From an optimization exercise on the open Yosys and OpenROAD flow, aimed at small area, a short achievable clock period and few clock cycles per item; shortcuts taken in it are not production practice.
Where RTL was checked, it was by simulation tests only, not by an equivalence proof against the original.
The series may have gaps, and a smaller design here may also do less where the tests do not look.
Only the layout flow was run in run 2; the RTL was not checked for function there.
Power and IR drop assume default switching activity.

[design/flow/design.v]
module adder (A, B, result);
  parameter WIDTH = 32;
  input logic [WIDTH-1:0] A, B;
  output logic [WIDTH-1:0] result;
  assign result = A + B;
endmodule
module xorer (A, B, result);
  parameter WIDTH = 32;
  input logic [WIDTH-1:0] A, B;
  output logic [WIDTH-1:0] result;
  assign result = A ^ B;
endmodule
module xorer3 (A, B, C, result);
  parameter WIDTH = 32;
  input logic [WIDTH-1:0] A, B, C;
  output logic [WIDTH-1:0] result;
  assign result = A ^ B ^ C;
endmodule
module bcrypt_core (
  input  logic         clk,
  input  logic         reset_l,
  input  logic         start,
  input  logic [4:0]   cost,
  input  logic [127:0] salt,
  input  logic [575:0] key,
  output logic [31:0]  s_addr,
  output logic [3:0]   s_we,
  output logic [127:0] s_wdata,
  input  logic [127:0] s_rdata,
  output logic [191:0] hash,
  output logic         done
);
  localparam logic [575:0] PI_P = 576'h8979fb1b9216d5d9b54709173f84d5b5c97c50ddc0ac29b734e90c6cbe5466cf38d01377452821e6ec4e6c89082efa98299f31d0a40938220370734413198a2e85a308d3243f6a88;
  localparam logic [191:0] CTEXT = {32'h6f756274, 32'h63727944, 32'h64657253, 32'h65686f6c, 32'h65616e42, 32'h4f727068};
  localparam logic [3:0] WAIT      = 4'd0,
                         XOR_KEY   = 4'd1,
                         ENC_LOAD  = 4'd2,
                         FR_INIT   = 4'd3,
                         FR_WAIT   = 4'd4,
                         FR_SWAP   = 4'd5,
                         ENC_DONE  = 4'd6,
                         STORE_P   = 4'd7,
                         STORE_SL  = 4'd8,
                         STORE_SR  = 4'd9,
                         CTEXT_INIT = 4'd10,
                         DONE      = 4'd11;
  logic [3:0]   state;
  logic [575:0] P;             
  logic [31:0]  r_L, r_R;      
  logic [31:0]  datal, datar;  
  logic [4:0]   r_round;
  logic [9:0]   pair;          
  logic [1:0]   phase;         
  logic [31:0]  iter;
  logic [5:0]   enc_count;     
  logic [1:0]   blk;           
  logic [191:0] cdata;
  logic [31:0] a1_out, x1_out, a2_out, p_next, x2_out;
  adder  #(32) a1 (s_rdata[31:0], s_rdata[63:32], a1_out);
  xorer  #(32) x1 (a1_out, s_rdata[95:64], x1_out);
  adder  #(32) a2 (x1_out, s_rdata[127:96], a2_out);
  assign p_next = P[32*(r_round+5'd1) +: 32];
  xorer3 #(32) x2 (a2_out, p_next, r_R, x2_out);
  logic [31:0] enc_in_l, enc_in_r, enc_out_l, enc_out_r;
  logic [127:0] salt_use;
  assign salt_use = (phase == 2'd0) ? salt : 128'h0;
  always_comb begin
    if (phase == 2'd3) begin
      enc_in_l = cdata[64*blk +: 32];
      enc_in_r = cdata[64*blk+32 +: 32];
    end
    else if (pair[0]) begin
      enc_in_l = datal ^ salt_use[95:64];
      enc_in_r = datar ^ salt_use[127:96];
    end
    else begin
      enc_in_l = datal ^ salt_use[31:0];
      enc_in_r = datar ^ salt_use[63:32];
    end
  end
  assign enc_out_l = r_R ^ P[575:544];
  assign enc_out_r = r_L;
  logic [575:0] key_use;
  assign key_use = (phase == 2'd2) ? {salt[63:0], {4{salt}}} : key;
  logic [9:0] spair;
  assign spair = pair - 10'd9;
  logic [1:0] sbox;
  assign sbox = spair[8:7];
  always_comb begin
    s_addr = {r_L[7:0], r_L[15:8], r_L[23:16], r_L[31:24]};
    s_we = 4'b0000;
    s_wdata = {4{datal}};
    if (state == STORE_SL) begin
      s_we[sbox] = 1'b1;
      s_addr[8*sbox +: 8] = {spair[6:0], 1'b0};
    end
    else if (state == STORE_SR) begin
      s_we[sbox] = 1'b1;
      s_addr[8*sbox +: 8] = {spair[6:0], 1'b1};
      s_wdata = {4{datar}};
    end
  end
  assign hash = cdata;
  assign done = (state == DONE);
  always_ff @(posedge clk) begin
    if (~reset_l) begin
      state <= WAIT;
      r_L <= 32'd0;    
    end
    else begin
      case (state)
        WAIT, DONE: begin
          if (start) begin
            state <= XOR_KEY;
            phase <= 2'd0;
            iter <= 32'd0;
          end
        end
        XOR_KEY: begin
          P <= ((phase == 2'd0) ? PI_P : P) ^ key_use;
          datal <= 32'd0;
          datar <= 32'd0;
          pair <= 10'd0;
          state <= ENC_LOAD;
        end
        ENC_LOAD: begin
          r_L <= enc_in_l ^ P[31:0];
          r_R <= enc_in_r;
          r_round <= 5'd0;
          state <= FR_INIT;
        end
        FR_INIT: state <= FR_WAIT;
        FR_WAIT: state <= FR_SWAP;
        FR_SWAP: begin
          r_L <= x2_out;
          r_R <= r_L;
          r_round <= r_round + 5'd1;
          state <= (r_round == 5'd15) ? ENC_DONE : FR_INIT;
        end
        ENC_DONE: begin
          if (phase == 2'd3) begin
            cdata[64*blk +: 32] <= enc_out_l;
            cdata[64*blk+32 +: 32] <= enc_out_r;
            if (blk == 2'd2) begin
              blk <= 2'd0;
              enc_count <= enc_count + 6'd1;
              state <= (enc_count == 6'd63) ? DONE : ENC_LOAD;
            end
            else begin
              blk <= blk + 2'd1;
              state <= ENC_LOAD;
            end
          end
          else begin
            datal <= enc_out_l;
            datar <= enc_out_r;
            state <= (pair < 10'd9) ? STORE_P : STORE_SL;
          end
        end
        STORE_P: begin
          P[64*pair[3:0] +: 32] <= datal;
          P[64*pair[3:0]+32 +: 32] <= datar;
          pair <= pair + 10'd1;
          state <= ENC_LOAD;
        end
        STORE_SL: state <= STORE_SR;
        STORE_SR: begin
          pair <= pair + 10'd1;
          if (pair == 10'd520) begin
            if (phase == 2'd2) begin
              if (iter == ((32'd1 << cost) - 32'd1)) begin
                state <= CTEXT_INIT;
              end
              else begin
                iter <= iter + 32'd1;
                phase <= 2'd1;
                state <= XOR_KEY;
              end
            end
            else begin
              phase <= phase + 2'd1;
              state <= XOR_KEY;
            end
          end
          else begin
            state <= ENC_LOAD;
          end
        end
        CTEXT_INIT: begin
          cdata <= CTEXT;
          phase <= 2'd3;
          blk <= 2'd0;
          enc_count <= 6'd0;
          state <= ENC_LOAD;
        end
        default: state <= WAIT;
      endcase
    end
  end
endmodule
[design/flow/run.sh]
#!/bin/bash
# synth_recipe.tcl (not shown) runs the flow's synth.tcl, then flattens the netlist and writes it again
# the make line also repeats each setting of config.mk as NAME=value (left out here)
make -C /OpenROAD-flow-scripts/flow DESIGN_CONFIG=/design/flow/config.mk WORK_HOME=/design/flow/orfs CLKGATE_MAP_FILE= SYNTH_SCRIPT=/design/flow/synth_recipe.tcl finish
[design/flow/constraint.sdc]
create_clock -name core_clock -period 10.0 [get_ports {clk}]
set_input_delay 2.0000 -clock core_clock [delete_from_list [all_inputs] [get_ports {clk}]]
set_output_delay 2.0000 -clock core_clock [all_outputs]
set_load 0.01 [all_outputs]
[design/flow/config.mk]
export PLATFORM = sky130hd
export DESIGN_NAME = bcrypt_core
export DESIGN_NICKNAME = bcrypt_core
export VERILOG_FILES = /design/flow/design.v
export SDC_FILE = /design/flow/constraint.sdc
export NUM_CORES = 4
export LEC_CHECK = 0
export CAP_MARGIN = 30
export CORE_MARGIN = 2
export CORE_UTILIZATION = 40
export SLEW_MARGIN = 40
==> run_1/met1.png <==
(1.5 px per um)
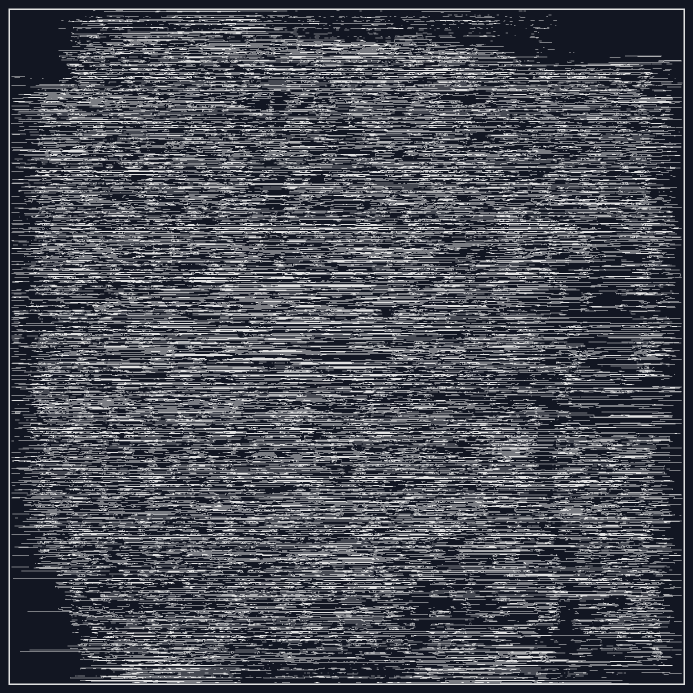
nets with wire on the layer: 9310
main direction: horizontal
longest straight run: 127 um
Routed WL: 511000 um
via count: 84200

==> run_1/met2.png <==
(1 px per um)
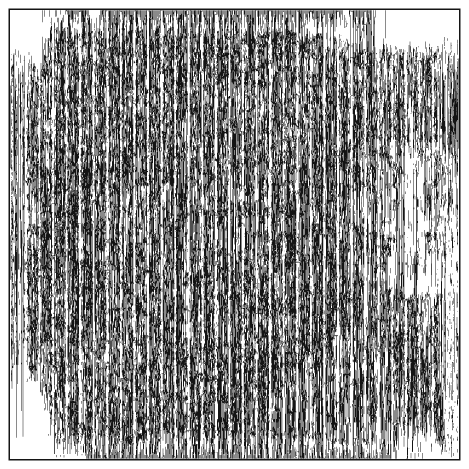
nets with wire on the layer: 8392
share of all routed wire: 41%
wire length on this layer: 208 mm
main direction: vertical
grt met2 use: 0.682

==> impl_metrics.tcl, run 1 <==
set metrics [dict create \
    status "finished clean" \
    die_w_um 449 \
    p_leak_nw 33.0 \
    seqPwrFrac 0.364 \
    post_cts_buffers 0 \
    synth_most_common_cell "a21oi_1" \
    crit_path_top_delay_cell "edfxtp_1" \
    cts_hold_buf 0 \
    criticalPathCategory "flop to primary output" \
    powerComb_mw 5.00 \
    clkPwrFrac 0.309 \
    path_depth 10 \
    boundaryPins 1197 \
    synth_flop_cell "edfxtp_1" \
    largestRegisters "P: 576 flops, cdata: 192 flops" \
    cp-end-kind "primary output" \
    holdPathEnd "enc_count[0]$_SDFFCE_PP0P_" \
    p_seq_mw 5.56 \
    final_area_sq_mm 0.0979 \
    wl_met3_um 69400 \
    synth-edff-count 921 \
    rsz0062_at_grt "false" \
    clkLatencyLatePin_ns 0.84 \
    yosys_warnings 1 \
    yosys.area.top_type "edfxtp_1" \
    seq_area_sq_mm 0.0284 \
    drt_iter0_markers 15800 \
    grt_pass1_vias 74700 \
    ant_nets 0 \
    placed_cell_area_sq_mm 0.0932 \
    synth.top_cell.area_share 0.349 \
    skew_ns 0.0507 \
    wl_met1_um 170000 \
    cap_viol_max_count 0 \
    port_buffers 1196 \
    multi_input_area_share 0.480 \
    period_minus_slack_ns 7.31 \
    crit_path_max_fanout 12 \
    synthTopCellsByCount "966 x a21oi_1, 949 x xnor2_1, 921 x edfxtp_1" \
    antenna_found_initial 123 \
    yosysUniqueCellTypes 80 \
    fin_nets 10000 \
    synth_seq_cells 957 \
    hold_path_depth 1 \
    switching_share 0.379 \
    synthesis.instances 8517 \
    final_cell_mix "1183 x clkdlybuf4s50_1, 962 x a21oi_1, 931 x xnor2_1, 921 x edfxtp_1, 808 x nor2_1" \
    ctsResizeCount 0 \
    seq-cell-share 0.290 \
    clockBufferDepth 3 \
    synthXorXnorAreaFrac 0.144 \
    seq_cells 957 \
    multi_input_area_sq_mm 0.0469 \
    clk_share 0.0408 \
    crit_top_cell "nor2_1" \
    synthAdderAreaFrac 0.0139 \
    synthMuxAreaShare 0.0883 \
    fin_util 0.497 \
    synth_async_sr_flop_share 0 \
    highest_layer "met5" \
    power_frac_comb 0.327 \
    drc 0 \
    worstPathRequired_ns 8.00 \
    cp_top_family "buffers and inverters" \
    gp_congestion 1.05 \
    n_all_buffers 1468 \
    startpoint_type "flop" \
    use_met1 0.570 \
    hold_ws_ns 0.597 \
    fin_cells 11900 \
    fillers 18400 \
    cts_tree "built" \
    p_int_mw 9.49 \
    startpoint "pair[3]$_SDFFCE_PN0P_" \
    period_share 0.731 \
    route.met2.wl_um 208000 \
    syn_area_sq_mm 0.0792 \
    finalWorstSetupSlack_ns 2.69 \
    core_sq_mm 0.197 \
    final_common_cell "clkdlybuf4s50_1" \
    largest_reg_flops 576 \
]
Testbench counts for the RTL of run 1, summed over its fixed seeds: cycles 1,960,386, hashes 18.
==> run_1/met3.png <==
(1 px per um)
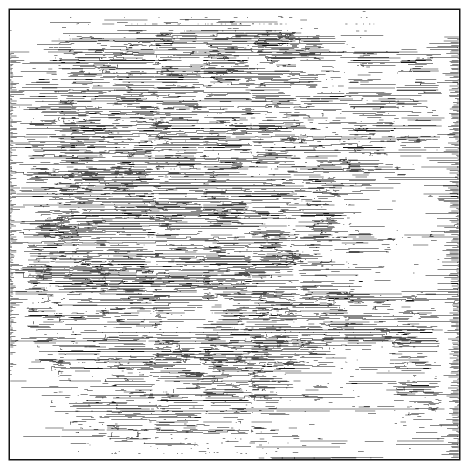
main direction: horizontal
wire length on this layer: 69.4 mm
share of all routed wire: 14%
routing usage on met3: 0.152

==> run 2: a larger rewrite; changed files in full <==
removed: design/flow/run.sh
==> design/flow/design.v <==
module adder (A, B, result);
  parameter WIDTH = 32;
  input logic [WIDTH-1:0] A, B;
  output logic [WIDTH-1:0] result;
  assign result = A + B;
endmodule
module xorer (A, B, result);
  parameter WIDTH = 32;
  input logic [WIDTH-1:0] A, B;
  output logic [WIDTH-1:0] result;
  assign result = A ^ B;
endmodule
module xorer3 (A, B, C, result);
  parameter WIDTH = 32;
  input logic [WIDTH-1:0] A, B, C;
  output logic [WIDTH-1:0] result;
  assign result = A ^ B ^ C;
endmodule
module bcrypt_core (
  input  logic         clk,
  input  logic         reset_l,
  input  logic         start,
  input  logic [4:0]   cost,
  input  logic [127:0] salt,
  input  logic [575:0] key,
  output logic [31:0]  s_addr,
  output logic [3:0]   s_we,
  output logic [127:0] s_wdata,
  input  logic [127:0] s_rdata,
  output logic [191:0] hash,
  output logic         done
);
  localparam logic [575:0] PI_P = 576'h8979fb1b9216d5d9b54709173f84d5b5c97c50ddc0ac29b734e90c6cbe5466cf38d01377452821e6ec4e6c89082efa98299f31d0a40938220370734413198a2e85a308d3243f6a88;
  localparam logic [191:0] CTEXT = {32'h6f756274, 32'h63727944, 32'h64657253, 32'h65686f6c, 32'h65616e42, 32'h4f727068};
  localparam logic [1:0] PH_SALTED = 2'd0,   
                         PH_KEY    = 2'd1,   
                         PH_SALT   = 2'd2,   
                         PH_CTEXT  = 2'd3;   
  localparam logic [9:0] CNT_P0 = 10'd1015;  
  logic         busy, done_r;
  logic [4:0]   k;        
  logic         rot2;     
  logic [1:0]   phase;
  logic [9:0]   cnt;      
  logic [575:0] P;        
  logic [31:0]  l, r;     
  logic [63:0]  c1, c2;   
  wire in_exp  = (phase != PH_CTEXT);
  wire ppart   = in_exp & cnt[9];
  wire keyen   = in_exp & (cnt == CNT_P0) & ~rot2;
  wire salten  = (phase == PH_SALTED) & (k[4:1] == 4'd0) & ~rot2;
  wire k17     = (k == 5'd17);
  wire exp_end = in_exp & (cnt == 10'd511);
  wire ct_end  = (cnt == 10'd191);
  wire [31:0] iter_inc = {1'b0, c1[30:0]} + 32'd1;
  logic it_last;          
  logic [17:0] kh;
  always_comb
    for (int i = 0; i < 18; i++) kh[i] = (k == i);
  logic [31:0] kmux, pi_w;
  always_comb begin
    kmux = 32'h0;
    pi_w = 32'h0;
    for (int i = 0; i < 18; i++) begin
      kmux = kmux | ({32{kh[i]}} & key[32*i +: 32]);
      pi_w = pi_w | ({32{kh[i]}} & PI_P[32*i +: 32]);
    end
  end
  wire [1:0]  ssel = (phase == PH_SALT) ? k[1:0] : {~cnt[0], k[0]};
  wire [31:0] smux = salt[32*ssel +: 32];
  wire [31:0] kw    = (phase == PH_SALT) ? smux : kmux;
  wire [31:0] pv    = (keyen & (phase == PH_SALTED)) ? pi_w : P[31:0];
  wire [31:0] tailv = pv ^ (keyen ? kw : 32'h0);
  wire [31:0] head  = tailv ^ (salten ? smux : 32'h0);
  function automatic logic [31:0] ks_add(input logic [31:0] a, input logic [31:0] b);
    logic [31:0] p, g, pp, gg, pn, gn;
    p = a ^ b;
    g = a & b;
    pp = p;
    gg = g;
    for (int d = 1; d < 32; d = 2 * d) begin
      for (int i = 0; i < 32; i++) begin
        if (i >= d) begin
          gn[i] = gg[i] | (pp[i] & gg[i-d]);
          pn[i] = pp[i] & pp[i-d];
        end
        else begin
          gn[i] = gg[i];
          pn[i] = pp[i];
        end
      end
      pp = pn;
      gg = gn;
    end
    ks_add = p ^ {gg[30:0], 1'b0};
  endfunction
  wire [31:0] f_a = ks_add(s_rdata[31:0], s_rdata[63:32]);
  wire [31:0] f_x = f_a ^ s_rdata[95:64];
  wire [31:0] f   = ks_add(f_x, s_rdata[127:96]);
  wire [31:0] t   = r ^ head;
  wire        fen = (k != 5'd0);
  wire [31:0] l_next = t ^ (fen ? f : 32'h0);
  wire sw = busy & in_exp & ~cnt[9] & (k >= 5'd16);
  logic [31:0] a_alt, a_fx;
  logic [3:0]  use_f;
  always_comb begin
    a_fx = {f[7:0], f[15:8], f[23:16], f[31:24]} ^ {t[7:0], t[15:8], t[23:16], t[31:24]};
    a_alt = {t[7:0], t[15:8], t[23:16], t[31:24]};
    use_f = {4{fen}};
    s_we = 4'b0000;
    s_wdata = {4{l ^ ((k == 5'd16) ? P[63:32] : 32'h0)}};
    if (sw) begin
      s_we[cnt[8:7]] = 1'b1;
      use_f[cnt[8:7]] = 1'b0;
      a_alt[8*cnt[8:7] +: 8] = {cnt[6:0], k[0]};
    end
    for (int b = 0; b < 4; b++)
      s_addr[8*b +: 8] = use_f[b] ? a_fx[8*b +: 8] : a_alt[8*b +: 8];
  end
  assign hash = {l, r, c2, c1};
  assign done = done_r;
  wire [3:0] pidx = cnt[3:0] - 4'd7;
  wire [31:0] tail = (rot2 && k[4:1] == pidx) ? (k[0] ? l : r) : tailv;
  always_ff @(posedge clk)
    P <= {tail, P[575:32]};
  always_ff @(posedge clk)
    it_last <= iter_inc[cost];
  always_ff @(posedge clk) begin
    if (~reset_l) begin
      busy   <= 1'b0;
      done_r <= 1'b0;
    end
    else if (!busy) begin
      if (start) begin
        busy   <= 1'b1;
        done_r <= 1'b0;
        phase  <= PH_SALTED;
        cnt    <= CNT_P0;
        k      <= 5'd0;
        rot2   <= 1'b0;
        c1[30:0] <= 31'd0;
        r      <= 32'h0;
        l      <= 32'h0;
      end
    end
    else begin
      k <= k17 ? 5'd0 : k + 5'd1;
      if (rot2) begin
        if (k17) begin
          rot2 <= 1'b0;
          cnt  <= cnt + 10'd1;
        end
      end
      else if (!k17) begin
        l <= l_next;
        r <= l;
      end
      else if (phase == PH_CTEXT) begin
        cnt <= cnt + 10'd1;
        if (ct_end) begin
          r      <= t;
          busy   <= 1'b0;
          done_r <= 1'b1;
        end
        else begin
          r  <= c1[31:0];
          l  <= c1[63:32];
          c1 <= c2;
          c2 <= {l, t};
        end
      end
      else if (exp_end) begin
        cnt <= CNT_P0;
        r   <= 32'h0;
        l   <= 32'h0;
        if (phase == PH_SALT) begin
          if (it_last) begin
            phase <= PH_CTEXT;
            cnt   <= 10'd0;
            r     <= CTEXT[31:0];
            l     <= CTEXT[63:32];
            c1    <= CTEXT[127:64];
            c2    <= CTEXT[191:128];
          end
          else begin
            c1[30:0] <= iter_inc[30:0];
            phase <= PH_KEY;
          end
        end
        else
          phase <= phase + 2'd1;
      end
      else begin
        r <= t;
        if (ppart) rot2 <= 1'b1;
        else       cnt  <= cnt + 10'd1;
      end
    end
  end
endmodule
==> design/flow/flow/run.sh <==
#!/bin/bash
# The standard layout, with the ports buffered by buf_1 cells.
set -euo pipefail
export BUFFER_PORTS_ARGS="-buffer_cell sky130_fd_sc_hd__buf_1"
bash standard.sh > standard.log 2>&1
==> design/flow/standard.sh <==
#!/bin/bash
# synth_recipe.tcl (not shown) runs the flow's synth.tcl, then flattens the netlist and writes it again
# the make line also repeats each setting of config.mk as NAME=value (left out here)
make -C /OpenROAD-flow-scripts/flow DESIGN_CONFIG=/design/flow/config.mk WORK_HOME=/design/flow/orfs CLKGATE_MAP_FILE= SYNTH_SCRIPT=/design/flow/synth_recipe.tcl "${@:-finish}"
==> design/flow/config.mk <==
export PLATFORM = sky130hd
export DESIGN_NAME = bcrypt_core
export DESIGN_NICKNAME = bcrypt_core
export VERILOG_FILES = /design/flow/design.v
export SDC_FILE = /design/flow/constraint.sdc
export NUM_CORES = 4
export LEC_CHECK = 0
export CAP_MARGIN = 30
export CORE_MARGIN = 2
export CORE_UTILIZATION = 20
export CTS_BUF_LIST = sky130_fd_sc_hd__clkbuf_4 sky130_fd_sc_hd__clkbuf_8
export SETUP_SLACK_MARGIN = 3
export SLEW_MARGIN = 40
==> run_2/met1.png <==
(2 px per um)
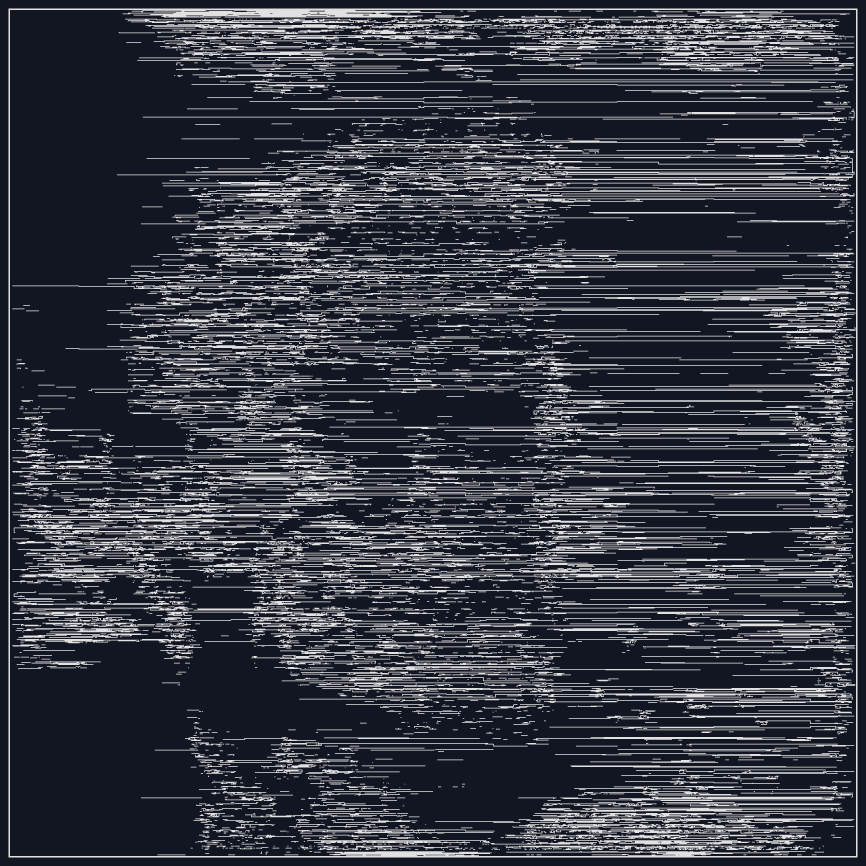
nets with wire on the layer: 4999
wire length on this layer: 91.2 mm
longest straight run: 197 um
met1 Track Usage GR: 0.298
via count: 34200
Routed WL: 252000 um

==> impl_metrics.tcl, run 2 <==
set metrics [dict create \
    holdPathEnd "P[103]$_DFF_P_" \
    drc 0 \
    post_cts_buffers 107 \
    min-delay-path-class "flop to flop" \
    cap_viol_max_count 0 \
    synthesis.instances 3275 \
    fin_util 0.277 \
    rsz0062_at_grt "true" \
    clk-power_mw 2.81 \
    p_int_mw 6.28 \
    antenna_found_initial 130 \
    synthXorXnorAreaFrac 0.0876 \
    period_share 0.825 \
    n_all_buffers 1478 \
    skew_ns 0.0803 \
    route.met2.wl_um 126000 \
    fin_nets 5492 \
    wl_met3_um 18600 \
    timing.rr.start "k[3]$_SDFFCE_PN0P_" \
    die_w_um 423 \
    yosys_warnings 1 \
    criticalPathCategory "input pin to primary output" \
    grt_pass1_vias 33000 \
    multi_input_area_sq_mm 0.0174 \
    final_cell_mix "1163 x buf_1, 579 x dfxtp_1, 240 x nand2_1, 229 x buf_4, 210 x edfxtp_1" \
    hold_path_depth 0 \
    crit_path_max_fanout 5 \
    power_frac_comb 0.317 \
    startpoint "s_rdata[32]" \
    die-area_sq_mm 0.179 \
    clkLatencyLatePin_ns 0.81 \
    p_seq_mw 3.70 \
    switching_share 0.339 \
    nNonClkInverters 46 \
    powerComb_mw 3.01 \
    synthTopCellsByCount "579 x dfxtp_1, 249 x nand2_1, 211 x nor2_1" \
    synth-edff-count 210 \
    placed_cell_area_sq_mm 0.0425 \
    clk_share 0.0520 \
    final_area_sq_mm 0.0482 \
    worstPathRequired_ns 8.00 \
    boundaryPins 1197 \
    highest_layer "met5" \
    gp_congestion 0.926 \
    cp_top_family "compound AO/OA/AOI/OAI gates" \
    nMultiInputCombCells 2154 \
    seq-cell-share 0.371 \
    clkPwrFrac 0.295 \
    synth_flop_cell "dfxtp_1" \
    ant_nets 0 \
    largest_reg_flops 576 \
    startpoint_type "input pin" \
    drt_iter0_markers 3331 \
    finalWorstSetupSlack_ns 1.75 \
    seq_area_sq_mm 0.0179 \
    cts_hold_buf 0 \
    hold_violations 0 \
    multi_input_area_share 0.360 \
    p_leak_nw 17.2 \
    wl_met1_um 91200 \
    power_density_mw_per_mm2 197 \
    synth_most_common_cell "dfxtp_1" \
    fillers 18600 \
    yosys.area.top_type "dfxtp_1" \
    seqPwrFrac 0.389 \
    core_sq_mm 0.174 \
    synth_seq_cells 789 \
    cp-end-kind "primary output" \
    period_minus_slack_ns 8.25 \
    clock_buffers 175 \
    path_depth 21 \
    seq_cells 789 \
    ctsResizeCount 247 \
    fin_cells 7046 \
    synth_async_sr_flop_share 0 \
    status "finished clean" \
    hold_ws_ns 0.286 \
    synth.top_cell.area_share 0.330 \
    largestRegisters "P: 576 flops, c1: 64 flops, c2: 64 flops" \
    yosysUniqueCellTypes 98 \
    final_common_cell "buf_1" \
    port_buffers 1196 \
]
==> run_2/met2.png <==
(1 px per um)
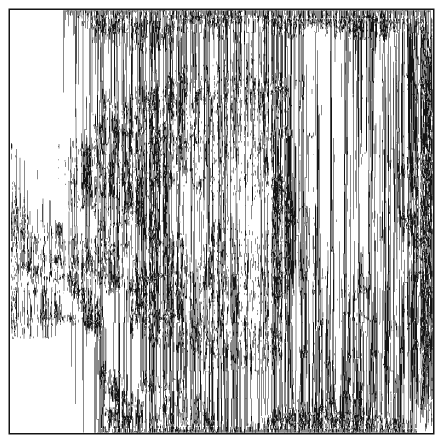
share of all routed wire: 50%
main direction: vertical
grt met2 use: 0.472

==> run 2 -> run 3 <==
--- a/design/flow/design.v
+++ b/design/flow/design.v
@@ -41,3 +41,2 @@
   logic [4:0]   k;        
-  logic         rot2;     
   logic [1:0]   phase;
@@ -49,4 +48,7 @@
   wire ppart   = in_exp & cnt[9];
-  wire keyen   = in_exp & (cnt == CNT_P0) & ~rot2;
-  wire salten  = (phase == PH_SALTED) & (k[4:1] == 4'd0) & ~rot2;
+  wire keyen   = in_exp & (cnt == CNT_P0);
+  wire salten  = (phase == PH_SALTED) & (k[4:1] == 4'd0);
+  wire pfix    = in_exp & ((cnt[9:3] == 7'h7f) | (cnt == 10'd0));
+  wire [3:0] pidx = cnt[3:0] - 4'd8;
+  wire byp     = pfix & (k[4:1] == pidx);
   wire k17     = (k == 5'd17);
@@ -71,3 +73,8 @@
   wire [31:0] kw    = (phase == PH_SALT) ? smux : kmux;
-  wire [31:0] pv    = (keyen & (phase == PH_SALTED)) ? pi_w : P[31:0];
+  logic [31:0] pv;
+  always_comb begin
+    pv = P[31:0];
+    if (keyen & (phase == PH_SALTED)) pv = pi_w;
+    if (byp) pv = k[0] ? c2[63:32] : c2[31:0];
+  end
   wire [31:0] tailv = pv ^ (keyen ? kw : 32'h0);
@@ -110,3 +117,3 @@
     s_we = 4'b0000;
-    s_wdata = {4{l ^ ((k == 5'd16) ? P[63:32] : 32'h0)}};
+    s_wdata = {4{l ^ ((k == 5'd16) ? ((cnt == 10'd0) ? c2[63:32] : P[63:32]) : 32'h0)}};
     if (sw) begin
@@ -121,6 +128,4 @@
   assign done = done_r;
-  wire [3:0] pidx = cnt[3:0] - 4'd7;
-  wire [31:0] tail = (rot2 && k[4:1] == pidx) ? (k[0] ? l : r) : tailv;
   always_ff @(posedge clk)
-    P <= {tail, P[575:32]};
+    P <= {tailv, P[575:32]};
   always_ff @(posedge clk)
@@ -139,3 +144,2 @@
         k      <= 5'd0;
-        rot2   <= 1'b0;
         c1[30:0] <= 31'd0;
@@ -147,9 +151,3 @@
       k <= k17 ? 5'd0 : k + 5'd1;
-      if (rot2) begin
-        if (k17) begin
-          rot2 <= 1'b0;
-          cnt  <= cnt + 10'd1;
-        end
-      end
-      else if (!k17) begin
+      if (!k17) begin
         l <= l_next;
@@ -193,5 +191,5 @@
       else begin
-        r <= t;
-        if (ppart) rot2 <= 1'b1;
-        else       cnt  <= cnt + 10'd1;
+        r   <= t;
+        cnt <= cnt + 10'd1;
+        if (ppart) c2 <= {l, t};
       end
--- a/design/flow/config.mk
+++ b/design/flow/config.mk
@@ -10,3 +10,5 @@
 export CORE_UTILIZATION = 20
-export CTS_BUF_LIST = sky130_fd_sc_hd__clkbuf_4 sky130_fd_sc_hd__clkbuf_8
+export CTS_CLUSTER_DIAMETER = 100
+export CTS_CLUSTER_SIZE = 24
+export PLACE_DENSITY = 0.75
 export SETUP_SLACK_MARGIN = 3
==> run_3/met4.png <==
(2 px per um) Cells faint in the background.
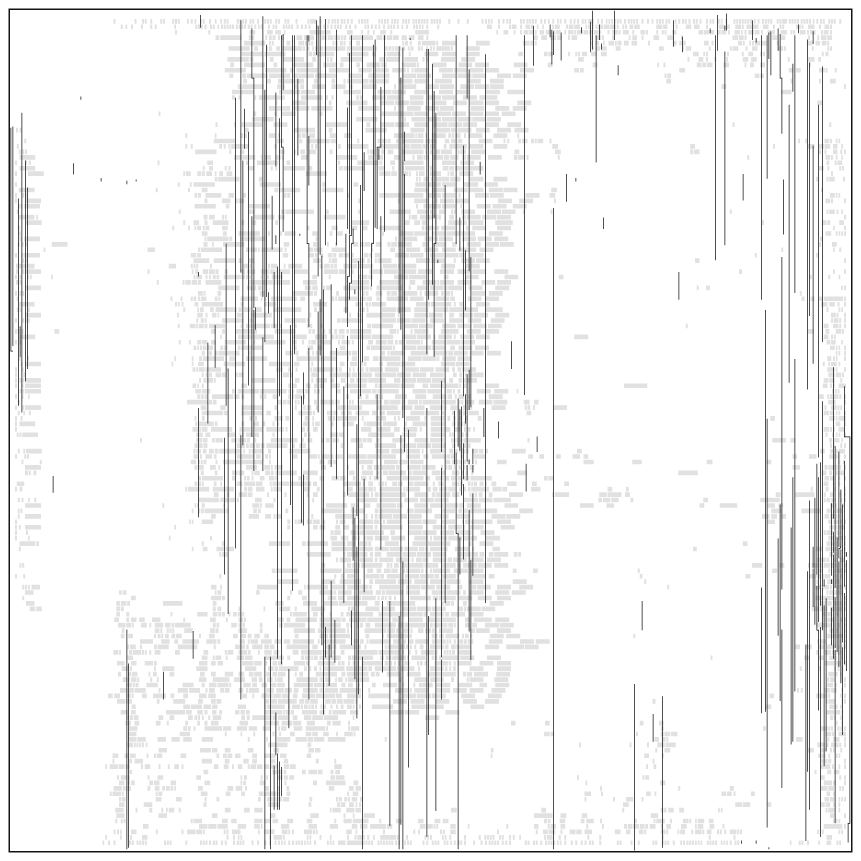
nets with wire on the layer: 230
longest straight run: 320 um
main direction: vertical
Routed WL: 248000 um
via count: 33900

==> impl_metrics.tcl, run 3 <==
set metrics [dict create \
    status "finished clean" \
    ant_nets 0 \
    crit_path_max_fanout 3 \
    cp_top_family "compound AO/OA/AOI/OAI gates" \
    hold_violations 0 \
    crit_path_top_delay_cell "a221o_2" \
    highest_layer "met5" \
    synth.top_cell.area_share 0.334 \
    fin_cells 6792 \
    drt_iter0_markers 3943 \
    power_density_mw_per_mm2 180 \
    p_seq_mw 3.54 \
    worstPathRequired_ns 8.00 \
    powerComb_mw 2.88 \
    yosys.area.top_type "dfxtp_1" \
    drc 0 \
    seqPwrFrac 0.432 \
    cts_hold_buf 0 \
    antenna_found_initial 70 \
    use_met1 0.296 \
    synth_seq_cells 788 \
    final_cell_mix "1165 x buf_1, 579 x dfxtp_1, 269 x nand2_1, 209 x edfxtp_1, 180 x buf_4" \
    p_int_mw 5.28 \
    multi_input_area_share 0.366 \
    cap_viol_max_count 0 \
    synth-edff-count 209 \
    placed_cell_area_sq_mm 0.0423 \
    final_area_sq_mm 0.0454 \
    multi_input_area_sq_mm 0.0166 \
    clock_buffers 56 \
    switching_share 0.355 \
    synthAdderAreaFrac 0.0282 \
    core_sq_mm 0.172 \
    wl_met3_um 22300 \
    clockBufferDepth 3 \
    min-delay-path-class "flop to flop" \
    hold_ws_ns 0.319 \
    yosysUniqueCellTypes 88 \
    synth_most_common_cell "dfxtp_1" \
    period_share 0.857 \
]
Testbench counts for the RTL of run 3, summed over its fixed seeds: cycles 681,180, hashes 18.
==> run_3/met3.png <==
(1.5 px per um)
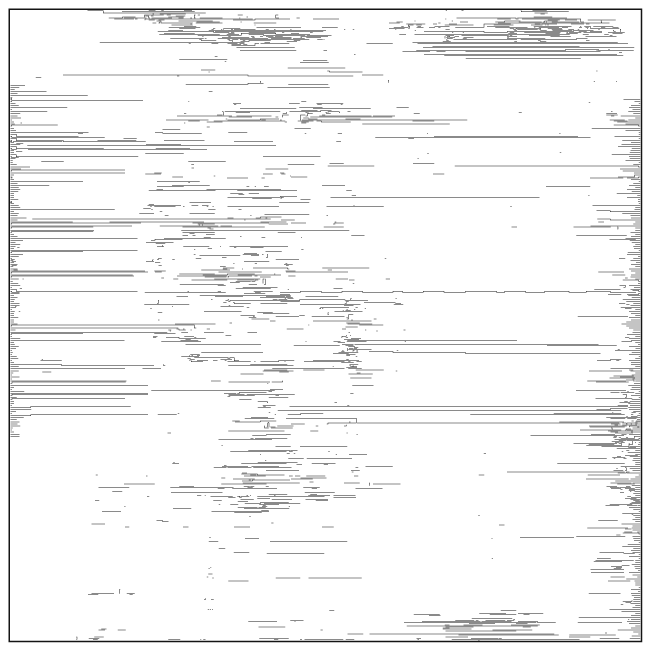
wire length on this layer: 22.3 mm
nets with wire on the layer: 1111
main direction: horizontal
share of all routed wire: 9.0%
routing usage on met3: 0.0704

==> run_3/met2.png <==
(1 px per um)
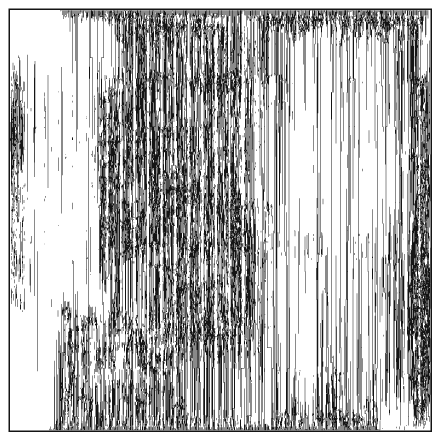

==> run 3 -> run 4 <==
--- a/design/flow/config.mk
+++ b/design/flow/config.mk
@@ -10,5 +10,3 @@
 export CORE_UTILIZATION = 20
-export CTS_CLUSTER_DIAMETER = 100
-export CTS_CLUSTER_SIZE = 24
-export PLACE_DENSITY = 0.75
+export CTS_BUF_LIST = sky130_fd_sc_hd__clkbuf_4 sky130_fd_sc_hd__clkbuf_8
 export SETUP_SLACK_MARGIN = 3
==> run_4/met2.png <==
(1 px per um)
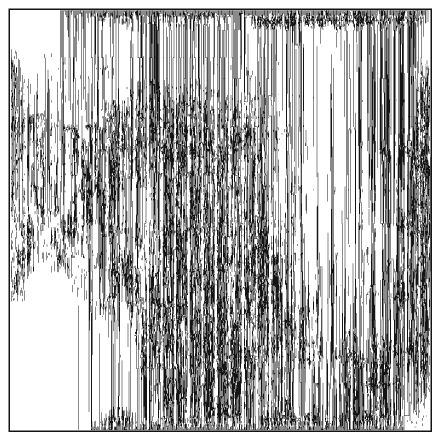
longest straight run: 300 um
wire length on this layer: 129 mm
nets with wire on the layer: 4828
grt met2 use: 0.478
via count: 34400
Routed WL: 262000 um

==> impl_metrics.tcl, run 4 <==
set metrics [dict create \
    status "finished clean" \
    port_buffers 1196 \
    final_area_sq_mm 0.0472 \
    synth-edff-count 209 \
    rsz0062_at_grt "true" \
    seq_cells 788 \
    timing.rr.start "k[0]$_SDFFCE_PN0P_" \
    crit_top_cell "a21oi_2" \
    cp_top_family "compound AO/OA/AOI/OAI gates" \
    seq-cell-share 0.378 \
    nNonClkInverters 73 \
    synth.top_cell.area_share 0.334 \
    synth_async_sr_flop_share 0 \
    power_density_mw_per_mm2 194 \
    synth_seq_cells 788 \
    wl_met3_um 21100 \
    seq_area_sq_mm 0.0179 \
    synthesis.instances 3269 \
    hold_path_depth 0 \
    startpoint_type "input pin" \
    grt_pass1_vias 32500 \
    die-area_sq_mm 0.177 \
    largest_reg_flops 576 \
    fillers 18500 \
    placed_cell_area_sq_mm 0.0421 \
    post_cts_buffers 85 \
    multi_input_area_share 0.356 \
    skew_ns 0.0391 \
    synthMuxAreaShare 0.0453 \
    criticalPathCategory "input pin to primary output" \
    crit_path_top_delay_cell "or3_4" \
    multi_input_area_sq_mm 0.0168 \
    antenna_found_initial 138 \
    clkPwrFrac 0.307 \
    wl_met1_um 93000 \
    fin_nets 5442 \
    global_route.usage.met3 0.0643 \
    final_common_cell "buf_1" \
    synthTopCellsByCount "579 x dfxtp_1, 278 x nand2_1, 209 x edfxtp_1" \
    cp-end-kind "primary output" \
    power_frac_comb 0.305 \
    crit_path_max_fanout 3 \
    p_leak_nw 17.1 \
    route.met2.wl_um 129000 \
    largestRegisters "P: 576 flops, c1: 64 flops, c2: 64 flops" \
    path_depth 25 \
    hold_ws_ns 0.296 \
    synthAdderAreaFrac 0.0282 \
    ctsResizeCount 210 \
    seqPwrFrac 0.388 \
    ant_nets 0 \
    synthXorXnorAreaFrac 0.0829 \
    clk-power_mw 2.82 \
    boundaryPins 1197 \
    synth_flop_cell "dfxtp_1" \
    final_cell_mix "1160 x buf_1, 579 x dfxtp_1, 271 x nand2_1, 209 x edfxtp_1, 186 x buf_4" \
    fin_util 0.275 \
    clock_buffers 175 \
    min-delay-path-class "flop to flop" \
    yosys_warnings 1 \
    drc 0 \
    switching_share 0.339 \
    nMultiInputCombCells 2121 \
    synth_most_common_cell "dfxtp_1" \
    highest_layer "met5" \
    drt_iter0_markers 4016 \
    yosysUniqueCellTypes 88 \
    p_int_mw 6.06 \
    syn_area_sq_mm 0.0347 \
]
==> run_4/met4.png <==
(2 px per um) Cells faint in the background.
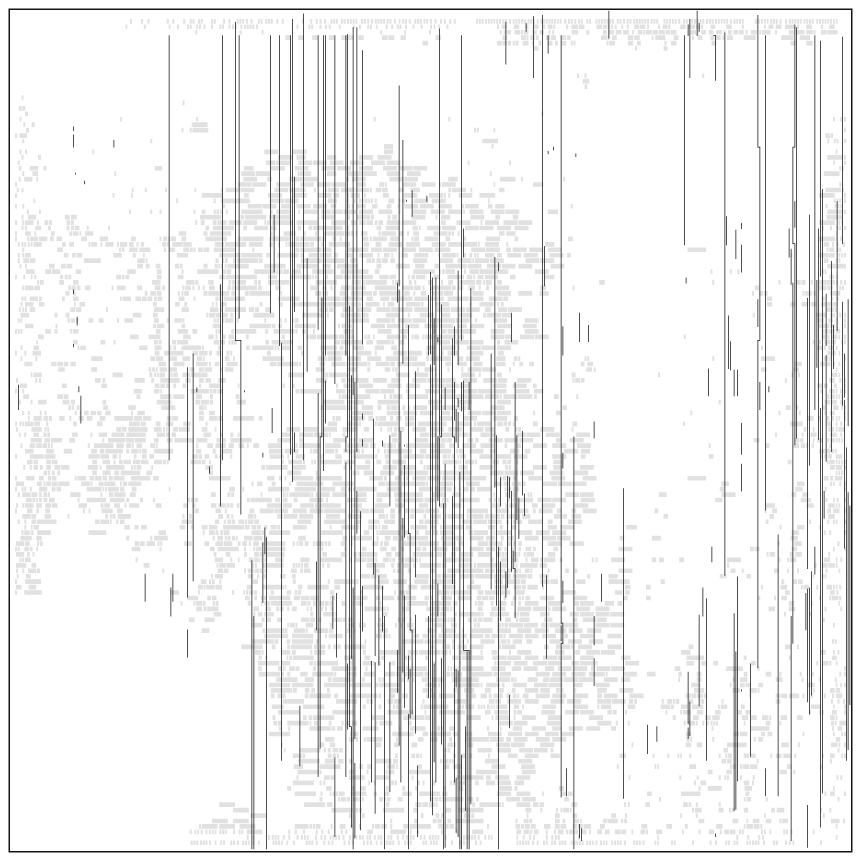
share of all routed wire: 7.2%
main direction: vertical
wire length on this layer: 18800 um
longest straight run: 302 um
nets with wire on the layer: 224

==> run 4 -> run 5 <==
--- a/design/flow/design.v
+++ b/design/flow/design.v
@@ -81,27 +81,5 @@
   wire [31:0] head  = tailv ^ (salten ? smux : 32'h0);
-  function automatic logic [31:0] ks_add(input logic [31:0] a, input logic [31:0] b);
-    logic [31:0] p, g, pp, gg, pn, gn;
-    p = a ^ b;
-    g = a & b;
-    pp = p;
-    gg = g;
-    for (int d = 1; d < 32; d = 2 * d) begin
-      for (int i = 0; i < 32; i++) begin
-        if (i >= d) begin
-          gn[i] = gg[i] | (pp[i] & gg[i-d]);
-          pn[i] = pp[i] & pp[i-d];
-        end
-        else begin
-          gn[i] = gg[i];
-          pn[i] = pp[i];
-        end
-      end
-      pp = pn;
-      gg = gn;
-    end
-    ks_add = p ^ {gg[30:0], 1'b0};
-  endfunction
-  wire [31:0] f_a = ks_add(s_rdata[31:0], s_rdata[63:32]);
+  wire [31:0] f_a = s_rdata[31:0] + s_rdata[63:32];
   wire [31:0] f_x = f_a ^ s_rdata[95:64];
-  wire [31:0] f   = ks_add(f_x, s_rdata[127:96]);
+  wire [31:0] f   = f_x + s_rdata[127:96];
   wire [31:0] t   = r ^ head;
@@ -110,6 +88,7 @@
   wire sw = busy & in_exp & ~cnt[9] & (k >= 5'd16);
-  logic [31:0] a_alt, a_fx;
+  logic [31:0] a_alt, a_f, a_t;
   logic [3:0]  use_f;
   always_comb begin
-    a_fx = {f[7:0], f[15:8], f[23:16], f[31:24]} ^ {t[7:0], t[15:8], t[23:16], t[31:24]};
+    a_f = {f[7:0], f[15:8], f[23:16], f[31:24]};
+    a_t = {t[7:0], t[15:8], t[23:16], t[31:24]};
     a_alt = {t[7:0], t[15:8], t[23:16], t[31:24]};
@@ -124,3 +103,3 @@
     for (int b = 0; b < 4; b++)
-      s_addr[8*b +: 8] = use_f[b] ? a_fx[8*b +: 8] : a_alt[8*b +: 8];
+      s_addr[8*b +: 8] = (a_f[8*b +: 8] & {8{use_f[b]}}) ^ (use_f[b] ? a_t[8*b +: 8] : a_alt[8*b +: 8]);
   end
--- a/design/flow/config.mk
+++ b/design/flow/config.mk
@@ -10,3 +10,5 @@
 export CORE_UTILIZATION = 20
-export CTS_BUF_LIST = sky130_fd_sc_hd__clkbuf_4 sky130_fd_sc_hd__clkbuf_8
+export CTS_CLUSTER_DIAMETER = 100
+export CTS_CLUSTER_SIZE = 24
+export PLACE_DENSITY = 0.75
 export SETUP_SLACK_MARGIN = 3
==> impl_metrics.tcl, run 5 <==
set metrics [dict create \
    multi_input_area_share 0.383 \
    fin_cells 7030 \
    port_buffers 1196 \
    period_minus_slack_ns 8.22 \
    fillers 19200 \
    wl_met3_um 22500 \
    hold_violations 0 \
    nMultiInputCombCells 2243 \
    drt-vias-per-instance 5.02 \
    cap_viol_max_count 0 \
    holdPathEnd "P[307]$_DFF_P_" \
    status "finished clean" \
    p_leak_nw 16.4 \
    dominant_cells "multi-input combinational cells" \
    min-delay-path-class "flop to flop" \
    seq_area_sq_mm 0.0179 \
    gp_congestion 0.994 \
    p_int_mw 5.34 \
    startpoint_type "input pin" \
    cp-end-kind "primary output" \
    clk_share 0.0248 \
    cts_hold_buf 0 \
    seqPwrFrac 0.429 \
    seq-cell-share 0.379 \
    die-area_sq_mm 0.184 \
    synth-edff-count 209 \
    final_common_cell "buf_1" \
    grtUsageMet2 0.531 \
    drc 0 \
    fin_util 0.262 \
    p_seq_mw 3.55 \
    rsz0062_at_grt "true" \
    ant_nets 0 \
    hold_ws_ns 0.315 \
    yosys_warnings 1 \
    worstPathRequired_ns 8.00 \
    cp_top_family "compound AO/OA/AOI/OAI gates" \
    criticalPathCategory "input pin to primary output" \
    wl_met1_um 94400 \
    switching_share 0.355 \
    syn_area_sq_mm 0.0362 \
    tightest_slew_ns 0.988 \
    largestRegisters "P: 576 flops, c1: 64 flops, c2: 64 flops" \
    crit_path_max_fanout 4 \
    synthMuxAreaShare 0.0483 \
    clockBufferDepth 3 \
    synth.top_cell.area_share 0.320 \
    core_sq_mm 0.180 \
    largest_reg_flops 576 \
    timing.rr.start "k[4]$_SDFFCE_PN0P_" \
    wire_per_inst_um 40.0 \
    final_cell_mix "1159 x buf_1, 578 x dfxtp_1, 271 x nand2_1, 224 x buf_4, 209 x edfxtp_1" \
    power_density_mw_per_mm2 176 \
    clkPwrFrac 0.222 \
    ctsResizeCount 245 \
    finalWorstSetupSlack_ns 1.78 \
    hold_path_depth 0 \
    final_area_sq_mm 0.0471 \
    placed_cell_area_sq_mm 0.0434 \
    clkLatencyLatePin_ns 0.66 \
    n_all_buffers 1448 \
    yosysUniqueCellTypes 114 \
    yosys.area.top_type "dfxtp_1" \
    period_share 0.822 \
    min_from "P[339]$_DFF_P_" \
    powerComb_mw 2.89 \
    grt_pass1_vias 33400 \
    clk-power_mw 1.84 \
    synthAdderAreaFrac 0.0270 \
    synth_async_sr_flop_share 0 \
    synthTopCellsByCount "579 x dfxtp_1, 276 x nand2_1, 209 x edfxtp_1" \
    area_growth_pct 30.3 \
    synth-simple-area-share 0.114 \
    synthXorXnorAreaFrac 0.0854 \
    synth_flop_cell "dfxtp_1" \
    drt_iter0_markers 4545 \
    post_cts_buffers 92 \
    setup_viol 0 \
    seq_cells 788 \
    cts_tree "built" \
    clock_buffers 55 \
    synth_most_common_cell "dfxtp_1" \
    startpoint "s_rdata[32]" \
    nNonClkInverters 61 \
    grt_max_degree 57 \
    highest_layer "met5" \
    multi_input_area_sq_mm 0.0180 \
    route.met2.wl_um 143000 \
    power_frac_comb 0.349 \
    antenna_found_initial 175 \
    die_w_um 429 \
    path_depth 22 \
    synthesis.instances 3395 \
    synth_seq_cells 788 \
    skew_ns 0.0438 \
    crit_path_top_delay_cell "ha_1" \
    boundaryPins 1197 \
]
Testbench counts for the RTL of run 5, summed over its fixed seeds: cycles 681,180, hashes 18.
==> run_5/met3.png <==
(1.5 px per um)
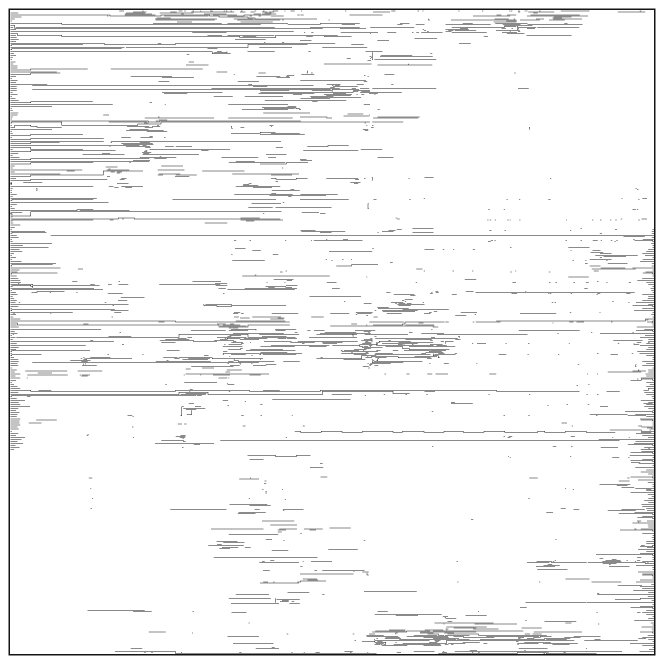
nets with wire on the layer: 1100
main direction: horizontal
wire length on this layer: 22.5 mm
routing usage on met3: 0.0654
Routed WL: 281000 um
via count: 35300

==> run_5/met1.png <==
(2 px per um)
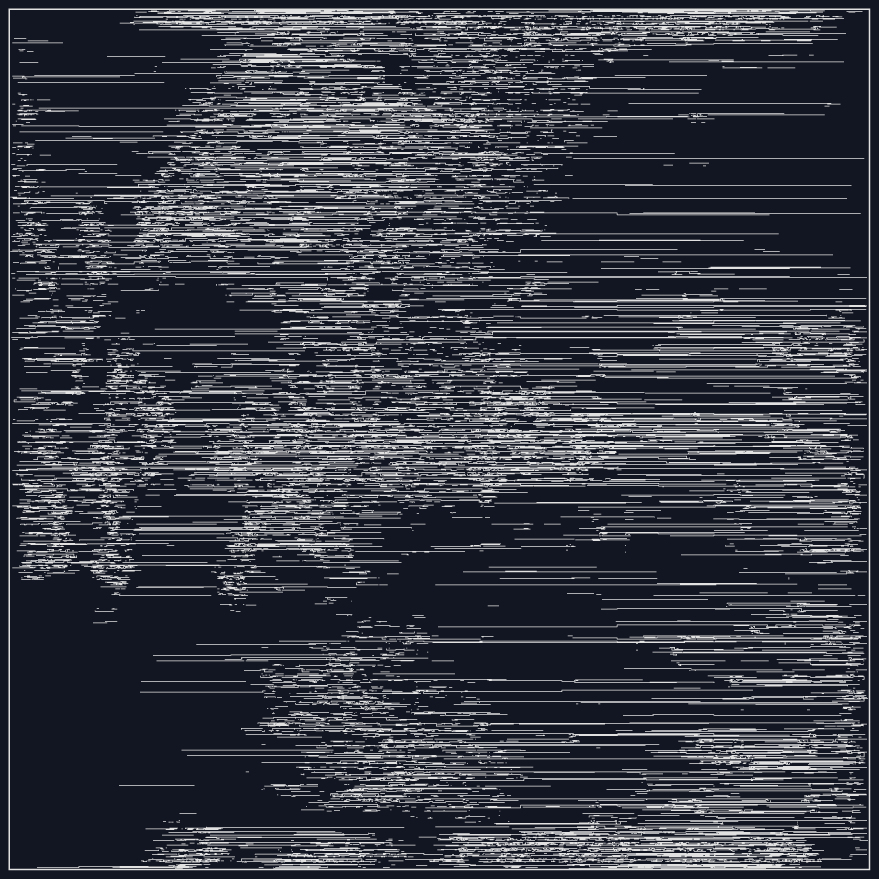
nets with wire on the layer: 4997
wire length on this layer: 94.4 mm
share of all routed wire: 34%
met1 Track Usage GR: 0.306

==> run 5 -> run 6 <==
--- a/design/flow/config.mk
+++ b/design/flow/config.mk
@@ -11,3 +11,3 @@
 export CTS_CLUSTER_DIAMETER = 100
-export CTS_CLUSTER_SIZE = 24
+export CTS_CLUSTER_SIZE = 20
 export PLACE_DENSITY = 0.75
==> impl_metrics.tcl, run 6 <==
set metrics [dict create \
    die_w_um 429 \
    dominant_cells "multi-input combinational cells" \
    hold_path_depth 0 \
    synthesis.instances 3395 \
    gp_congestion 0.994 \
    largestRegisters "P: 576 flops, c1: 64 flops, c2: 64 flops" \
    multi_input_area_share 0.381 \
    num_vias 35400 \
    yosys_warnings 1 \
    grt_pass1_vias 33500 \
    port_buffers 1196 \
    p_int_mw 5.45 \
    status "finished clean" \
    synthXorXnorAreaFrac 0.0854 \
    timing.rr.start "k[4]$_SDFFCE_PN0P_" \
    area_growth_pct 30.3 \
    holdPathEnd "P[425]$_DFF_P_" \
    syn_area_sq_mm 0.0362 \
    cts_tree "built" \
    cts_hold_buf 0 \
    drt_iter0_markers 4387 \
    cp-end-kind "primary output" \
    highest_layer "met5" \
    power_density_mw_per_mm2 178 \
    nNonClkInverters 61 \
    use_met1 0.304 \
    setup_viol 0 \
    cap_viol_max_count 0 \
    multi_input_area_sq_mm 0.0180 \
    finalWorstSetupSlack_ns 1.77 \
    wire_per_inst_um 40.1 \
    synthAdderAreaFrac 0.0270 \
    yosys.area.top_type "dfxtp_1" \
    hold_ws_ns 0.312 \
    largest_reg_flops 576 \
    path_depth 22 \
    cp_top_family "compound AO/OA/AOI/OAI gates" \
    crit_path_top_delay_cell "ha_1" \
    startpoint_type "input pin" \
    antenna_found_initial 167 \
    hold_violations 0 \
    final_cell_mix "1164 x buf_1, 578 x dfxtp_1, 271 x nand2_1, 220 x buf_4, 209 x edfxtp_1" \
    drc 0 \
    wl_met3_um 24200 \
    post_cts_buffers 88 \
    rsz0062_at_grt "true" \
    crit_path_max_fanout 4 \
    final_common_cell "buf_1" \
    clk_share 0.0288 \
    synth.top_cell.area_share 0.320 \
    p_leak_nw 16.5 \
    fin_cells 7027 \
    die-area_sq_mm 0.184 \
    switching_share 0.352 \
    fillers 19200 \
    core_sq_mm 0.180 \
    nMultiInputCombCells 2243 \
    grt_max_degree 57 \
    seq-cell-share 0.379 \
    ant_nets 0 \
]
==> run_6/final_all.png <==
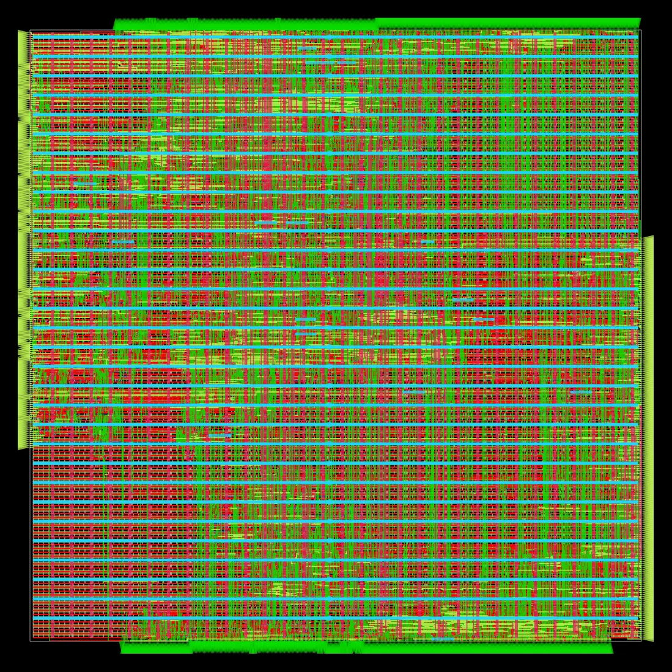
Site Rows: 156
Die H: 429 um
Finished Cell Area: 0.0472 sq mm

==> run_6/final_clocks.png <==
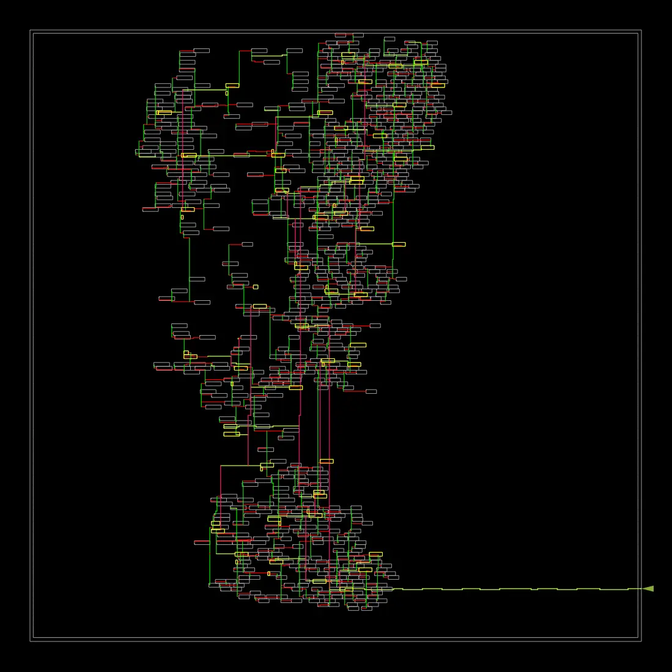
FF+latch count: 788
Setup Skew: 0.0714 ns
CTS Buf Count: 46
Worst-Skew Late Latency: 0.68 ns
P_clk: 2.01 mW

==> run 6 -> run 7 <==
==> design/flow/flow/run.sh (replaced) <==
#!/bin/bash
# The standard layout, with the ports buffered by buf_1 cells and the pins
# allowed on every routing track (the die is too small for two-track spacing).
set -euo pipefail
export BUFFER_PORTS_ARGS="-buffer_cell sky130_fd_sc_hd__buf_1"
export PLACE_PINS_ARGS="-min_distance 1 -min_distance_in_tracks"
bash standard.sh > standard.log 2>&1
--- a/design/flow/config.mk
+++ b/design/flow/config.mk
@@ -9,3 +9,3 @@
 export CORE_MARGIN = 2
-export CORE_UTILIZATION = 20
+export CORE_UTILIZATION = 35
 export CTS_CLUSTER_DIAMETER = 100
==> run_7/met3.png <==
(2 px per um)
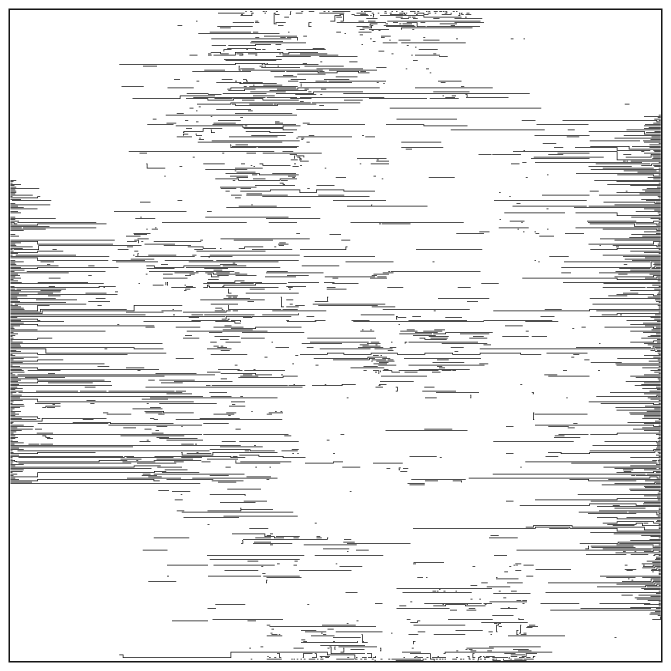
wire length on this layer: 22.9 mm
longest straight run: 115 um
nets with wire on the layer: 1259
routing usage on met3: 0.122
Routed WL: 206000 um

==> run_7/met4.png <==
(2 px per um) Cells faint in the background.
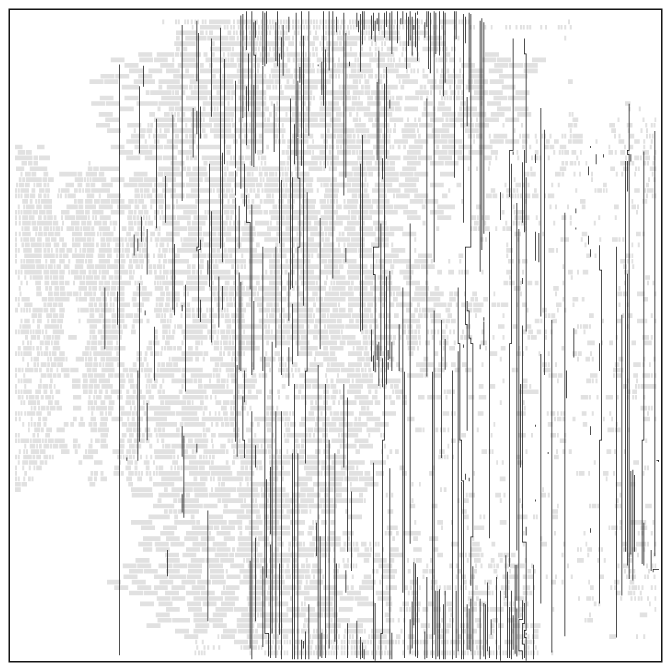
wire length on this layer: 16200 um
longest straight run: 295 um
main direction: vertical
share of all routed wire: 7.8%
nets with wire on the layer: 282
via count: 34800

==> impl_metrics.tcl, run 7 <==
set metrics [dict create \
    status "finished clean" \
    syn_area_sq_mm 0.0362 \
    largestRegisters "P: 576 flops, c1: 64 flops, c2: 64 flops" \
    startpoint_type "input pin" \
    final_common_cell "buf_1" \
    power_density_mw_per_mm2 178 \
    post_cts_buffers 77 \
    die-area_sq_mm 0.106 \
    multi_input_area_sq_mm 0.0176 \
    use_met1 0.422 \
    synthXorXnorAreaFrac 0.0854 \
    startpoint "s_rdata[0]" \
    synth-simple-area-share 0.114 \
    n_all_buffers 1403 \
    seq-cell-share 0.396 \
    yosys_warnings 1 \
    antenna_found_initial 74 \
    boundaryPins 1197 \
    ctsResizeCount 156 \
    rows 117 \
    drc 0 \
    route.met2.wl_um 92900 \
    rsz0062_at_grt "true" \
    cts_hold_buf 0 \
    synthesis.instances 3395 \
    wl_met3_um 22900 \
    hold_ws_ns 0.297 \
    clkLatencyLatePin_ns 0.62 \
    min-delay-path-class "flop to flop" \
    power_frac_comb 0.319 \
    cts-buffers-inserted 45 \
    synth_flop_cell "dfxtp_1" \
    nNonClkInverters 61 \
    crit_path_max_fanout 3 \
    period_share 0.826 \
    synth_async_sr_flop_share 0 \
    grtUsageMet2 0.584 \
    holdPathEnd "P[497]$_DFF_P_" \
    clockBufferDepth 3 \
    drt_iter0_markers 4219 \
    hold_violations 0 \
    cp-end-kind "primary output" \
    fin_cells 5974 \
    gp_congestion 1.04 \
    dominant_cells "flip-flops and latches" \
    final_area_sq_mm 0.0451 \
    fillers 9874 \
    wire_per_inst_um 34.5 \
    ant_nets 0 \
    fin_util 0.441 \
    hold_path_depth 0 \
    nMultiInputCombCells 2243 \
    crit_path_top_delay_cell "a2111oi_4" \
    seq_area_sq_mm 0.0179 \
    synth-edff-count 209 \
    clock_buffers 71 \
    seq_cells 788 \
    placed_cell_area_sq_mm 0.0416 \
    cp_top_family "compound AO/OA/AOI/OAI gates" \
    drt-vias-per-instance 5.83 \
    skew_ns 0.0555 \
    setup_viol 0 \
    timing.rr.start "k[4]$_SDFFCE_PN0P_" \
    core_sq_mm 0.102 \
    multi_input_area_share 0.390 \
    criticalPathCategory "input pin to primary output" \
    p_leak_nw 16.2 \
    min_from "P[529]$_DFF_P_" \
    seqPwrFrac 0.442 \
    synth_most_common_cell "dfxtp_1" \
    period_minus_slack_ns 8.26 \
    finalWorstSetupSlack_ns 1.74 \
    powerComb_mw 2.56 \
    area_growth_pct 24.7 \
    tightest_slew_ns 1.03 \
    worstPathRequired_ns 8.00 \
    path_depth 23 \
    fin_nets 5459 \
    die_w_um 326 \
    clk_share 0.0293 \
    synth.top_cell.area_share 0.320 \
    die_height_um 326 \
    yosys.area.top_type "dfxtp_1" \
    grt_max_degree 94 \
    largest_reg_flops 576 \
    synth_seq_cells 788 \
    p_seq_mw 3.55 \
    p_int_mw 5.39 \
    cts_tree "built" \
    final_cell_mix "1166 x buf_1, 579 x dfxtp_1, 271 x nand2_1, 209 x edfxtp_1, 177 x buf_4" \
    port_buffers 1196 \
    highest_layer "met5" \
]
==> run 7 -> run 8 <==
--- a/design/flow/config.mk
+++ b/design/flow/config.mk
@@ -11,3 +11,3 @@
 export CTS_CLUSTER_DIAMETER = 100
-export CTS_CLUSTER_SIZE = 20
+export CTS_CLUSTER_SIZE = 24
 export PLACE_DENSITY = 0.75
==> run_8/met3.png <==
(2 px per um)
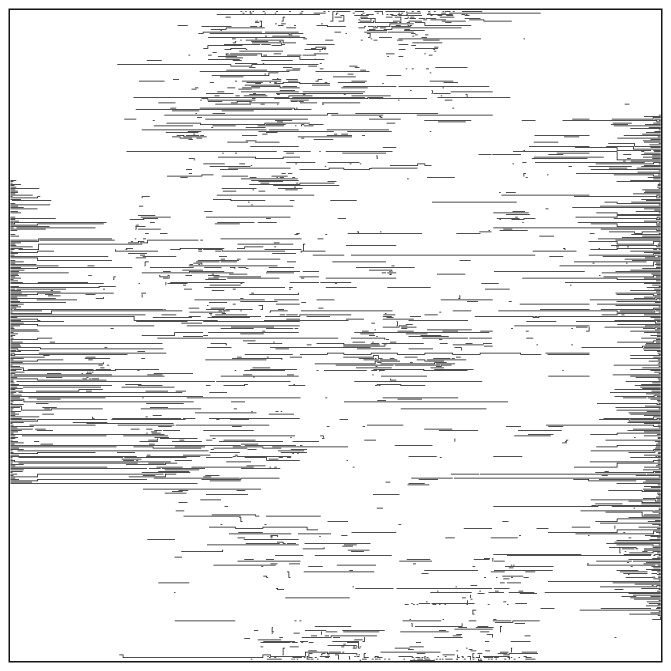
main direction: horizontal
share of all routed wire: 11%
routing usage on met3: 0.120
via count: 34900
Routed WL: 206000 um

==> run_8/met1.png <==
(2 px per um)
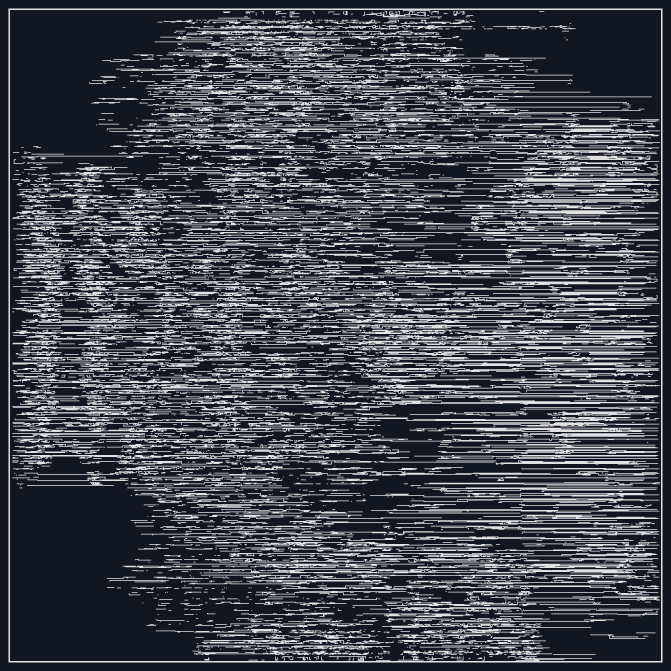
wire length on this layer: 73.8 mm
share of all routed wire: 36%
main direction: horizontal
met1 Track Usage GR: 0.423

==> impl_metrics.tcl, run 8 <==
set metrics [dict create \
    worstPathRequired_ns 8.00 \
    yosys_warnings 1 \
    seq_cells 788 \
    largestRegisters "P: 576 flops, c1: 64 flops, c2: 64 flops" \
    timing.rr.start "k[0]$_SDFFCE_PN0P_" \
    ctsResizeCount 155 \
    drc 0 \
    cp-end-kind "primary output" \
    startpoint_type "input pin" \
    synthTopCellsByCount "579 x dfxtp_1, 276 x nand2_1, 209 x edfxtp_1" \
    n_all_buffers 1403 \
    rows 117 \
    seq-cell-share 0.398 \
    rsz0062_at_grt "true" \
    synthesis.instances 3395 \
    p_leak_nw 16.1 \
    yosysUniqueCellTypes 114 \
    synth.top_cell.area_share 0.320 \
    tightest_slew_ns 0.998 \
    p_int_mw 5.25 \
    die_height_um 326 \
    skew_ns 0.0372 \
    clkLatencyLatePin_ns 0.63 \
    yosys.area.top_type "dfxtp_1" \
    path_depth 23 \
    synthMuxAreaShare 0.0483 \
    fin_nets 5452 \
    syn_area_sq_mm 0.0362 \
    cts-root-buf "clkbuf_16" \
    cp_top_family "compound AO/OA/AOI/OAI gates" \
    ant_nets 0 \
    route.met2.wl_um 92600 \
    switching_share 0.332 \
    port_buffers 1196 \
    grt_max_degree 94 \
    synth_seq_cells 788 \
    gp_congestion 1.04 \
    setup_viol 0 \
    seq_area_sq_mm 0.0179 \
    dominant_cells "flip-flops and latches" \
    clk_share 0.0243 \
    cts_hold_buf 0 \
    boundaryPins 1197 \
    drt-vias-per-instance 5.85 \
    min_from "P[434]$_DFF_P_" \
    seqPwrFrac 0.451 \
    largest_reg_flops 576 \
    power_density_mw_per_mm2 175 \
    fillers 9881 \
    hold_ws_ns 0.323 \
    cap_viol_max_count 0 \
    cts-buffers-inserted 38 \
    wire_per_inst_um 34.5 \
    antenna_found_initial 71 \
    startpoint "s_rdata[0]" \
    synth_async_sr_flop_share 0 \
    power_frac_comb 0.326 \
    period_share 0.828 \
    multi_input_area_share 0.392 \
    crit_path_max_fanout 3 \
    highest_layer "met5" \
    criticalPathCategory "input pin to primary output" \
    drt_iter0_markers 4269 \
    cts_tree "built" \
    synthAdderAreaFrac 0.0270 \
    min-delay-path-class "flop to flop" \
    area_growth_pct 24.1 \
    wl_met1_um 73800 \
    final_area_sq_mm 0.0449 \
    nMultiInputCombCells 2243 \
    clk-power_mw 1.75 \
    grt_pass1_vias 32900 \
    synth-simple-area-share 0.114 \
    die-area_sq_mm 0.106 \
    clockBufferDepth 3 \
    die_w_um 326 \
    synth-edff-count 209 \
    holdPathEnd "P[402]$_DFF_P_" \
    synthXorXnorAreaFrac 0.0854 \
    crit_path_top_delay_cell "a2111oi_4" \
    grtUsageMet2 0.583 \
    hold_path_depth 0 \
    synth_flop_cell "dfxtp_1" \
    hold_violations 0 \
    finalWorstSetupSlack_ns 1.72 \
    status "finished clean" \
    period_minus_slack_ns 8.28 \
    final_cell_mix "1166 x buf_1, 579 x dfxtp_1, 271 x nand2_1, 209 x edfxtp_1, 177 x buf_4" \
    p_seq_mw 3.55 \
    clkPwrFrac 0.223 \
    post_cts_buffers 80 \
    wl_met3_um 22700 \
]
==> run 8 -> run 9 <==
--- a/design/flow/design.v
+++ b/design/flow/design.v
@@ -55,3 +55,4 @@
   wire exp_end = in_exp & (cnt == 10'd511);
-  wire ct_end  = (cnt == 10'd191);
+  wire ct_bend = (cnt[5:0] == 6'd63);    
+  wire ct_end  = ct_bend & cnt[7];        
   wire [31:0] iter_inc = {1'b0, c1[30:0]} + 32'd1;
@@ -136,12 +137,14 @@
         cnt <= cnt + 10'd1;
-        if (ct_end) begin
-          r      <= t;
-          busy   <= 1'b0;
-          done_r <= 1'b1;
-        end
-        else begin
-          r  <= c1[31:0];
-          l  <= c1[63:32];
-          c1 <= c2;
-          c2 <= {l, t};
+        r   <= t;
+        if (ct_bend) begin
+          if (cnt[7]) begin
+            busy   <= 1'b0;
+            done_r <= 1'b1;
+          end
+          else begin
+            if (cnt[6]) c2 <= {l, t};
+            else        c1 <= {l, t};
+            r <= cnt[6] ? CTEXT[159:128] : CTEXT[95:64];
+            l <= cnt[6] ? CTEXT[191:160] : CTEXT[127:96];
+          end
         end
@@ -158,4 +161,2 @@
             l     <= CTEXT[63:32];
-            c1    <= CTEXT[127:64];
-            c2    <= CTEXT[191:128];
           end
--- a/design/flow/config.mk
+++ b/design/flow/config.mk
@@ -11,3 +11,3 @@
 export CTS_CLUSTER_DIAMETER = 100
-export CTS_CLUSTER_SIZE = 24
+export CTS_CLUSTER_SIZE = 20
 export PLACE_DENSITY = 0.75
@@ -15 +15,2 @@
 export SLEW_MARGIN = 40
+export TNS_END_PERCENT = 5
==> impl_metrics.tcl, run 9 <==
set metrics [dict create \
    use_met1 0.409 \
    synthesis.instances 3235 \
    yosys.area.top_type "dfxtp_1" \
    cts-root-buf "clkbuf_16" \
    synth_top_family_by_area "compound AO/OA/AOI/OAI gates" \
    grt_max_degree 85 \
    grt_pass1_wl_um 246000 \
    synth-seq-area-share 0.509 \
    port_buffers 1196 \
    synthXorXnorAreaFrac 0.0815 \
    synthTopCellsByArea "dfxtp_1 33%, edfxtp_1 18%, xor2_1 3.5%" \
    synth_seq_cells 788 \
    synthMuxAreaShare 0.0544 \
    yosysUniqueCellTypes 101 \
    ctsResizeCount 31 \
    dp_hpwl_um 144000 \
    grt_busiest_layer "met2" \
    grt_util_all_layers 0.345 \
    cts_hold_buf 0 \
    grtUsageMet2 0.505 \
    synth_async_sr_flop_share 0 \
    boundaryPins 1197 \
    cts_sinks 788 \
    placed_cells 5542 \
    synth-edff-count 209 \
    grt_pass1_vias 32400 \
    lastStage "global routing (5_1_grt)" \
    die_w_um 321 \
    synth_flop_cell "dfxtp_1" \
    global_route.usage.met3 0.120 \
    status "stopped before the end" \
    die_height_um 321 \
    synth_compound_area_frac 0.166 \
    synth_most_common_cell "dfxtp_1" \
    synthesis.nets 4152 \
    error_line "[ERROR GRT-0116] Global routing finished with congestion. Check the congestion regions in the DRC Viewer." \
    synth-simple-area-share 0.108 \
    pre_cts_ws_ns 1.19 \
    cts-buffers-inserted 46 \
    synth.top_cell.area_share 0.330 \
    rows 116 \
    gp_congestion 1.09 \
    avgSynthCellArea_sq_um 10.9 \
    start_util 0.352 \
    syn_area_sq_mm 0.0351 \
    synthTopCellsByCount "579 x dfxtp_1, 277 x nand2_1, 209 x edfxtp_1" \
    placed_cell_area_sq_mm 0.0408 \
    yosys_warnings 1 \
    post_cts_buffers 23 \
    clockBufferDepth 3 \
    grt_overflow 2 \
    cts_max_level 2 \
    synthAdderAreaFrac 0.0279 \
]
Testbench counts for the RTL of run 9, summed over its fixed seeds: cycles 681,180, hashes 18.
==> run 9 -> run 10 <==
==> design/flow/flow/run.sh (replaced) <==
#!/bin/bash
# The standard layout, with the ports buffered by buf_1 cells.
set -euo pipefail
export BUFFER_PORTS_ARGS="-buffer_cell sky130_fd_sc_hd__buf_1"
bash standard.sh > standard.log 2>&1
--- a/design/flow/config.mk
+++ b/design/flow/config.mk
@@ -9,3 +9,3 @@
 export CORE_MARGIN = 2
-export CORE_UTILIZATION = 35
+export CORE_UTILIZATION = 20
 export CTS_CLUSTER_DIAMETER = 100
@@ -15,2 +15 @@
 export SLEW_MARGIN = 40
-export TNS_END_PERCENT = 5
==> run_10/met1.png <==
(2 px per um)
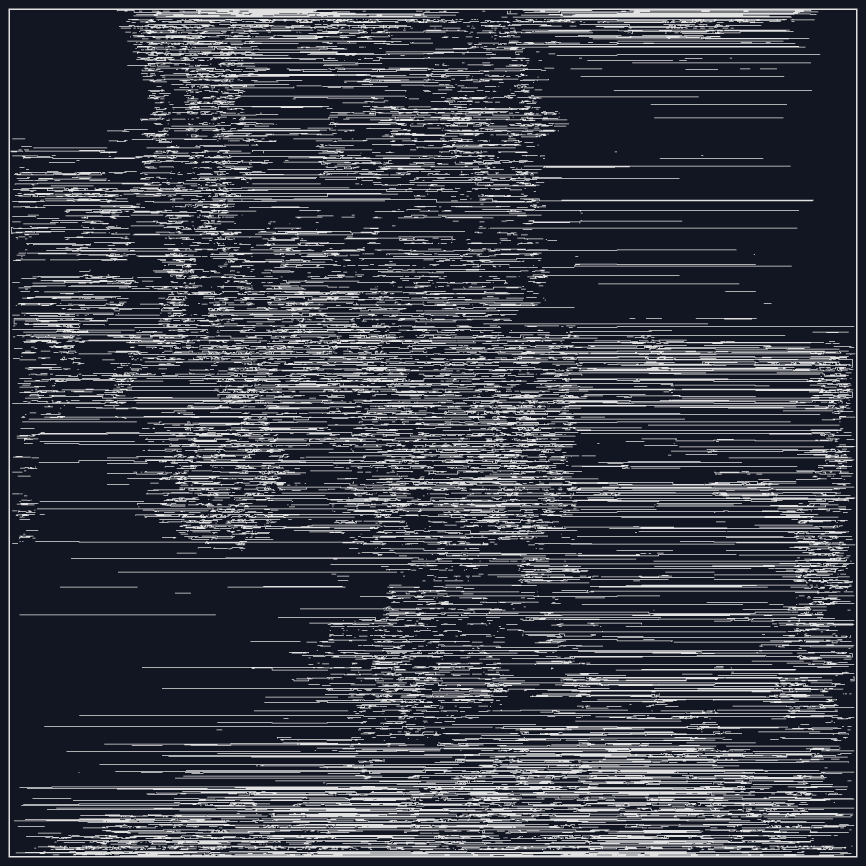
nets with wire on the layer: 4920
wire length on this layer: 102 mm
longest straight run: 263 um
main direction: horizontal
via count: 34200
Routed WL: 271000 um

==> run_10/met4.png <==
(2 px per um) Cells faint in the background.
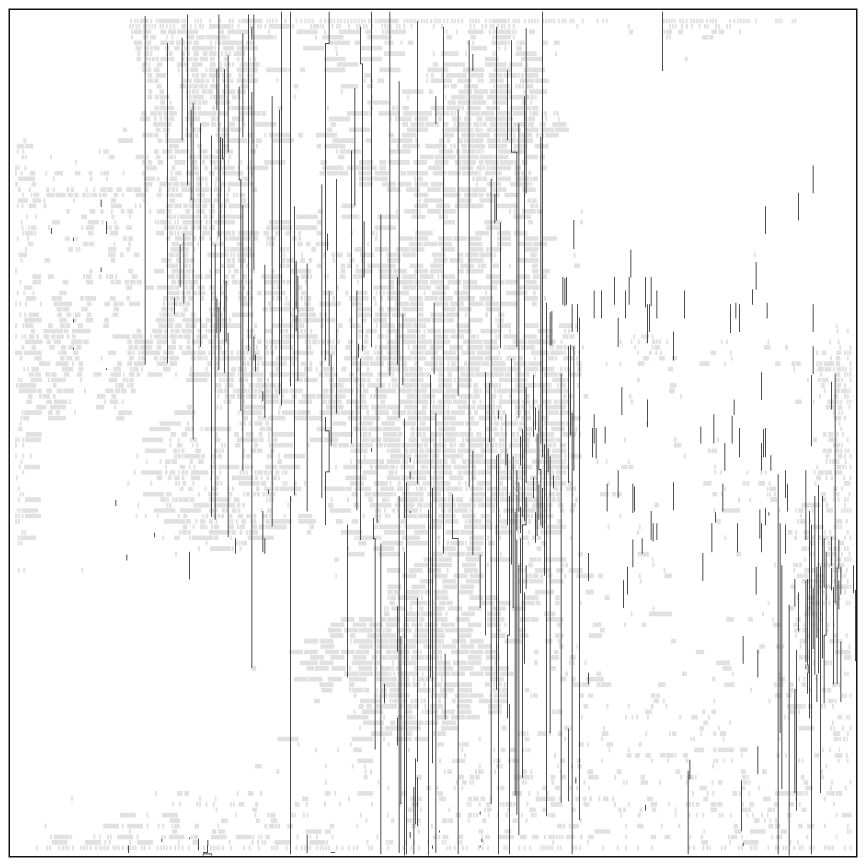
longest straight run: 312 um
nets with wire on the layer: 274
main direction: vertical
wire length on this layer: 17300 um

==> impl_metrics.tcl, run 10 <==
set metrics [dict create \
    status "finished clean" \
    peakVddDrop_v 0.000146 \
    grt_max_degree 50 \
    worstPathRequired_ns 8.00 \
    drc 0 \
    synth_compound_area_frac 0.166 \
    startpoint_type "input pin" \
    drt-vias-per-instance 4.98 \
    clk-power_mw 1.95 \
    synthesis.instances 3235 \
    seq_area_sq_mm 0.0179 \
    holdPathEnd "P[244]$_DFF_P_" \
    hold_ws_ns 0.313 \
    multi_input_area_sq_mm 0.0173 \
    cts_sinks 788 \
    cts_tree "built" \
    p_seq_mw 3.52 \
    ant_nets 0 \
    gp_congestion 1.02 \
    drt_iter0_markers 3504 \
    period_share 0.821 \
    grt_overflow 0 \
    core_sq_mm 0.174 \
    synthXorXnorAreaFrac 0.0815 \
    cts_max_level 2 \
    synthMuxAreaShare 0.0544 \
    cap_viol_max_count 0 \
    path_depth 20 \
    cts-root-buf "clkbuf_16" \
    antenna_found_initial 188 \
    hold_path_depth 0 \
    ctsResizeCount 240 \
    nMultiInputCombCells 2099 \
    criticalPathCategory "input pin to primary output" \
    yosys_warnings 1 \
    synth_seq_cells 788 \
    seq_cells 788 \
    synth-simple-area-share 0.108 \
    powerComb_mw 2.74 \
    clk_share 0.0278 \
    avgSynthCellArea_sq_um 10.9 \
    p_leak_nw 16.5 \
    fin_nets 5390 \
    area_growth_pct 32.9 \
    synth-edff-count 209 \
    route.met2.wl_um 131000 \
    timing.rr.start "k[0]$_SDFFCE_PN0P_" \
    global_route.usage.met3 0.0719 \
    hold_violations 0 \
    synth.top_cell.area_share 0.330 \
    grt_busiest_layer "met2" \
    grt_pass1_vias 32700 \
    clock_buffers 74 \
    synthAdderAreaFrac 0.0279 \
    die-area_sq_mm 0.179 \
    clockBufferDepth 3 \
    power_density_mw_per_mm2 176 \
    multi_input_area_share 0.370 \
    boundaryPins 1197 \
    fin_cells 6869 \
    p_int_mw 5.38 \
    grt_util_all_layers 0.290 \
    crit_top_cell "a21o_1" \
    switching_share 0.346 \
    start_util 0.202 \
    power_frac_comb 0.334 \
    wl_met3_um 20200 \
    rsz0062_at_grt "true" \
    fin_util 0.268 \
    synthTopCellsByArea "dfxtp_1 33%, edfxtp_1 18%, xor2_1 3.5%" \
    arrival_ns 6.21 \
    synth_async_sr_flop_share 0 \
    synthesis.nets 4152 \
    synthTopCellsByCount "579 x dfxtp_1, 277 x nand2_1, 209 x edfxtp_1" \
    wl_met1_um 102000 \
    wire_per_inst_um 39.5 \
    cts_hold_buf 0 \
    die_w_um 423 \
    die_height_um 423 \
    cp_top_family "compound AO/OA/AOI/OAI gates" \
    synth-seq-area-share 0.509 \
    setup_viol 0 \
    pre_cts_ws_ns 1.21 \
    synth_most_common_cell "dfxtp_1" \
    port_buffers 1196 \
    fillers 18800 \
    dp_hpwl_um 226000 \
    seq-cell-share 0.383 \
    grt_pass1_wl_um 340000 \
    yosys.area.top_type "dfxtp_1" \
    min-delay-path-class "flop to flop" \
    cp-end-kind "primary output" \
    n_all_buffers 1476 \
    nNonClkInverters 63 \
    synth_top_family_by_area "compound AO/OA/AOI/OAI gates" \
    finalWorstSetupSlack_ns 1.79 \
    yosysUniqueCellTypes 101 \
    highest_layer "met5" \
    placed_cells 6609 \
    final_cell_mix "1152 x buf_1, 579 x dfxtp_1, 267 x nand2_1, 245 x buf_4, 209 x edfxtp_1" \
    clkLatencyLatePin_ns 0.63 \
    final_area_sq_mm 0.0467 \
    syn_area_sq_mm 0.0351 \
    min_from "P[276]$_DFF_P_" \
    use_met1 0.333 \
]
==> run_10/final_clocks.png <==
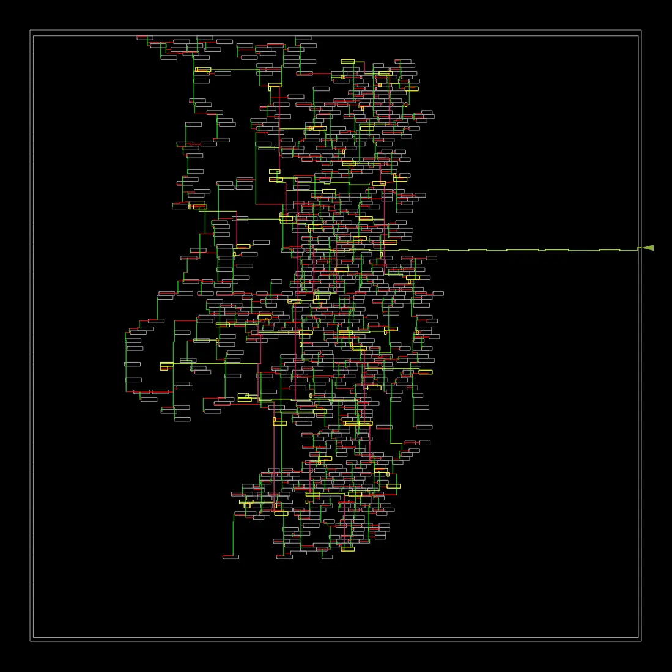

==> run 10 -> run 11 <==
--- a/design/flow/config.mk
+++ b/design/flow/config.mk
@@ -15 +15,2 @@
 export SLEW_MARGIN = 40
+export TNS_END_PERCENT = 5
==> run_11/final_clocks.png <==
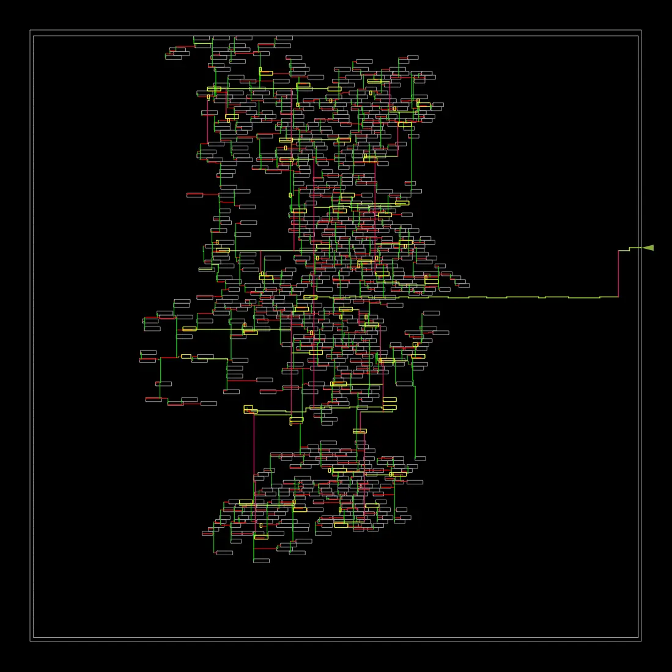
P_clk: 1.94 mW
clkbuf count: 75
clock sink count: 788

==> impl_metrics.tcl, run 11 <==
set metrics [dict create \
    final_common_cell "buf_1" \
    synth_top_family_by_area "compound AO/OA/AOI/OAI gates" \
    holdPathEnd "P[152]$_DFF_P_" \
    fin_cells 6755 \
    grt_pass1_vias 31900 \
    multi_input_area_sq_mm 0.0162 \
    seqPwrFrac 0.458 \
    wl_met1_um 102000 \
    cts-buffers-inserted 45 \
    global_route.usage.met3 0.0586 \
    cp-end-kind "primary output" \
    seq_cells 788 \
    core_sq_mm 0.174 \
    p_leak_nw 15.5 \
    use_met1 0.344 \
    die_height_um 423 \
    synthTopCellsByCount "579 x dfxtp_1, 277 x nand2_1, 209 x edfxtp_1" \
    seq-cell-share 0.403 \
    min-delay-path-class "flop to flop" \
    antenna_found_initial 191 \
    grt_busiest_layer "met2" \
    largest_reg_flops 576 \
    switching_share 0.345 \
    arrival_ns 6.33 \
    clkLatencyLatePin_ns 0.63 \
    largestRegisters "P: 576 flops, c1: 64 flops, c2: 64 flops" \
    cp_top_family "compound AO/OA/AOI/OAI gates" \
    hold_violations 0 \
    drc 0 \
    power_density_mw_per_mm2 175 \
    synthAdderAreaFrac 0.0279 \
    p_int_mw 5.07 \
    failed_checks "antenna rules" \
    synth_seq_cells 788 \
    route.met2.wl_um 128000 \
    wire_per_inst_um 39.7 \
    synthMuxAreaShare 0.0544 \
    skew_ns 0.0292 \
    worstPathRequired_ns 8.00 \
    fin_util 0.254 \
    port_buffers 1196 \
    crit_path_top_delay_cell "nand4_1" \
    finalWorstSetupSlack_ns 1.67 \
    synth-simple-area-share 0.108 \
    start_util 0.202 \
    clk_share 0.0295 \
    yosysUniqueCellTypes 101 \
    yosys.area.top_type "dfxtp_1" \
    rsz0062_at_grt "true" \
    cts_hold_buf 0 \
    crit_top_cell "buf_4" \
    die-area_sq_mm 0.179 \
    setup_viol 0 \
    pre_cts_ws_ns 1.13 \
    gp_congestion 1.05 \
    nMultiInputCombCells 2098 \
    fillers 18900 \
    status "complete, but fails checks" \
    hold_ws_ns 0.317 \
    hold_path_depth 0 \
    crit_path_max_fanout 21 \
    cts_max_level 2 \
    n_all_buffers 1345 \
    syn_area_sq_mm 0.0351 \
    yosys_warnings 1 \
    criticalPathCategory "flop to primary output" \
    synth-seq-area-share 0.509 \
    startpoint "k[0]$_SDFFCE_PN0P_" \
    dp_hpwl_um 228000 \
    fin_nets 5258 \
    ctsResizeCount 36 \
    power_frac_comb 0.292 \
    area_growth_pct 26.2 \
    rows 153 \
    grt_util_all_layers 0.287 \
    peakVddDrop_v 0.000126 \
    cts-root-buf "clkbuf_16" \
    boundaryPins 1197 \
    synthesis.nets 4152 \
    min_from "P[184]$_DFF_P_" \
    tightest_slew_ns 0.902 \
    grt_max_degree 90 \
    nNonClkInverters 63 \
    ant_nets 1 \
    grt_overflow 0 \
    drt-vias-per-instance 4.99 \
    clockBufferDepth 3 \
    period_share 0.833 \
    startpoint_type "flop" \
    synthTopCellsByArea "dfxtp_1 33%, edfxtp_1 18%, xor2_1 3.5%" \
    avgSynthCellArea_sq_um 10.9 \
    synth_flop_cell "dfxtp_1" \
    synth-edff-count 209 \
]
==> run_11/met2.png <==
(1 px per um)
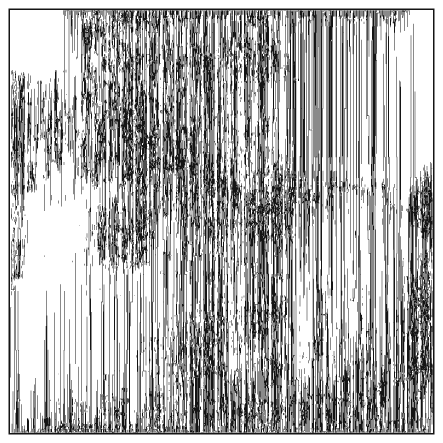
nets with wire on the layer: 4699
longest straight run: 356 um
grt met2 use: 0.485
via count: 33700
Routed WL: 268000 um

==> run_11/final_all.png <==
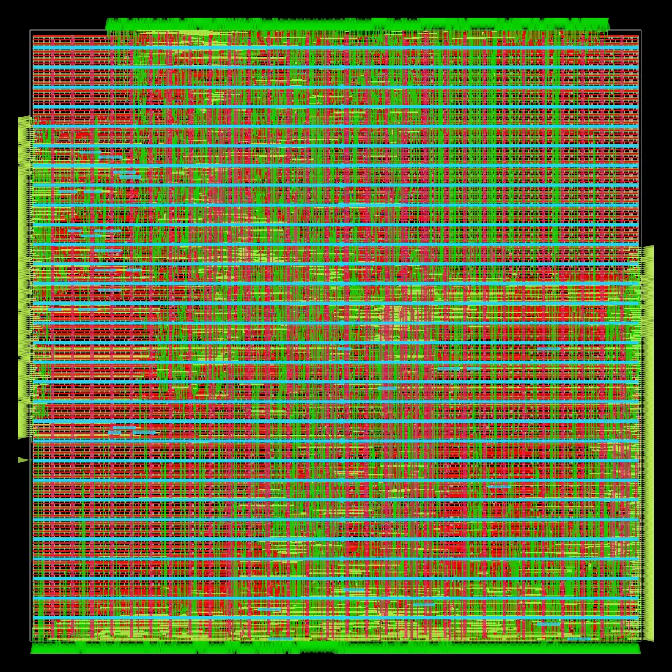

==> run 11 -> run 12 <==
==> design/flow/flow/run.sh (replaced) <==
#!/bin/bash
# The standard layout, with the ports buffered by buf_1 cells and more rounds
# of antenna repair after detailed routing.
set -euo pipefail
export BUFFER_PORTS_ARGS="-buffer_cell sky130_fd_sc_hd__buf_1"
export MAX_REPAIR_ANTENNAS_ITER_DRT=12
bash standard.sh > standard.log 2>&1
--- a/design/flow/config.mk
+++ b/design/flow/config.mk
@@ -15,2 +15,2 @@
 export SLEW_MARGIN = 40
-export TNS_END_PERCENT = 5
+export TNS_END_PERCENT = 1
==> run_12/final_all.png <==
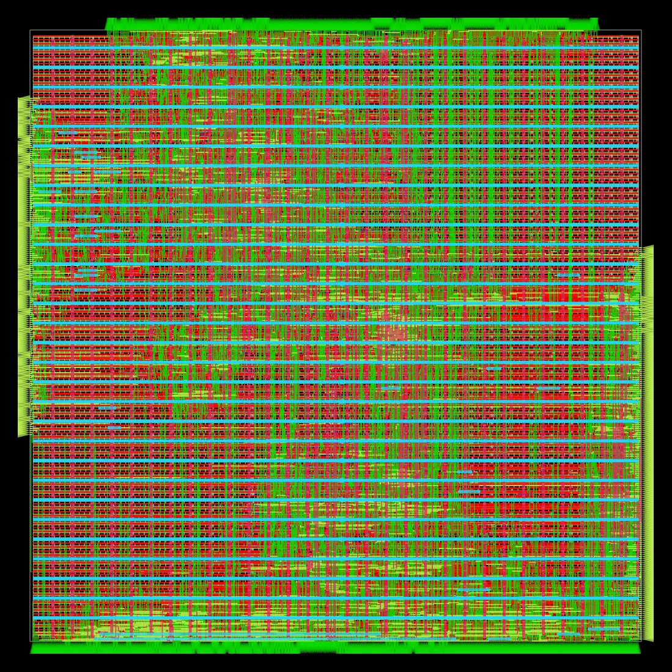
Finished Cell Area: 0.0446 sq mm
Final Util: 0.256

==> impl_metrics.tcl, run 12 <==
set metrics [dict create \
    synth-edff-count 209 \
    clk_share 0.0290 \
    grt_max_degree 69 \
    finalWorstSetupSlack_ns 1.62 \
    powerComb_mw 2.33 \
    yosys_warnings 1 \
    start_util 0.202 \
    route.met2.wl_um 131000 \
    synth_compound_area_frac 0.166 \
    global_route.usage.met3 0.0662 \
    placed_cells 6610 \
    grt_util_all_layers 0.287 \
    core_sq_mm 0.174 \
    tightest_slew_ns 1.06 \
    nNonClkInverters 63 \
    min-delay-path-class "flop to flop" \
    synthMuxAreaShare 0.0544 \
    gp_congestion 1.04 \
    synth.top_cell.area_share 0.330 \
    final_common_cell "buf_1" \
    fin_nets 5282 \
    seqPwrFrac 0.454 \
    fillers 18800 \
    synthXorXnorAreaFrac 0.0815 \
    synth-simple-area-share 0.108 \
    grt_pass1_vias 32000 \
    drt_iter0_markers 4013 \
    synthesis.instances 3235 \
    hold_violations 0 \
    synth_flop_cell "dfxtp_1" \
    synth-seq-area-share 0.509 \
    clockBufferDepth 3 \
    crit_path_max_fanout 68 \
    switching_share 0.348 \
    cp_top_family "buffers and inverters" \
    cts-buffers-inserted 45 \
    clkLatencyLatePin_ns 0.62 \
    cts_sinks 788 \
    largest_reg_flops 576 \
    startpoint_type "flop" \
    grt_busiest_layer "met2" \
    port_buffers 1196 \
    die_w_um 423 \
    highest_layer "met5" \
    synthAdderAreaFrac 0.0279 \
    rows 153 \
    fin_cells 6794 \
    die_height_um 423 \
    pre_cts_ws_ns 0.793 \
    die-area_sq_mm 0.179 \
    p_seq_mw 3.54 \
    crit_path_top_delay_cell "ha_1" \
    ctsResizeCount 59 \
    drt-vias-per-instance 5.02 \
    seq_area_sq_mm 0.0179 \
    yosysUniqueCellTypes 101 \
    path_depth 14 \
    synth_async_sr_flop_share 0 \
    period_share 0.838 \
    wl_met3_um 21600 \
    cp_num_buf_inv 4 \
    reg2reg_slack_ns 4.13 \
    syn_area_sq_mm 0.0351 \
    hold_path_depth 0 \
    use_met1 0.333 \
    status "finished clean" \
    clock_buffers 75 \
    post_cts_buffers 18 \
    wire_per_inst_um 39.5 \
    dominant_cells "flip-flops and latches" \
    boundaryPins 1197 \
    cts-root-buf "clkbuf_16" \
    area_growth_pct 27.1 \
    peakVddDrop_v 0.000116 \
    power_density_mw_per_mm2 175 \
    n_all_buffers 1369 \
    nMultiInputCombCells 2098 \
    seq_cells 788 \
    dp_hpwl_um 228000 \
    multi_input_area_share 0.364 \
    grt_overflow 0 \
    rsz0062_at_grt "true" \
    placed_cell_area_sq_mm 0.0424 \
    power_frac_comb 0.299 \
    synthTopCellsByCount "579 x dfxtp_1, 277 x nand2_1, 209 x edfxtp_1" \
    grtUsageMet2 0.492 \
    cp-end-kind "primary output" \
    seq-cell-share 0.400 \
    cts_max_level 2 \
    synthTopCellsByArea "dfxtp_1 33%, edfxtp_1 18%, xor2_1 3.5%" \
    p_leak_nw 15.6 \
    worstPathRequired_ns 8.00 \
    drc 0 \
    multi_input_area_sq_mm 0.0162 \
    grt_pass1_wl_um 336000 \
    clkPwrFrac 0.246 \
    synthesis.nets 4152 \
    largestRegisters "P: 576 flops, c1: 64 flops, c2: 64 flops" \
    min_from "P[432]$_DFF_P_" \
    avgSynthCellArea_sq_um 10.9 \
    criticalPathCategory "flop to primary output" \
    clk-power_mw 1.92 \
    p_int_mw 5.08 \
    synth_top_family_by_area "compound AO/OA/AOI/OAI gates" \
    timing.rr.start "k[0]$_SDFFCE_PN0P_" \
    synth_most_common_cell "dfxtp_1" \
]
==> run_12/met4.png <==
(2 px per um) Cells faint in the background.
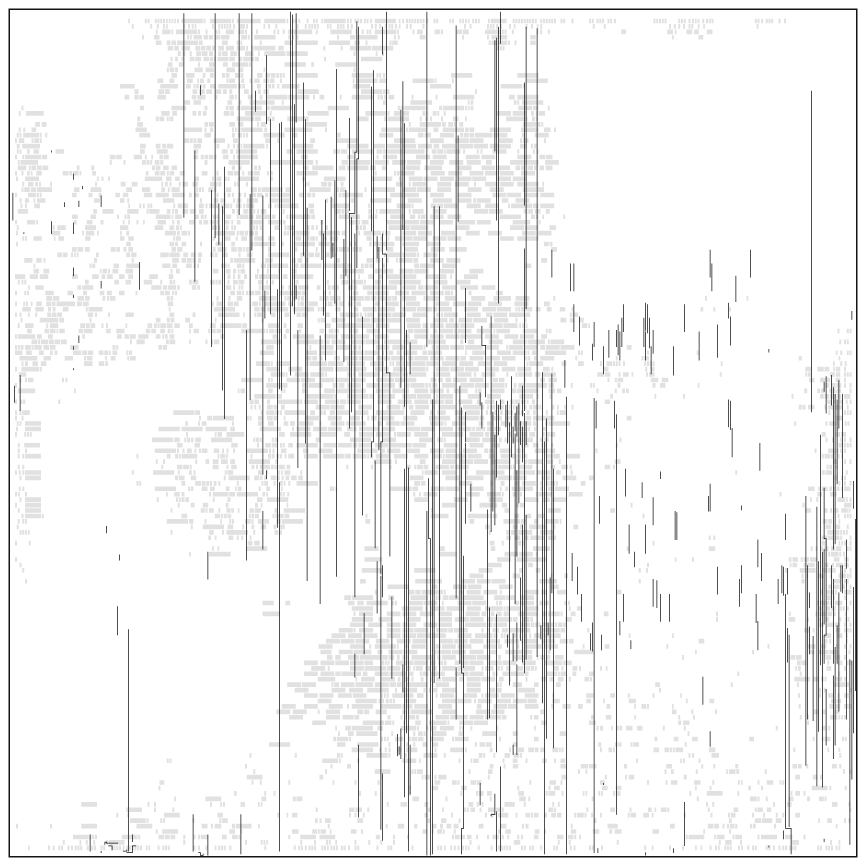
longest straight run: 314 um
wire length on this layer: 16200 um
nets with wire on the layer: 274
via count: 34100
Routed WL: 268000 um

==> run 12 -> run 13 <==
--- a/design/flow/config.mk
+++ b/design/flow/config.mk
@@ -15,2 +15,2 @@
 export SLEW_MARGIN = 40
-export TNS_END_PERCENT = 1
+export TNS_END_PERCENT = 5
==> run_13/met3.png <==
(1.5 px per um)
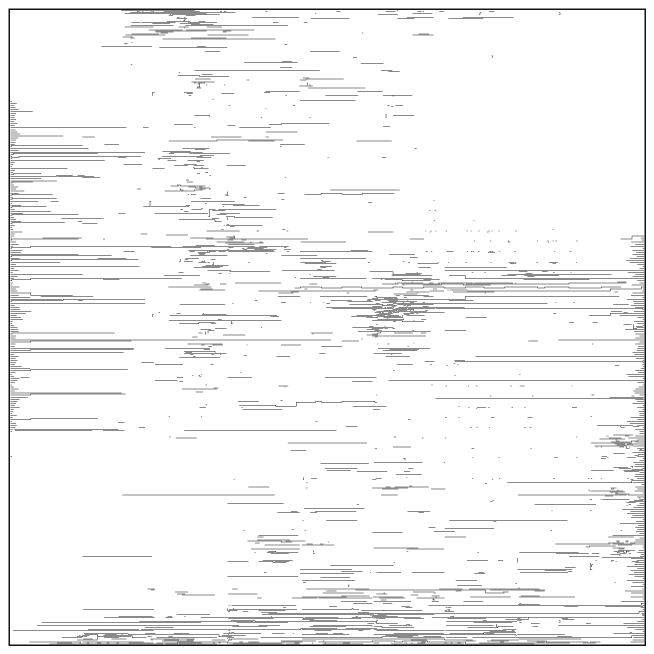
main direction: horizontal
longest straight run: 247 um
share of all routed wire: 7.8%
wire length on this layer: 20.8 mm
nets with wire on the layer: 1013
via count: 33700
routing usage on met3: 0.0586

==> impl_metrics.tcl, run 13 <==
set metrics [dict create \
    status "finished clean" \
    core_sq_mm 0.174 \
    grt_util_all_layers 0.287 \
    cap_viol_max_count 0 \
    post_cts_buffers 18 \
    crit_top_cell "buf_4" \
    yosysUniqueCellTypes 101 \
    seqPwrFrac 0.458 \
    start_util 0.202 \
    multi_input_area_share 0.365 \
    startpoint_type "flop" \
    worstPathRequired_ns 8.00 \
    area_growth_pct 26.3 \
    wl_met3_um 20800 \
    hold_violations 0 \
    antenna_found_initial 191 \
    rsz0062_at_grt "true" \
    cp-end-kind "primary output" \
    timing.rr.start "k[0]$_SDFFCE_PN0P_" \
    period_minus_slack_ns 8.33 \
    clkLatencyLatePin_ns 0.63 \
    drt-vias-per-instance 4.98 \
    synth_top_family_by_area "compound AO/OA/AOI/OAI gates" \
    p_int_mw 5.07 \
    min-delay-path-class "flop to flop" \
    cts-buffers-inserted 45 \
    placed_cell_area_sq_mm 0.0424 \
    setup_viol 0 \
    clk-power_mw 1.94 \
    reg2reg_slack_ns 4.23 \
    clockBufferDepth 3 \
    path_depth 16 \
    synthMuxAreaShare 0.0544 \
    grt_pass1_vias 31900 \
    synthesis.nets 4152 \
    switching_share 0.345 \
    highest_layer "met5" \
    cts_hold_buf 0 \
    skew_ns 0.0292 \
    final_area_sq_mm 0.0443 \
    arrival_ns 6.33 \
    min_from "P[184]$_DFF_P_" \
    criticalPathCategory "flop to primary output" \
    final_common_cell "buf_1" \
    boundaryPins 1197 \
    drt_iter0_markers 3703 \
    crit_path_max_fanout 21 \
    p_leak_nw 15.5 \
    synthTopCellsByCount "579 x dfxtp_1, 277 x nand2_1, 209 x edfxtp_1" \
    crit_path_top_delay_cell "nand4_1" \
    wire_per_inst_um 39.7 \
    use_met1 0.344 \
    route.met2.wl_um 128000 \
    multi_input_area_sq_mm 0.0162 \
    synthAdderAreaFrac 0.0279 \
    tightest_slew_ns 0.902 \
    finalWorstSetupSlack_ns 1.67 \
    cp_num_buf_inv 5 \
    ctsResizeCount 36 \
    cp_top_family "compound AO/OA/AOI/OAI gates" \
    power_density_mw_per_mm2 175 \
    fillers 18900 \
    avgSynthCellArea_sq_um 10.9 \
    synth_most_common_cell "dfxtp_1" \
    seq_cells 788 \
    fin_cells 6757 \
    grt_busiest_layer "met2" \
    seq-cell-share 0.403 \
    synth-simple-area-share 0.108 \
    nNonClkInverters 63 \
    synth_seq_cells 788 \
    powerComb_mw 2.26 \
    cts_tree "built" \
    wl_met1_um 102000 \
    clk_share 0.0295 \
    grt_overflow 0 \
    port_buffers 1196 \
    die_w_um 423 \
]
==> run_13/met2.png <==
(1 px per um)
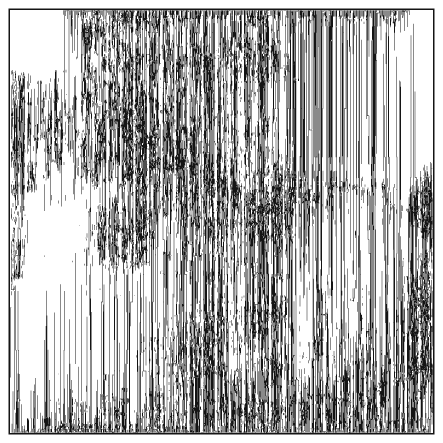
nets with wire on the layer: 4699
wire length on this layer: 128 mm
longest straight run: 356 um
main direction: vertical
share of all routed wire: 48%
Routed WL: 268000 um

==> run 13 -> run 14 <==
--- a/design/flow/config.mk
+++ b/design/flow/config.mk
@@ -7,3 +7,3 @@
 export LEC_CHECK = 0
-export CAP_MARGIN = 30
+export CAP_MARGIN = 20
 export CORE_MARGIN = 2
@@ -14,3 +14,3 @@
 export SETUP_SLACK_MARGIN = 3
-export SLEW_MARGIN = 40
+export SLEW_MARGIN = 25
 export TNS_END_PERCENT = 5
==> impl_metrics.tcl, run 14 <==
set metrics [dict create \
    p_int_mw 5.06 \
    synthTopCellsByCount "579 x dfxtp_1, 277 x nand2_1, 209 x edfxtp_1" \
    multi_input_area_sq_mm 0.0160 \
    min-delay-path-class "flop to flop" \
    p_seq_mw 3.54 \
    area_growth_pct 26.1 \
    largest_reg_flops 576 \
    reg2reg_slack_ns 4.31 \
    drc 0 \
    use_met1 0.341 \
    grt_pass1_wl_um 335000 \
    synth_flop_cell "dfxtp_1" \
    cts_sinks 788 \
    holdPathEnd "P[78]$_DFF_P_" \
    port_buffers 1196 \
    grtUsageMet2 0.491 \
    cp_num_buf_inv 5 \
    p_leak_nw 15.5 \
    grt_busiest_layer "met2" \
    pre_cts_ws_ns 1.13 \
    fin_util 0.254 \
    peakVddDrop_v 0.000127 \
    path_depth 16 \
    n_all_buffers 1356 \
    grt_max_degree 90 \
    fin_nets 5269 \
    synth.top_cell.area_share 0.330 \
    synth-edff-count 209 \
    nNonClkInverters 63 \
    grt_overflow 0 \
    syn_area_sq_mm 0.0351 \
    synth_compound_area_frac 0.166 \
    dp_hpwl_um 228000 \
    synth-simple-area-share 0.108 \
    cts_tree "built" \
    cp-end-kind "primary output" \
    largestRegisters "P: 576 flops, c1: 64 flops, c2: 64 flops" \
    antenna_found_initial 191 \
    wire_per_inst_um 39.7 \
    ant_nets 0 \
    hold_ws_ns 0.316 \
    gp_congestion 1.05 \
    crit_top_cell "buf_4" \
    synth_seq_cells 788 \
    tightest_slew_ns 1.20 \
    synth_most_common_cell "dfxtp_1" \
    cap_viol_max_count 0 \
    avgSynthCellArea_sq_um 10.9 \
    synthesis.nets 4152 \
    final_cell_mix "1186 x buf_1, 579 x dfxtp_1, 273 x nand2_1, 209 x edfxtp_1, 157 x nor2_1" \
    placed_cell_area_sq_mm 0.0423 \
    final_area_sq_mm 0.0443 \
    synth_top_family_by_area "compound AO/OA/AOI/OAI gates" \
    yosys.area.top_type "dfxtp_1" \
    boundaryPins 1197 \
    grt_pass1_vias 31500 \
    powerComb_mw 2.27 \
    switching_share 0.348 \
    die_w_um 423 \
    yosys_warnings 1 \
    cts_hold_buf 0 \
    wl_met1_um 103000 \
    crit_path_top_delay_cell "nand4_1" \
    startpoint "k[0]$_SDFFCE_PN0P_" \
    worstPathRequired_ns 8.00 \
    synthAdderAreaFrac 0.0279 \
    crit_path_max_fanout 22 \
    synth-seq-area-share 0.509 \
    grt_util_all_layers 0.287 \
    drt_iter0_markers 3758 \
    seq-cell-share 0.403 \
    synthesis.instances 3235 \
    clockBufferDepth 3 \
    setup_viol 0 \
    nMultiInputCombCells 2098 \
    clk-power_mw 1.95 \
    timing.rr.start "k[0]$_SDFFCE_PN0P_" \
    route.met2.wl_um 131000 \
    power_frac_comb 0.293 \
    cts-buffers-inserted 45 \
    status "finished clean" \
    startpoint_type "flop" \
    wl_met3_um 20100 \
    cts_max_level 2 \
    synthXorXnorAreaFrac 0.0815 \
    final_common_cell "buf_1" \
    drt-vias-per-instance 5.01 \
    finalWorstSetupSlack_ns 1.45 \
]
==> run_14/met4.png <==
(2 px per um) Cells faint in the background.
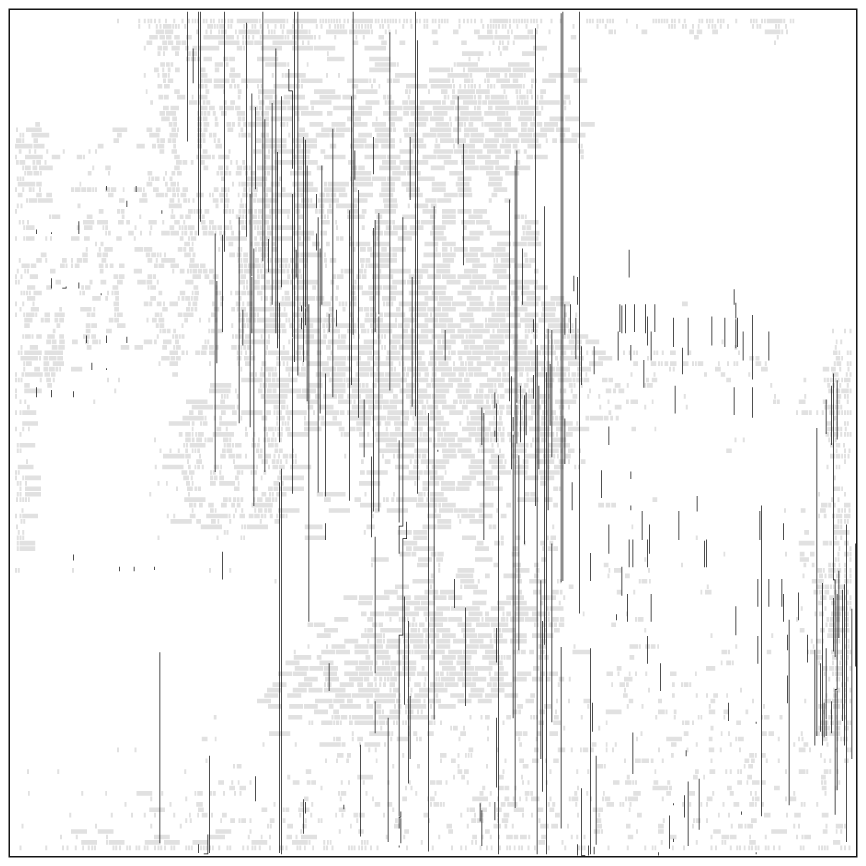
nets with wire on the layer: 231
share of all routed wire: 5.2%
main direction: vertical
Routed WL: 269000 um
via count: 33900

==> run_14/final_clocks.png <==
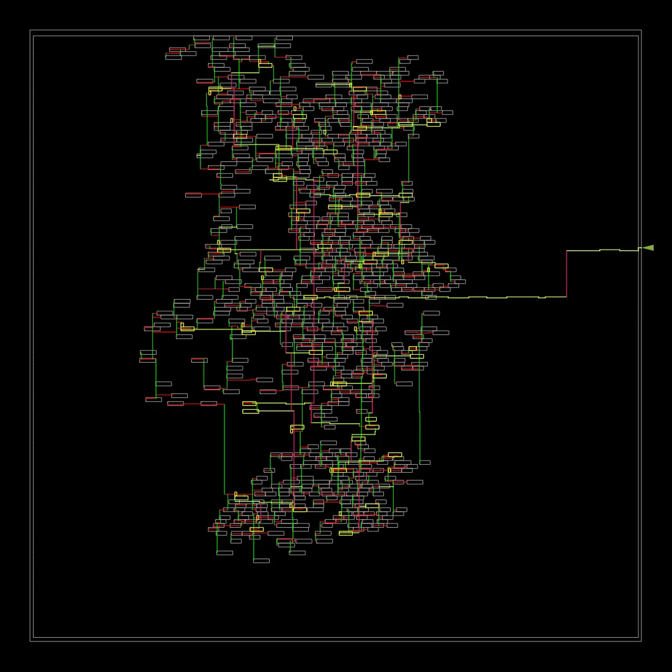
clkbuf count: 74
Worst-Skew Late Latency: 0.65 ns

==> run 14 -> run 15 <==
--- a/design/flow/design.v
+++ b/design/flow/design.v
@@ -59,5 +59,3 @@
   logic it_last;          
-  logic [17:0] kh;
-  always_comb
-    for (int i = 0; i < 18; i++) kh[i] = (k == i);
+  logic [17:0] kh;        
   logic [31:0] kmux, pi_w;
@@ -124,2 +122,3 @@
         k      <= 5'd0;
+        kh     <= 18'd1;
         c1[30:0] <= 31'd0;
@@ -131,2 +130,3 @@
       k <= k17 ? 5'd0 : k + 5'd1;
+      kh <= {kh[16:0], kh[17]};
       if (!k17) begin
--- a/design/flow/config.mk
+++ b/design/flow/config.mk
@@ -7,3 +7,3 @@
 export LEC_CHECK = 0
-export CAP_MARGIN = 20
+export CAP_MARGIN = 30
 export CORE_MARGIN = 2
@@ -13,4 +13,4 @@
 export PLACE_DENSITY = 0.75
-export SETUP_SLACK_MARGIN = 3
-export SLEW_MARGIN = 25
+export SETUP_SLACK_MARGIN = 4
+export SLEW_MARGIN = 40
 export TNS_END_PERCENT = 5
==> impl_metrics.tcl, run 15 <==
set metrics [dict create \
    ant_nets 0 \
    post_cts_buffers 20 \
    final_cell_mix "1180 x buf_1, 579 x dfxtp_1, 227 x edfxtp_1, 224 x nand2_1, 193 x a21oi_1" \
    largest_reg_flops 576 \
    cts_max_level 2 \
    die_w_um 418 \
    grt_busiest_layer "met2" \
    area_growth_pct 27.1 \
    multi_input_area_sq_mm 0.0147 \
    gp_congestion 1.00 \
    peakVddDrop_v 0.000127 \
    grt_pass1_vias 30600 \
    route.met2.wl_um 131000 \
    fin_nets 5135 \
    min-delay-path-class "flop to flop" \
    synthTopCellsByCount "579 x dfxtp_1, 227 x edfxtp_1, 225 x nand2_1" \
    p_seq_mw 3.66 \
    die-area_sq_mm 0.175 \
    clk-power_mw 2.11 \
    synth_seq_cells 806 \
    synthesis.instances 3112 \
    nMultiInputCombCells 1954 \
    min_from "P[222]$_DFF_P_" \
    boundaryPins 1197 \
    arrival_ns 6.43 \
    core_sq_mm 0.170 \
    drt-vias-per-instance 5.00 \
    startpoint_type "input pin" \
    seqPwrFrac 0.446 \
    avgSynthCellArea_sq_um 11.0 \
    synthMuxAreaShare 0.0347 \
    hold_path_depth 0 \
    yosysUniqueCellTypes 87 \
    synth-simple-area-share 0.0980 \
    grt_overflow 0 \
    synth_most_common_cell "dfxtp_1" \
    period_share 0.843 \
    cts_hold_buf 0 \
    crit_path_max_fanout 6 \
    seq_area_sq_mm 0.0184 \
    antenna_found_initial 235 \
    cap_viol_max_count 0 \
    cts_tree "built" \
    powerComb_mw 2.43 \
    path_depth 23 \
    hold_ws_ns 0.313 \
    rsz0062_at_grt "true" \
    switching_share 0.348 \
    crit_path_top_delay_cell "a311oi_4" \
    criticalPathCategory "input pin to primary output" \
    clkPwrFrac 0.258 \
    wire_per_inst_um 38.8 \
    use_met1 0.276 \
    power_frac_comb 0.296 \
    fin_util 0.257 \
    port_buffers 1196 \
    start_util 0.202 \
    grt_pass1_wl_um 316000 \
    clk_share 0.0339 \
    yosys_warnings 1 \
    finalWorstSetupSlack_ns 1.57 \
    multi_input_area_share 0.338 \
    largestRegisters "P: 576 flops, c1: 64 flops, c2: 64 flops" \
    drc 0 \
    reg2reg_slack_ns 4.78 \
    final_area_sq_mm 0.0435 \
    grt_util_all_layers 0.279 \
    power_density_mw_per_mm2 189 \
    synthesis.nets 4027 \
    status "finished clean" \
    syn_area_sq_mm 0.0342 \
    fin_cells 6591 \
    clockBufferDepth 3 \
    pre_cts_ws_ns 0.754 \
    global_route.usage.met3 0.0524 \
]
Testbench counts for the RTL of run 15, summed over its fixed seeds: cycles 681,180, hashes 18.
==> run_15/met4.png <==
(2 px per um) Cells faint in the background.
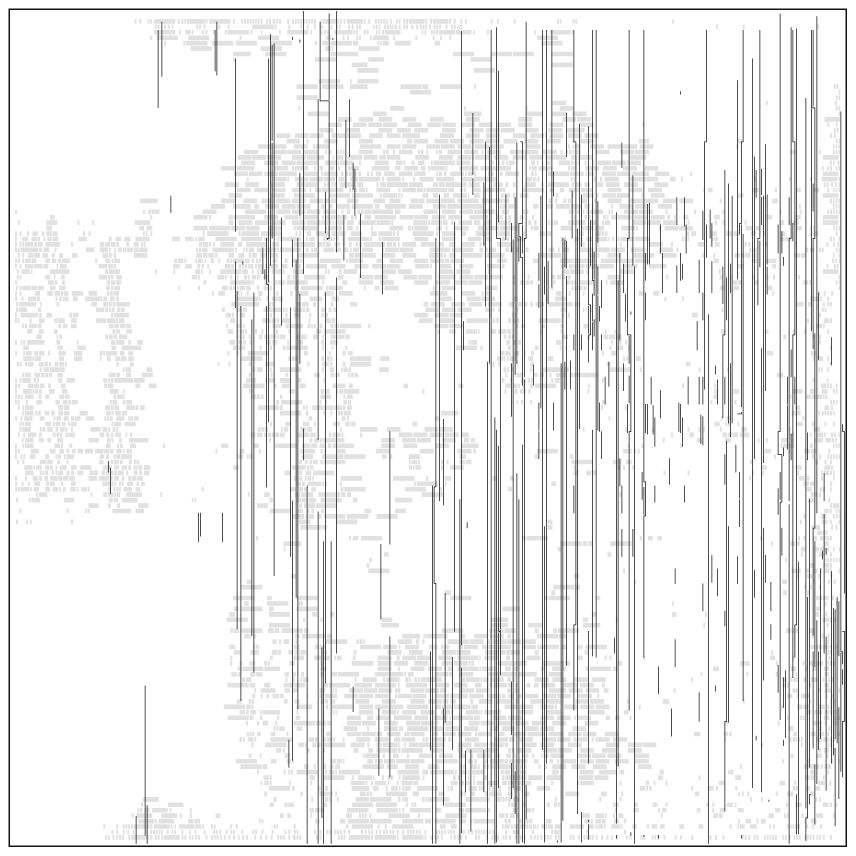
main direction: vertical
share of all routed wire: 9.5%
wire length on this layer: 24.4 mm
longest straight run: 378 um
nets with wire on the layer: 297
via count: 33000
Routed WL: 255000 um

==> run_15/final_clocks.png <==
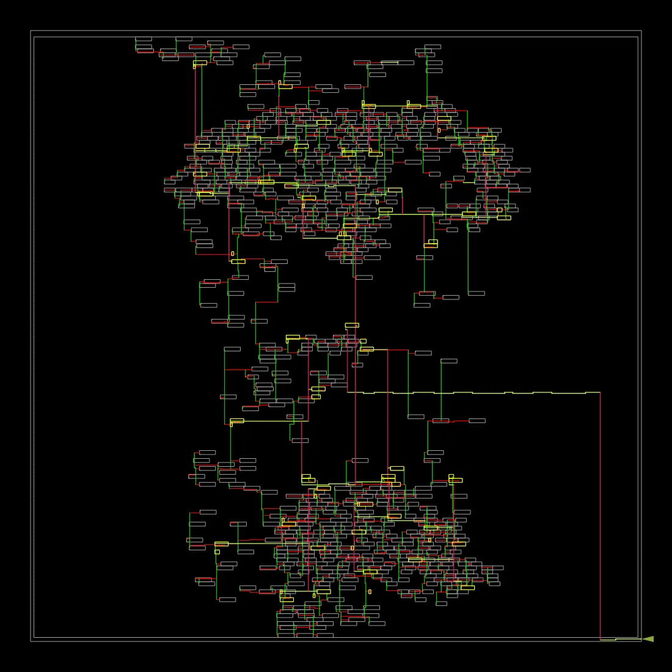
FF+latch count: 806
clkbuf count: 77
clock sink count: 806
Worst-Skew Late Latency: 0.64 ns

==> run 15 -> run 16 <==
--- a/design/flow/config.mk
+++ b/design/flow/config.mk
@@ -13,3 +13,3 @@
 export PLACE_DENSITY = 0.75
-export SETUP_SLACK_MARGIN = 4
+export SETUP_SLACK_MARGIN = 3
 export SLEW_MARGIN = 40
==> run_16/met1.png <==
(2 px per um)
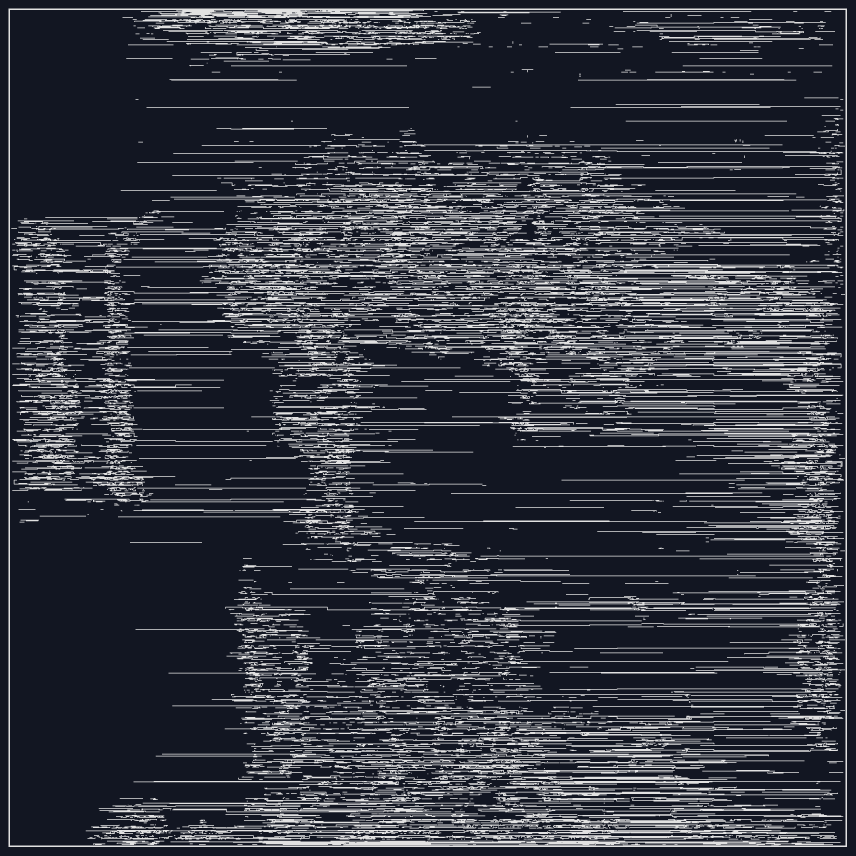
share of all routed wire: 33%
main direction: horizontal
wire length on this layer: 81.8 mm
met1 Track Usage GR: 0.276
Routed WL: 251000 um
via count: 33100

==> impl_metrics.tcl, run 16 <==
set metrics [dict create \
    synthesis.instances 3112 \
    boundaryPins 1197 \
    die-area_sq_mm 0.175 \
    clkLatencyLatePin_ns 0.65 \
    grt_util_all_layers 0.273 \
    period_share 0.837 \
    p_int_mw 5.28 \
    nNonClkInverters 79 \
    die_height_um 418 \
    highest_layer "met5" \
    avgSynthCellArea_sq_um 11.0 \
    n_all_buffers 1323 \
    ctsResizeCount 38 \
    gp_congestion 1.00 \
    grtUsageMet2 0.500 \
    core_sq_mm 0.170 \
    cp_top_family "simple AND/OR/NAND/NOR gates" \
    synthesis.nets 4027 \
    synthTopCellsByArea "dfxtp_1 34%, edfxtp_1 20%, xnor2_1 3.5%" \
    pre_cts_ws_ns 0.709 \
    arrival_ns 6.37 \
    wl_met3_um 16500 \
    final_common_cell "buf_1" \
    wire_per_inst_um 38.3 \
    period_minus_slack_ns 8.37 \
    clk_share 0.0324 \
    skew_ns 0.0468 \
    power_frac_comb 0.293 \
    synthXorXnorAreaFrac 0.0839 \
    hold_path_depth 0 \
    grt_overflow 0 \
    wl_met1_um 81800 \
    cp_num_buf_inv 2 \
    nMultiInputCombCells 1954 \
    grt_pass1_wl_um 310000 \
    setup_viol 0 \
    grt_max_degree 65 \
    clkPwrFrac 0.255 \
    status "finished clean" \
    tightest_slew_ns 0.906 \
    largestRegisters "P: 576 flops, c1: 64 flops, c2: 64 flops" \
    area_growth_pct 26.6 \
    worstPathRequired_ns 8.00 \
    die_w_um 418 \
]
==> run_16/met3.png <==
(1.5 px per um)
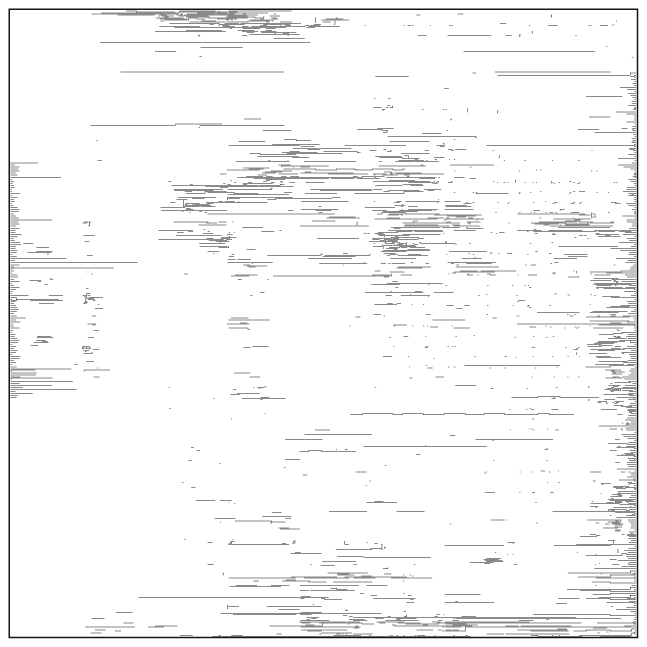
wire length on this layer: 16500 um
main direction: horizontal
routing usage on met3: 0.0430


==> screenshots <==
Signal wires on met2.
(1 px per um)
shot_01.png
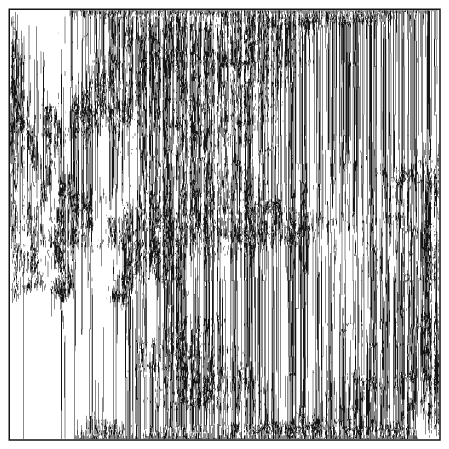
shot_02.png
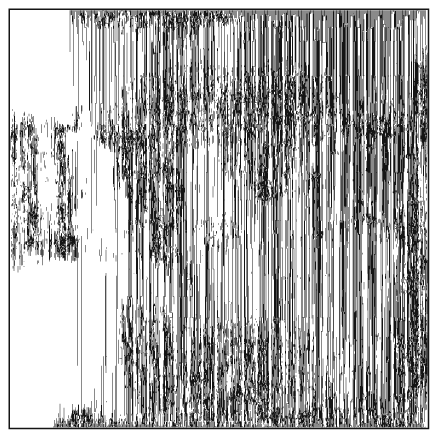
For run 5, see shot_01.png.
For run 15, see shot_02.png.

Key to shot_02.png:
main direction: vertical
wire length on this layer: 131 mm


## Gallery

The metal 4 layer.
image #1
(2 px per um) Cells faint in the background.
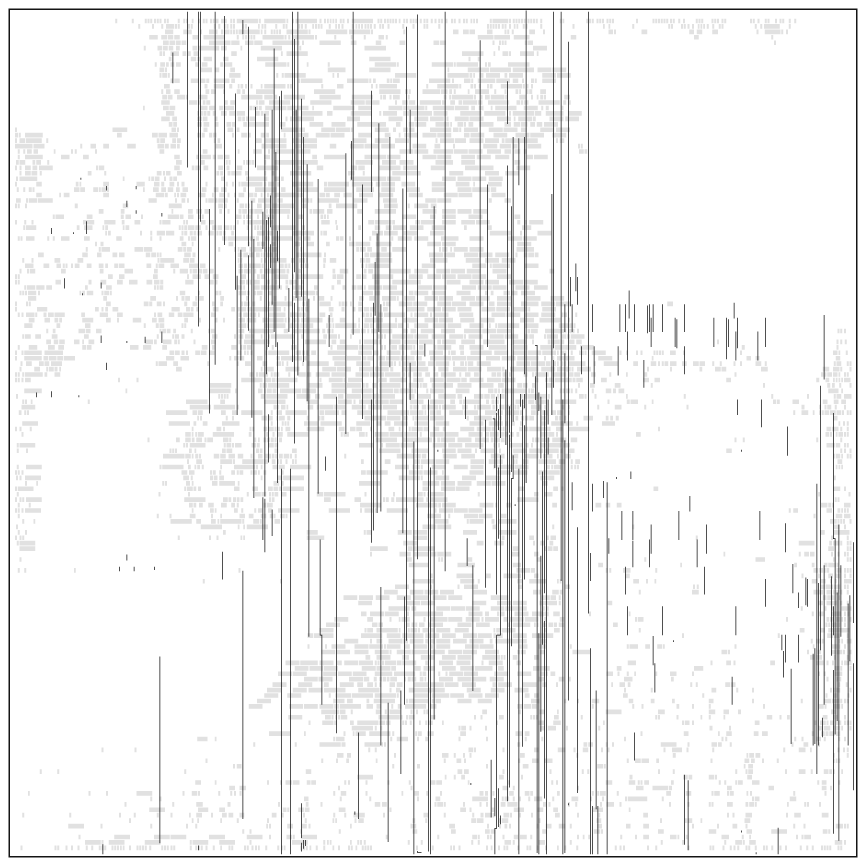
image #2
(1.5 px per um) Cells faint in the background.
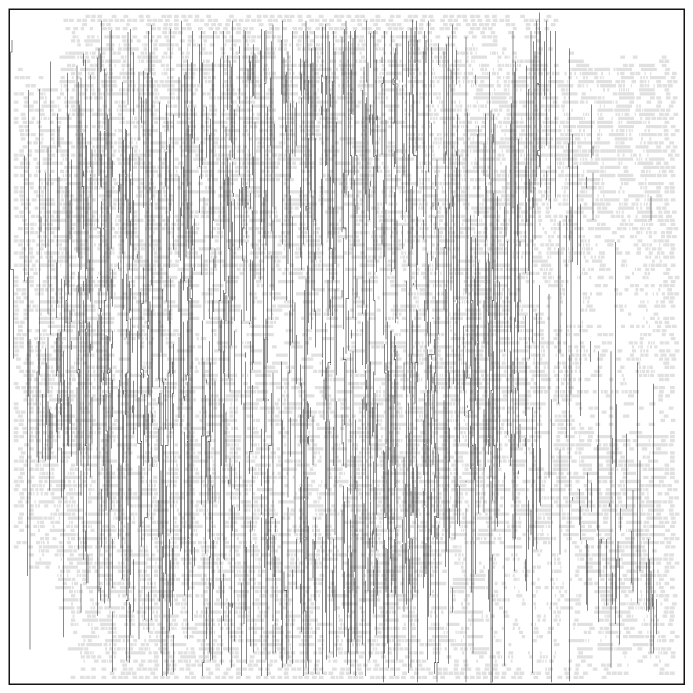
image #3
(2 px per um) Cells faint in the background.
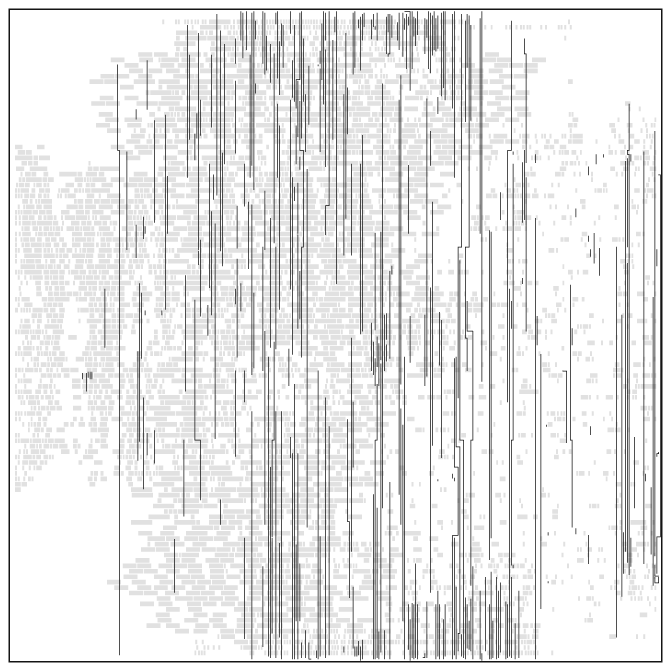
image #4
(2 px per um) Cells faint in the background.
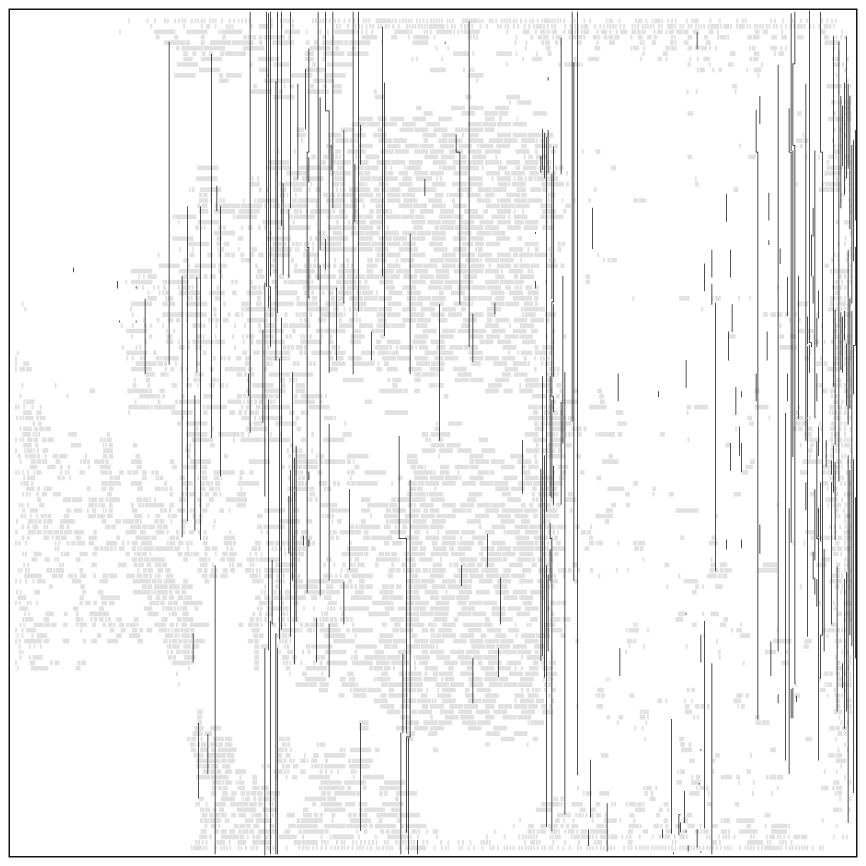
image #2: run 1
image #4: run 2
image #3: run 8
image #1: run 11
The one with the smallest die is image #3.

==> what the ideal ports hide <==
Ports are ideal in the flow. The routed layouts listed here were re-timed in OpenROAD.
Step 1 assumes that a clkbuf_16 drives the clock port and a buf_2 every other input.
Step 2 times the ports against the registers' clock, not the clock port: input delays grow and output delays shrink by t, the midpoint of the rising clock arrivals with the driver on.
Three values: ideal, step 1, step 2; two values: the first two.
run | t, ns | slack for setup (ns) | worst setup path after step 2 | slew at the worst register clock pin (ns) | worst data-port slew with drivers (ns)
run 1 | 0.916 | 2.692 / 2.588 / 2.832 | input to register | 0.07 / 0.07 | 0.43
run 2 | 0.863 | 1.753 / 1.715 / 1.715 | input to output | 0.08 / 0.08 | 0.34
run 3 | 0.699 | 1.425 / 1.391 / 1.391 | input to output | 0.12 / 0.12 | 0.42
run 4 | 0.850 | 1.282 / 1.243 / 1.243 | input to output | 0.07 / 0.07 | 0.45
run 5 | 0.727 | 1.780 / 1.737 / 1.737 | input to output | 0.12 / 0.12 | 0.55
run 6 | 0.747 | 1.772 / 1.727 / 1.727 | input to output | 0.11 / 0.11 | 0.55
run 7 | 0.678 | 1.737 / 1.700 / 1.700 | input to output | 0.10 / 0.10 | 0.43
run 8 | 0.692 | 1.717 / 1.681 / 1.681 | input to output | 0.11 / 0.11 | 0.43
run 10 | 0.690 | 1.787 / 1.689 / 1.689 | input to output | 0.10 / 0.10 | 0.46
run 11 | 0.685 | 1.666 / 1.593 / 1.635 | input to output | 0.10 / 0.10 | 0.46
run 12 | 0.673 | 1.623 / 1.552 / 1.593 | input to output | 0.10 / 0.10 | 0.50
run 13 | 0.685 | 1.666 / 1.593 / 1.635 | input to output | 0.10 / 0.10 | 0.46
run 14 | 0.702 | 1.450 / 1.377 / 1.610 | input to output | 0.10 / 0.10 | 0.42
run 15 | 0.718 | 1.566 / 1.464 / 1.464 | input to output | 0.10 / 0.10 | 0.40
run 16 | 0.707 | 1.628 / 1.530 / 1.530 | input to output | 0.10 / 0.10 | 0.41
The setup slack of run 15, which loses most, moves by -0.102 ns with the drivers and by -0.102 ns with both steps.
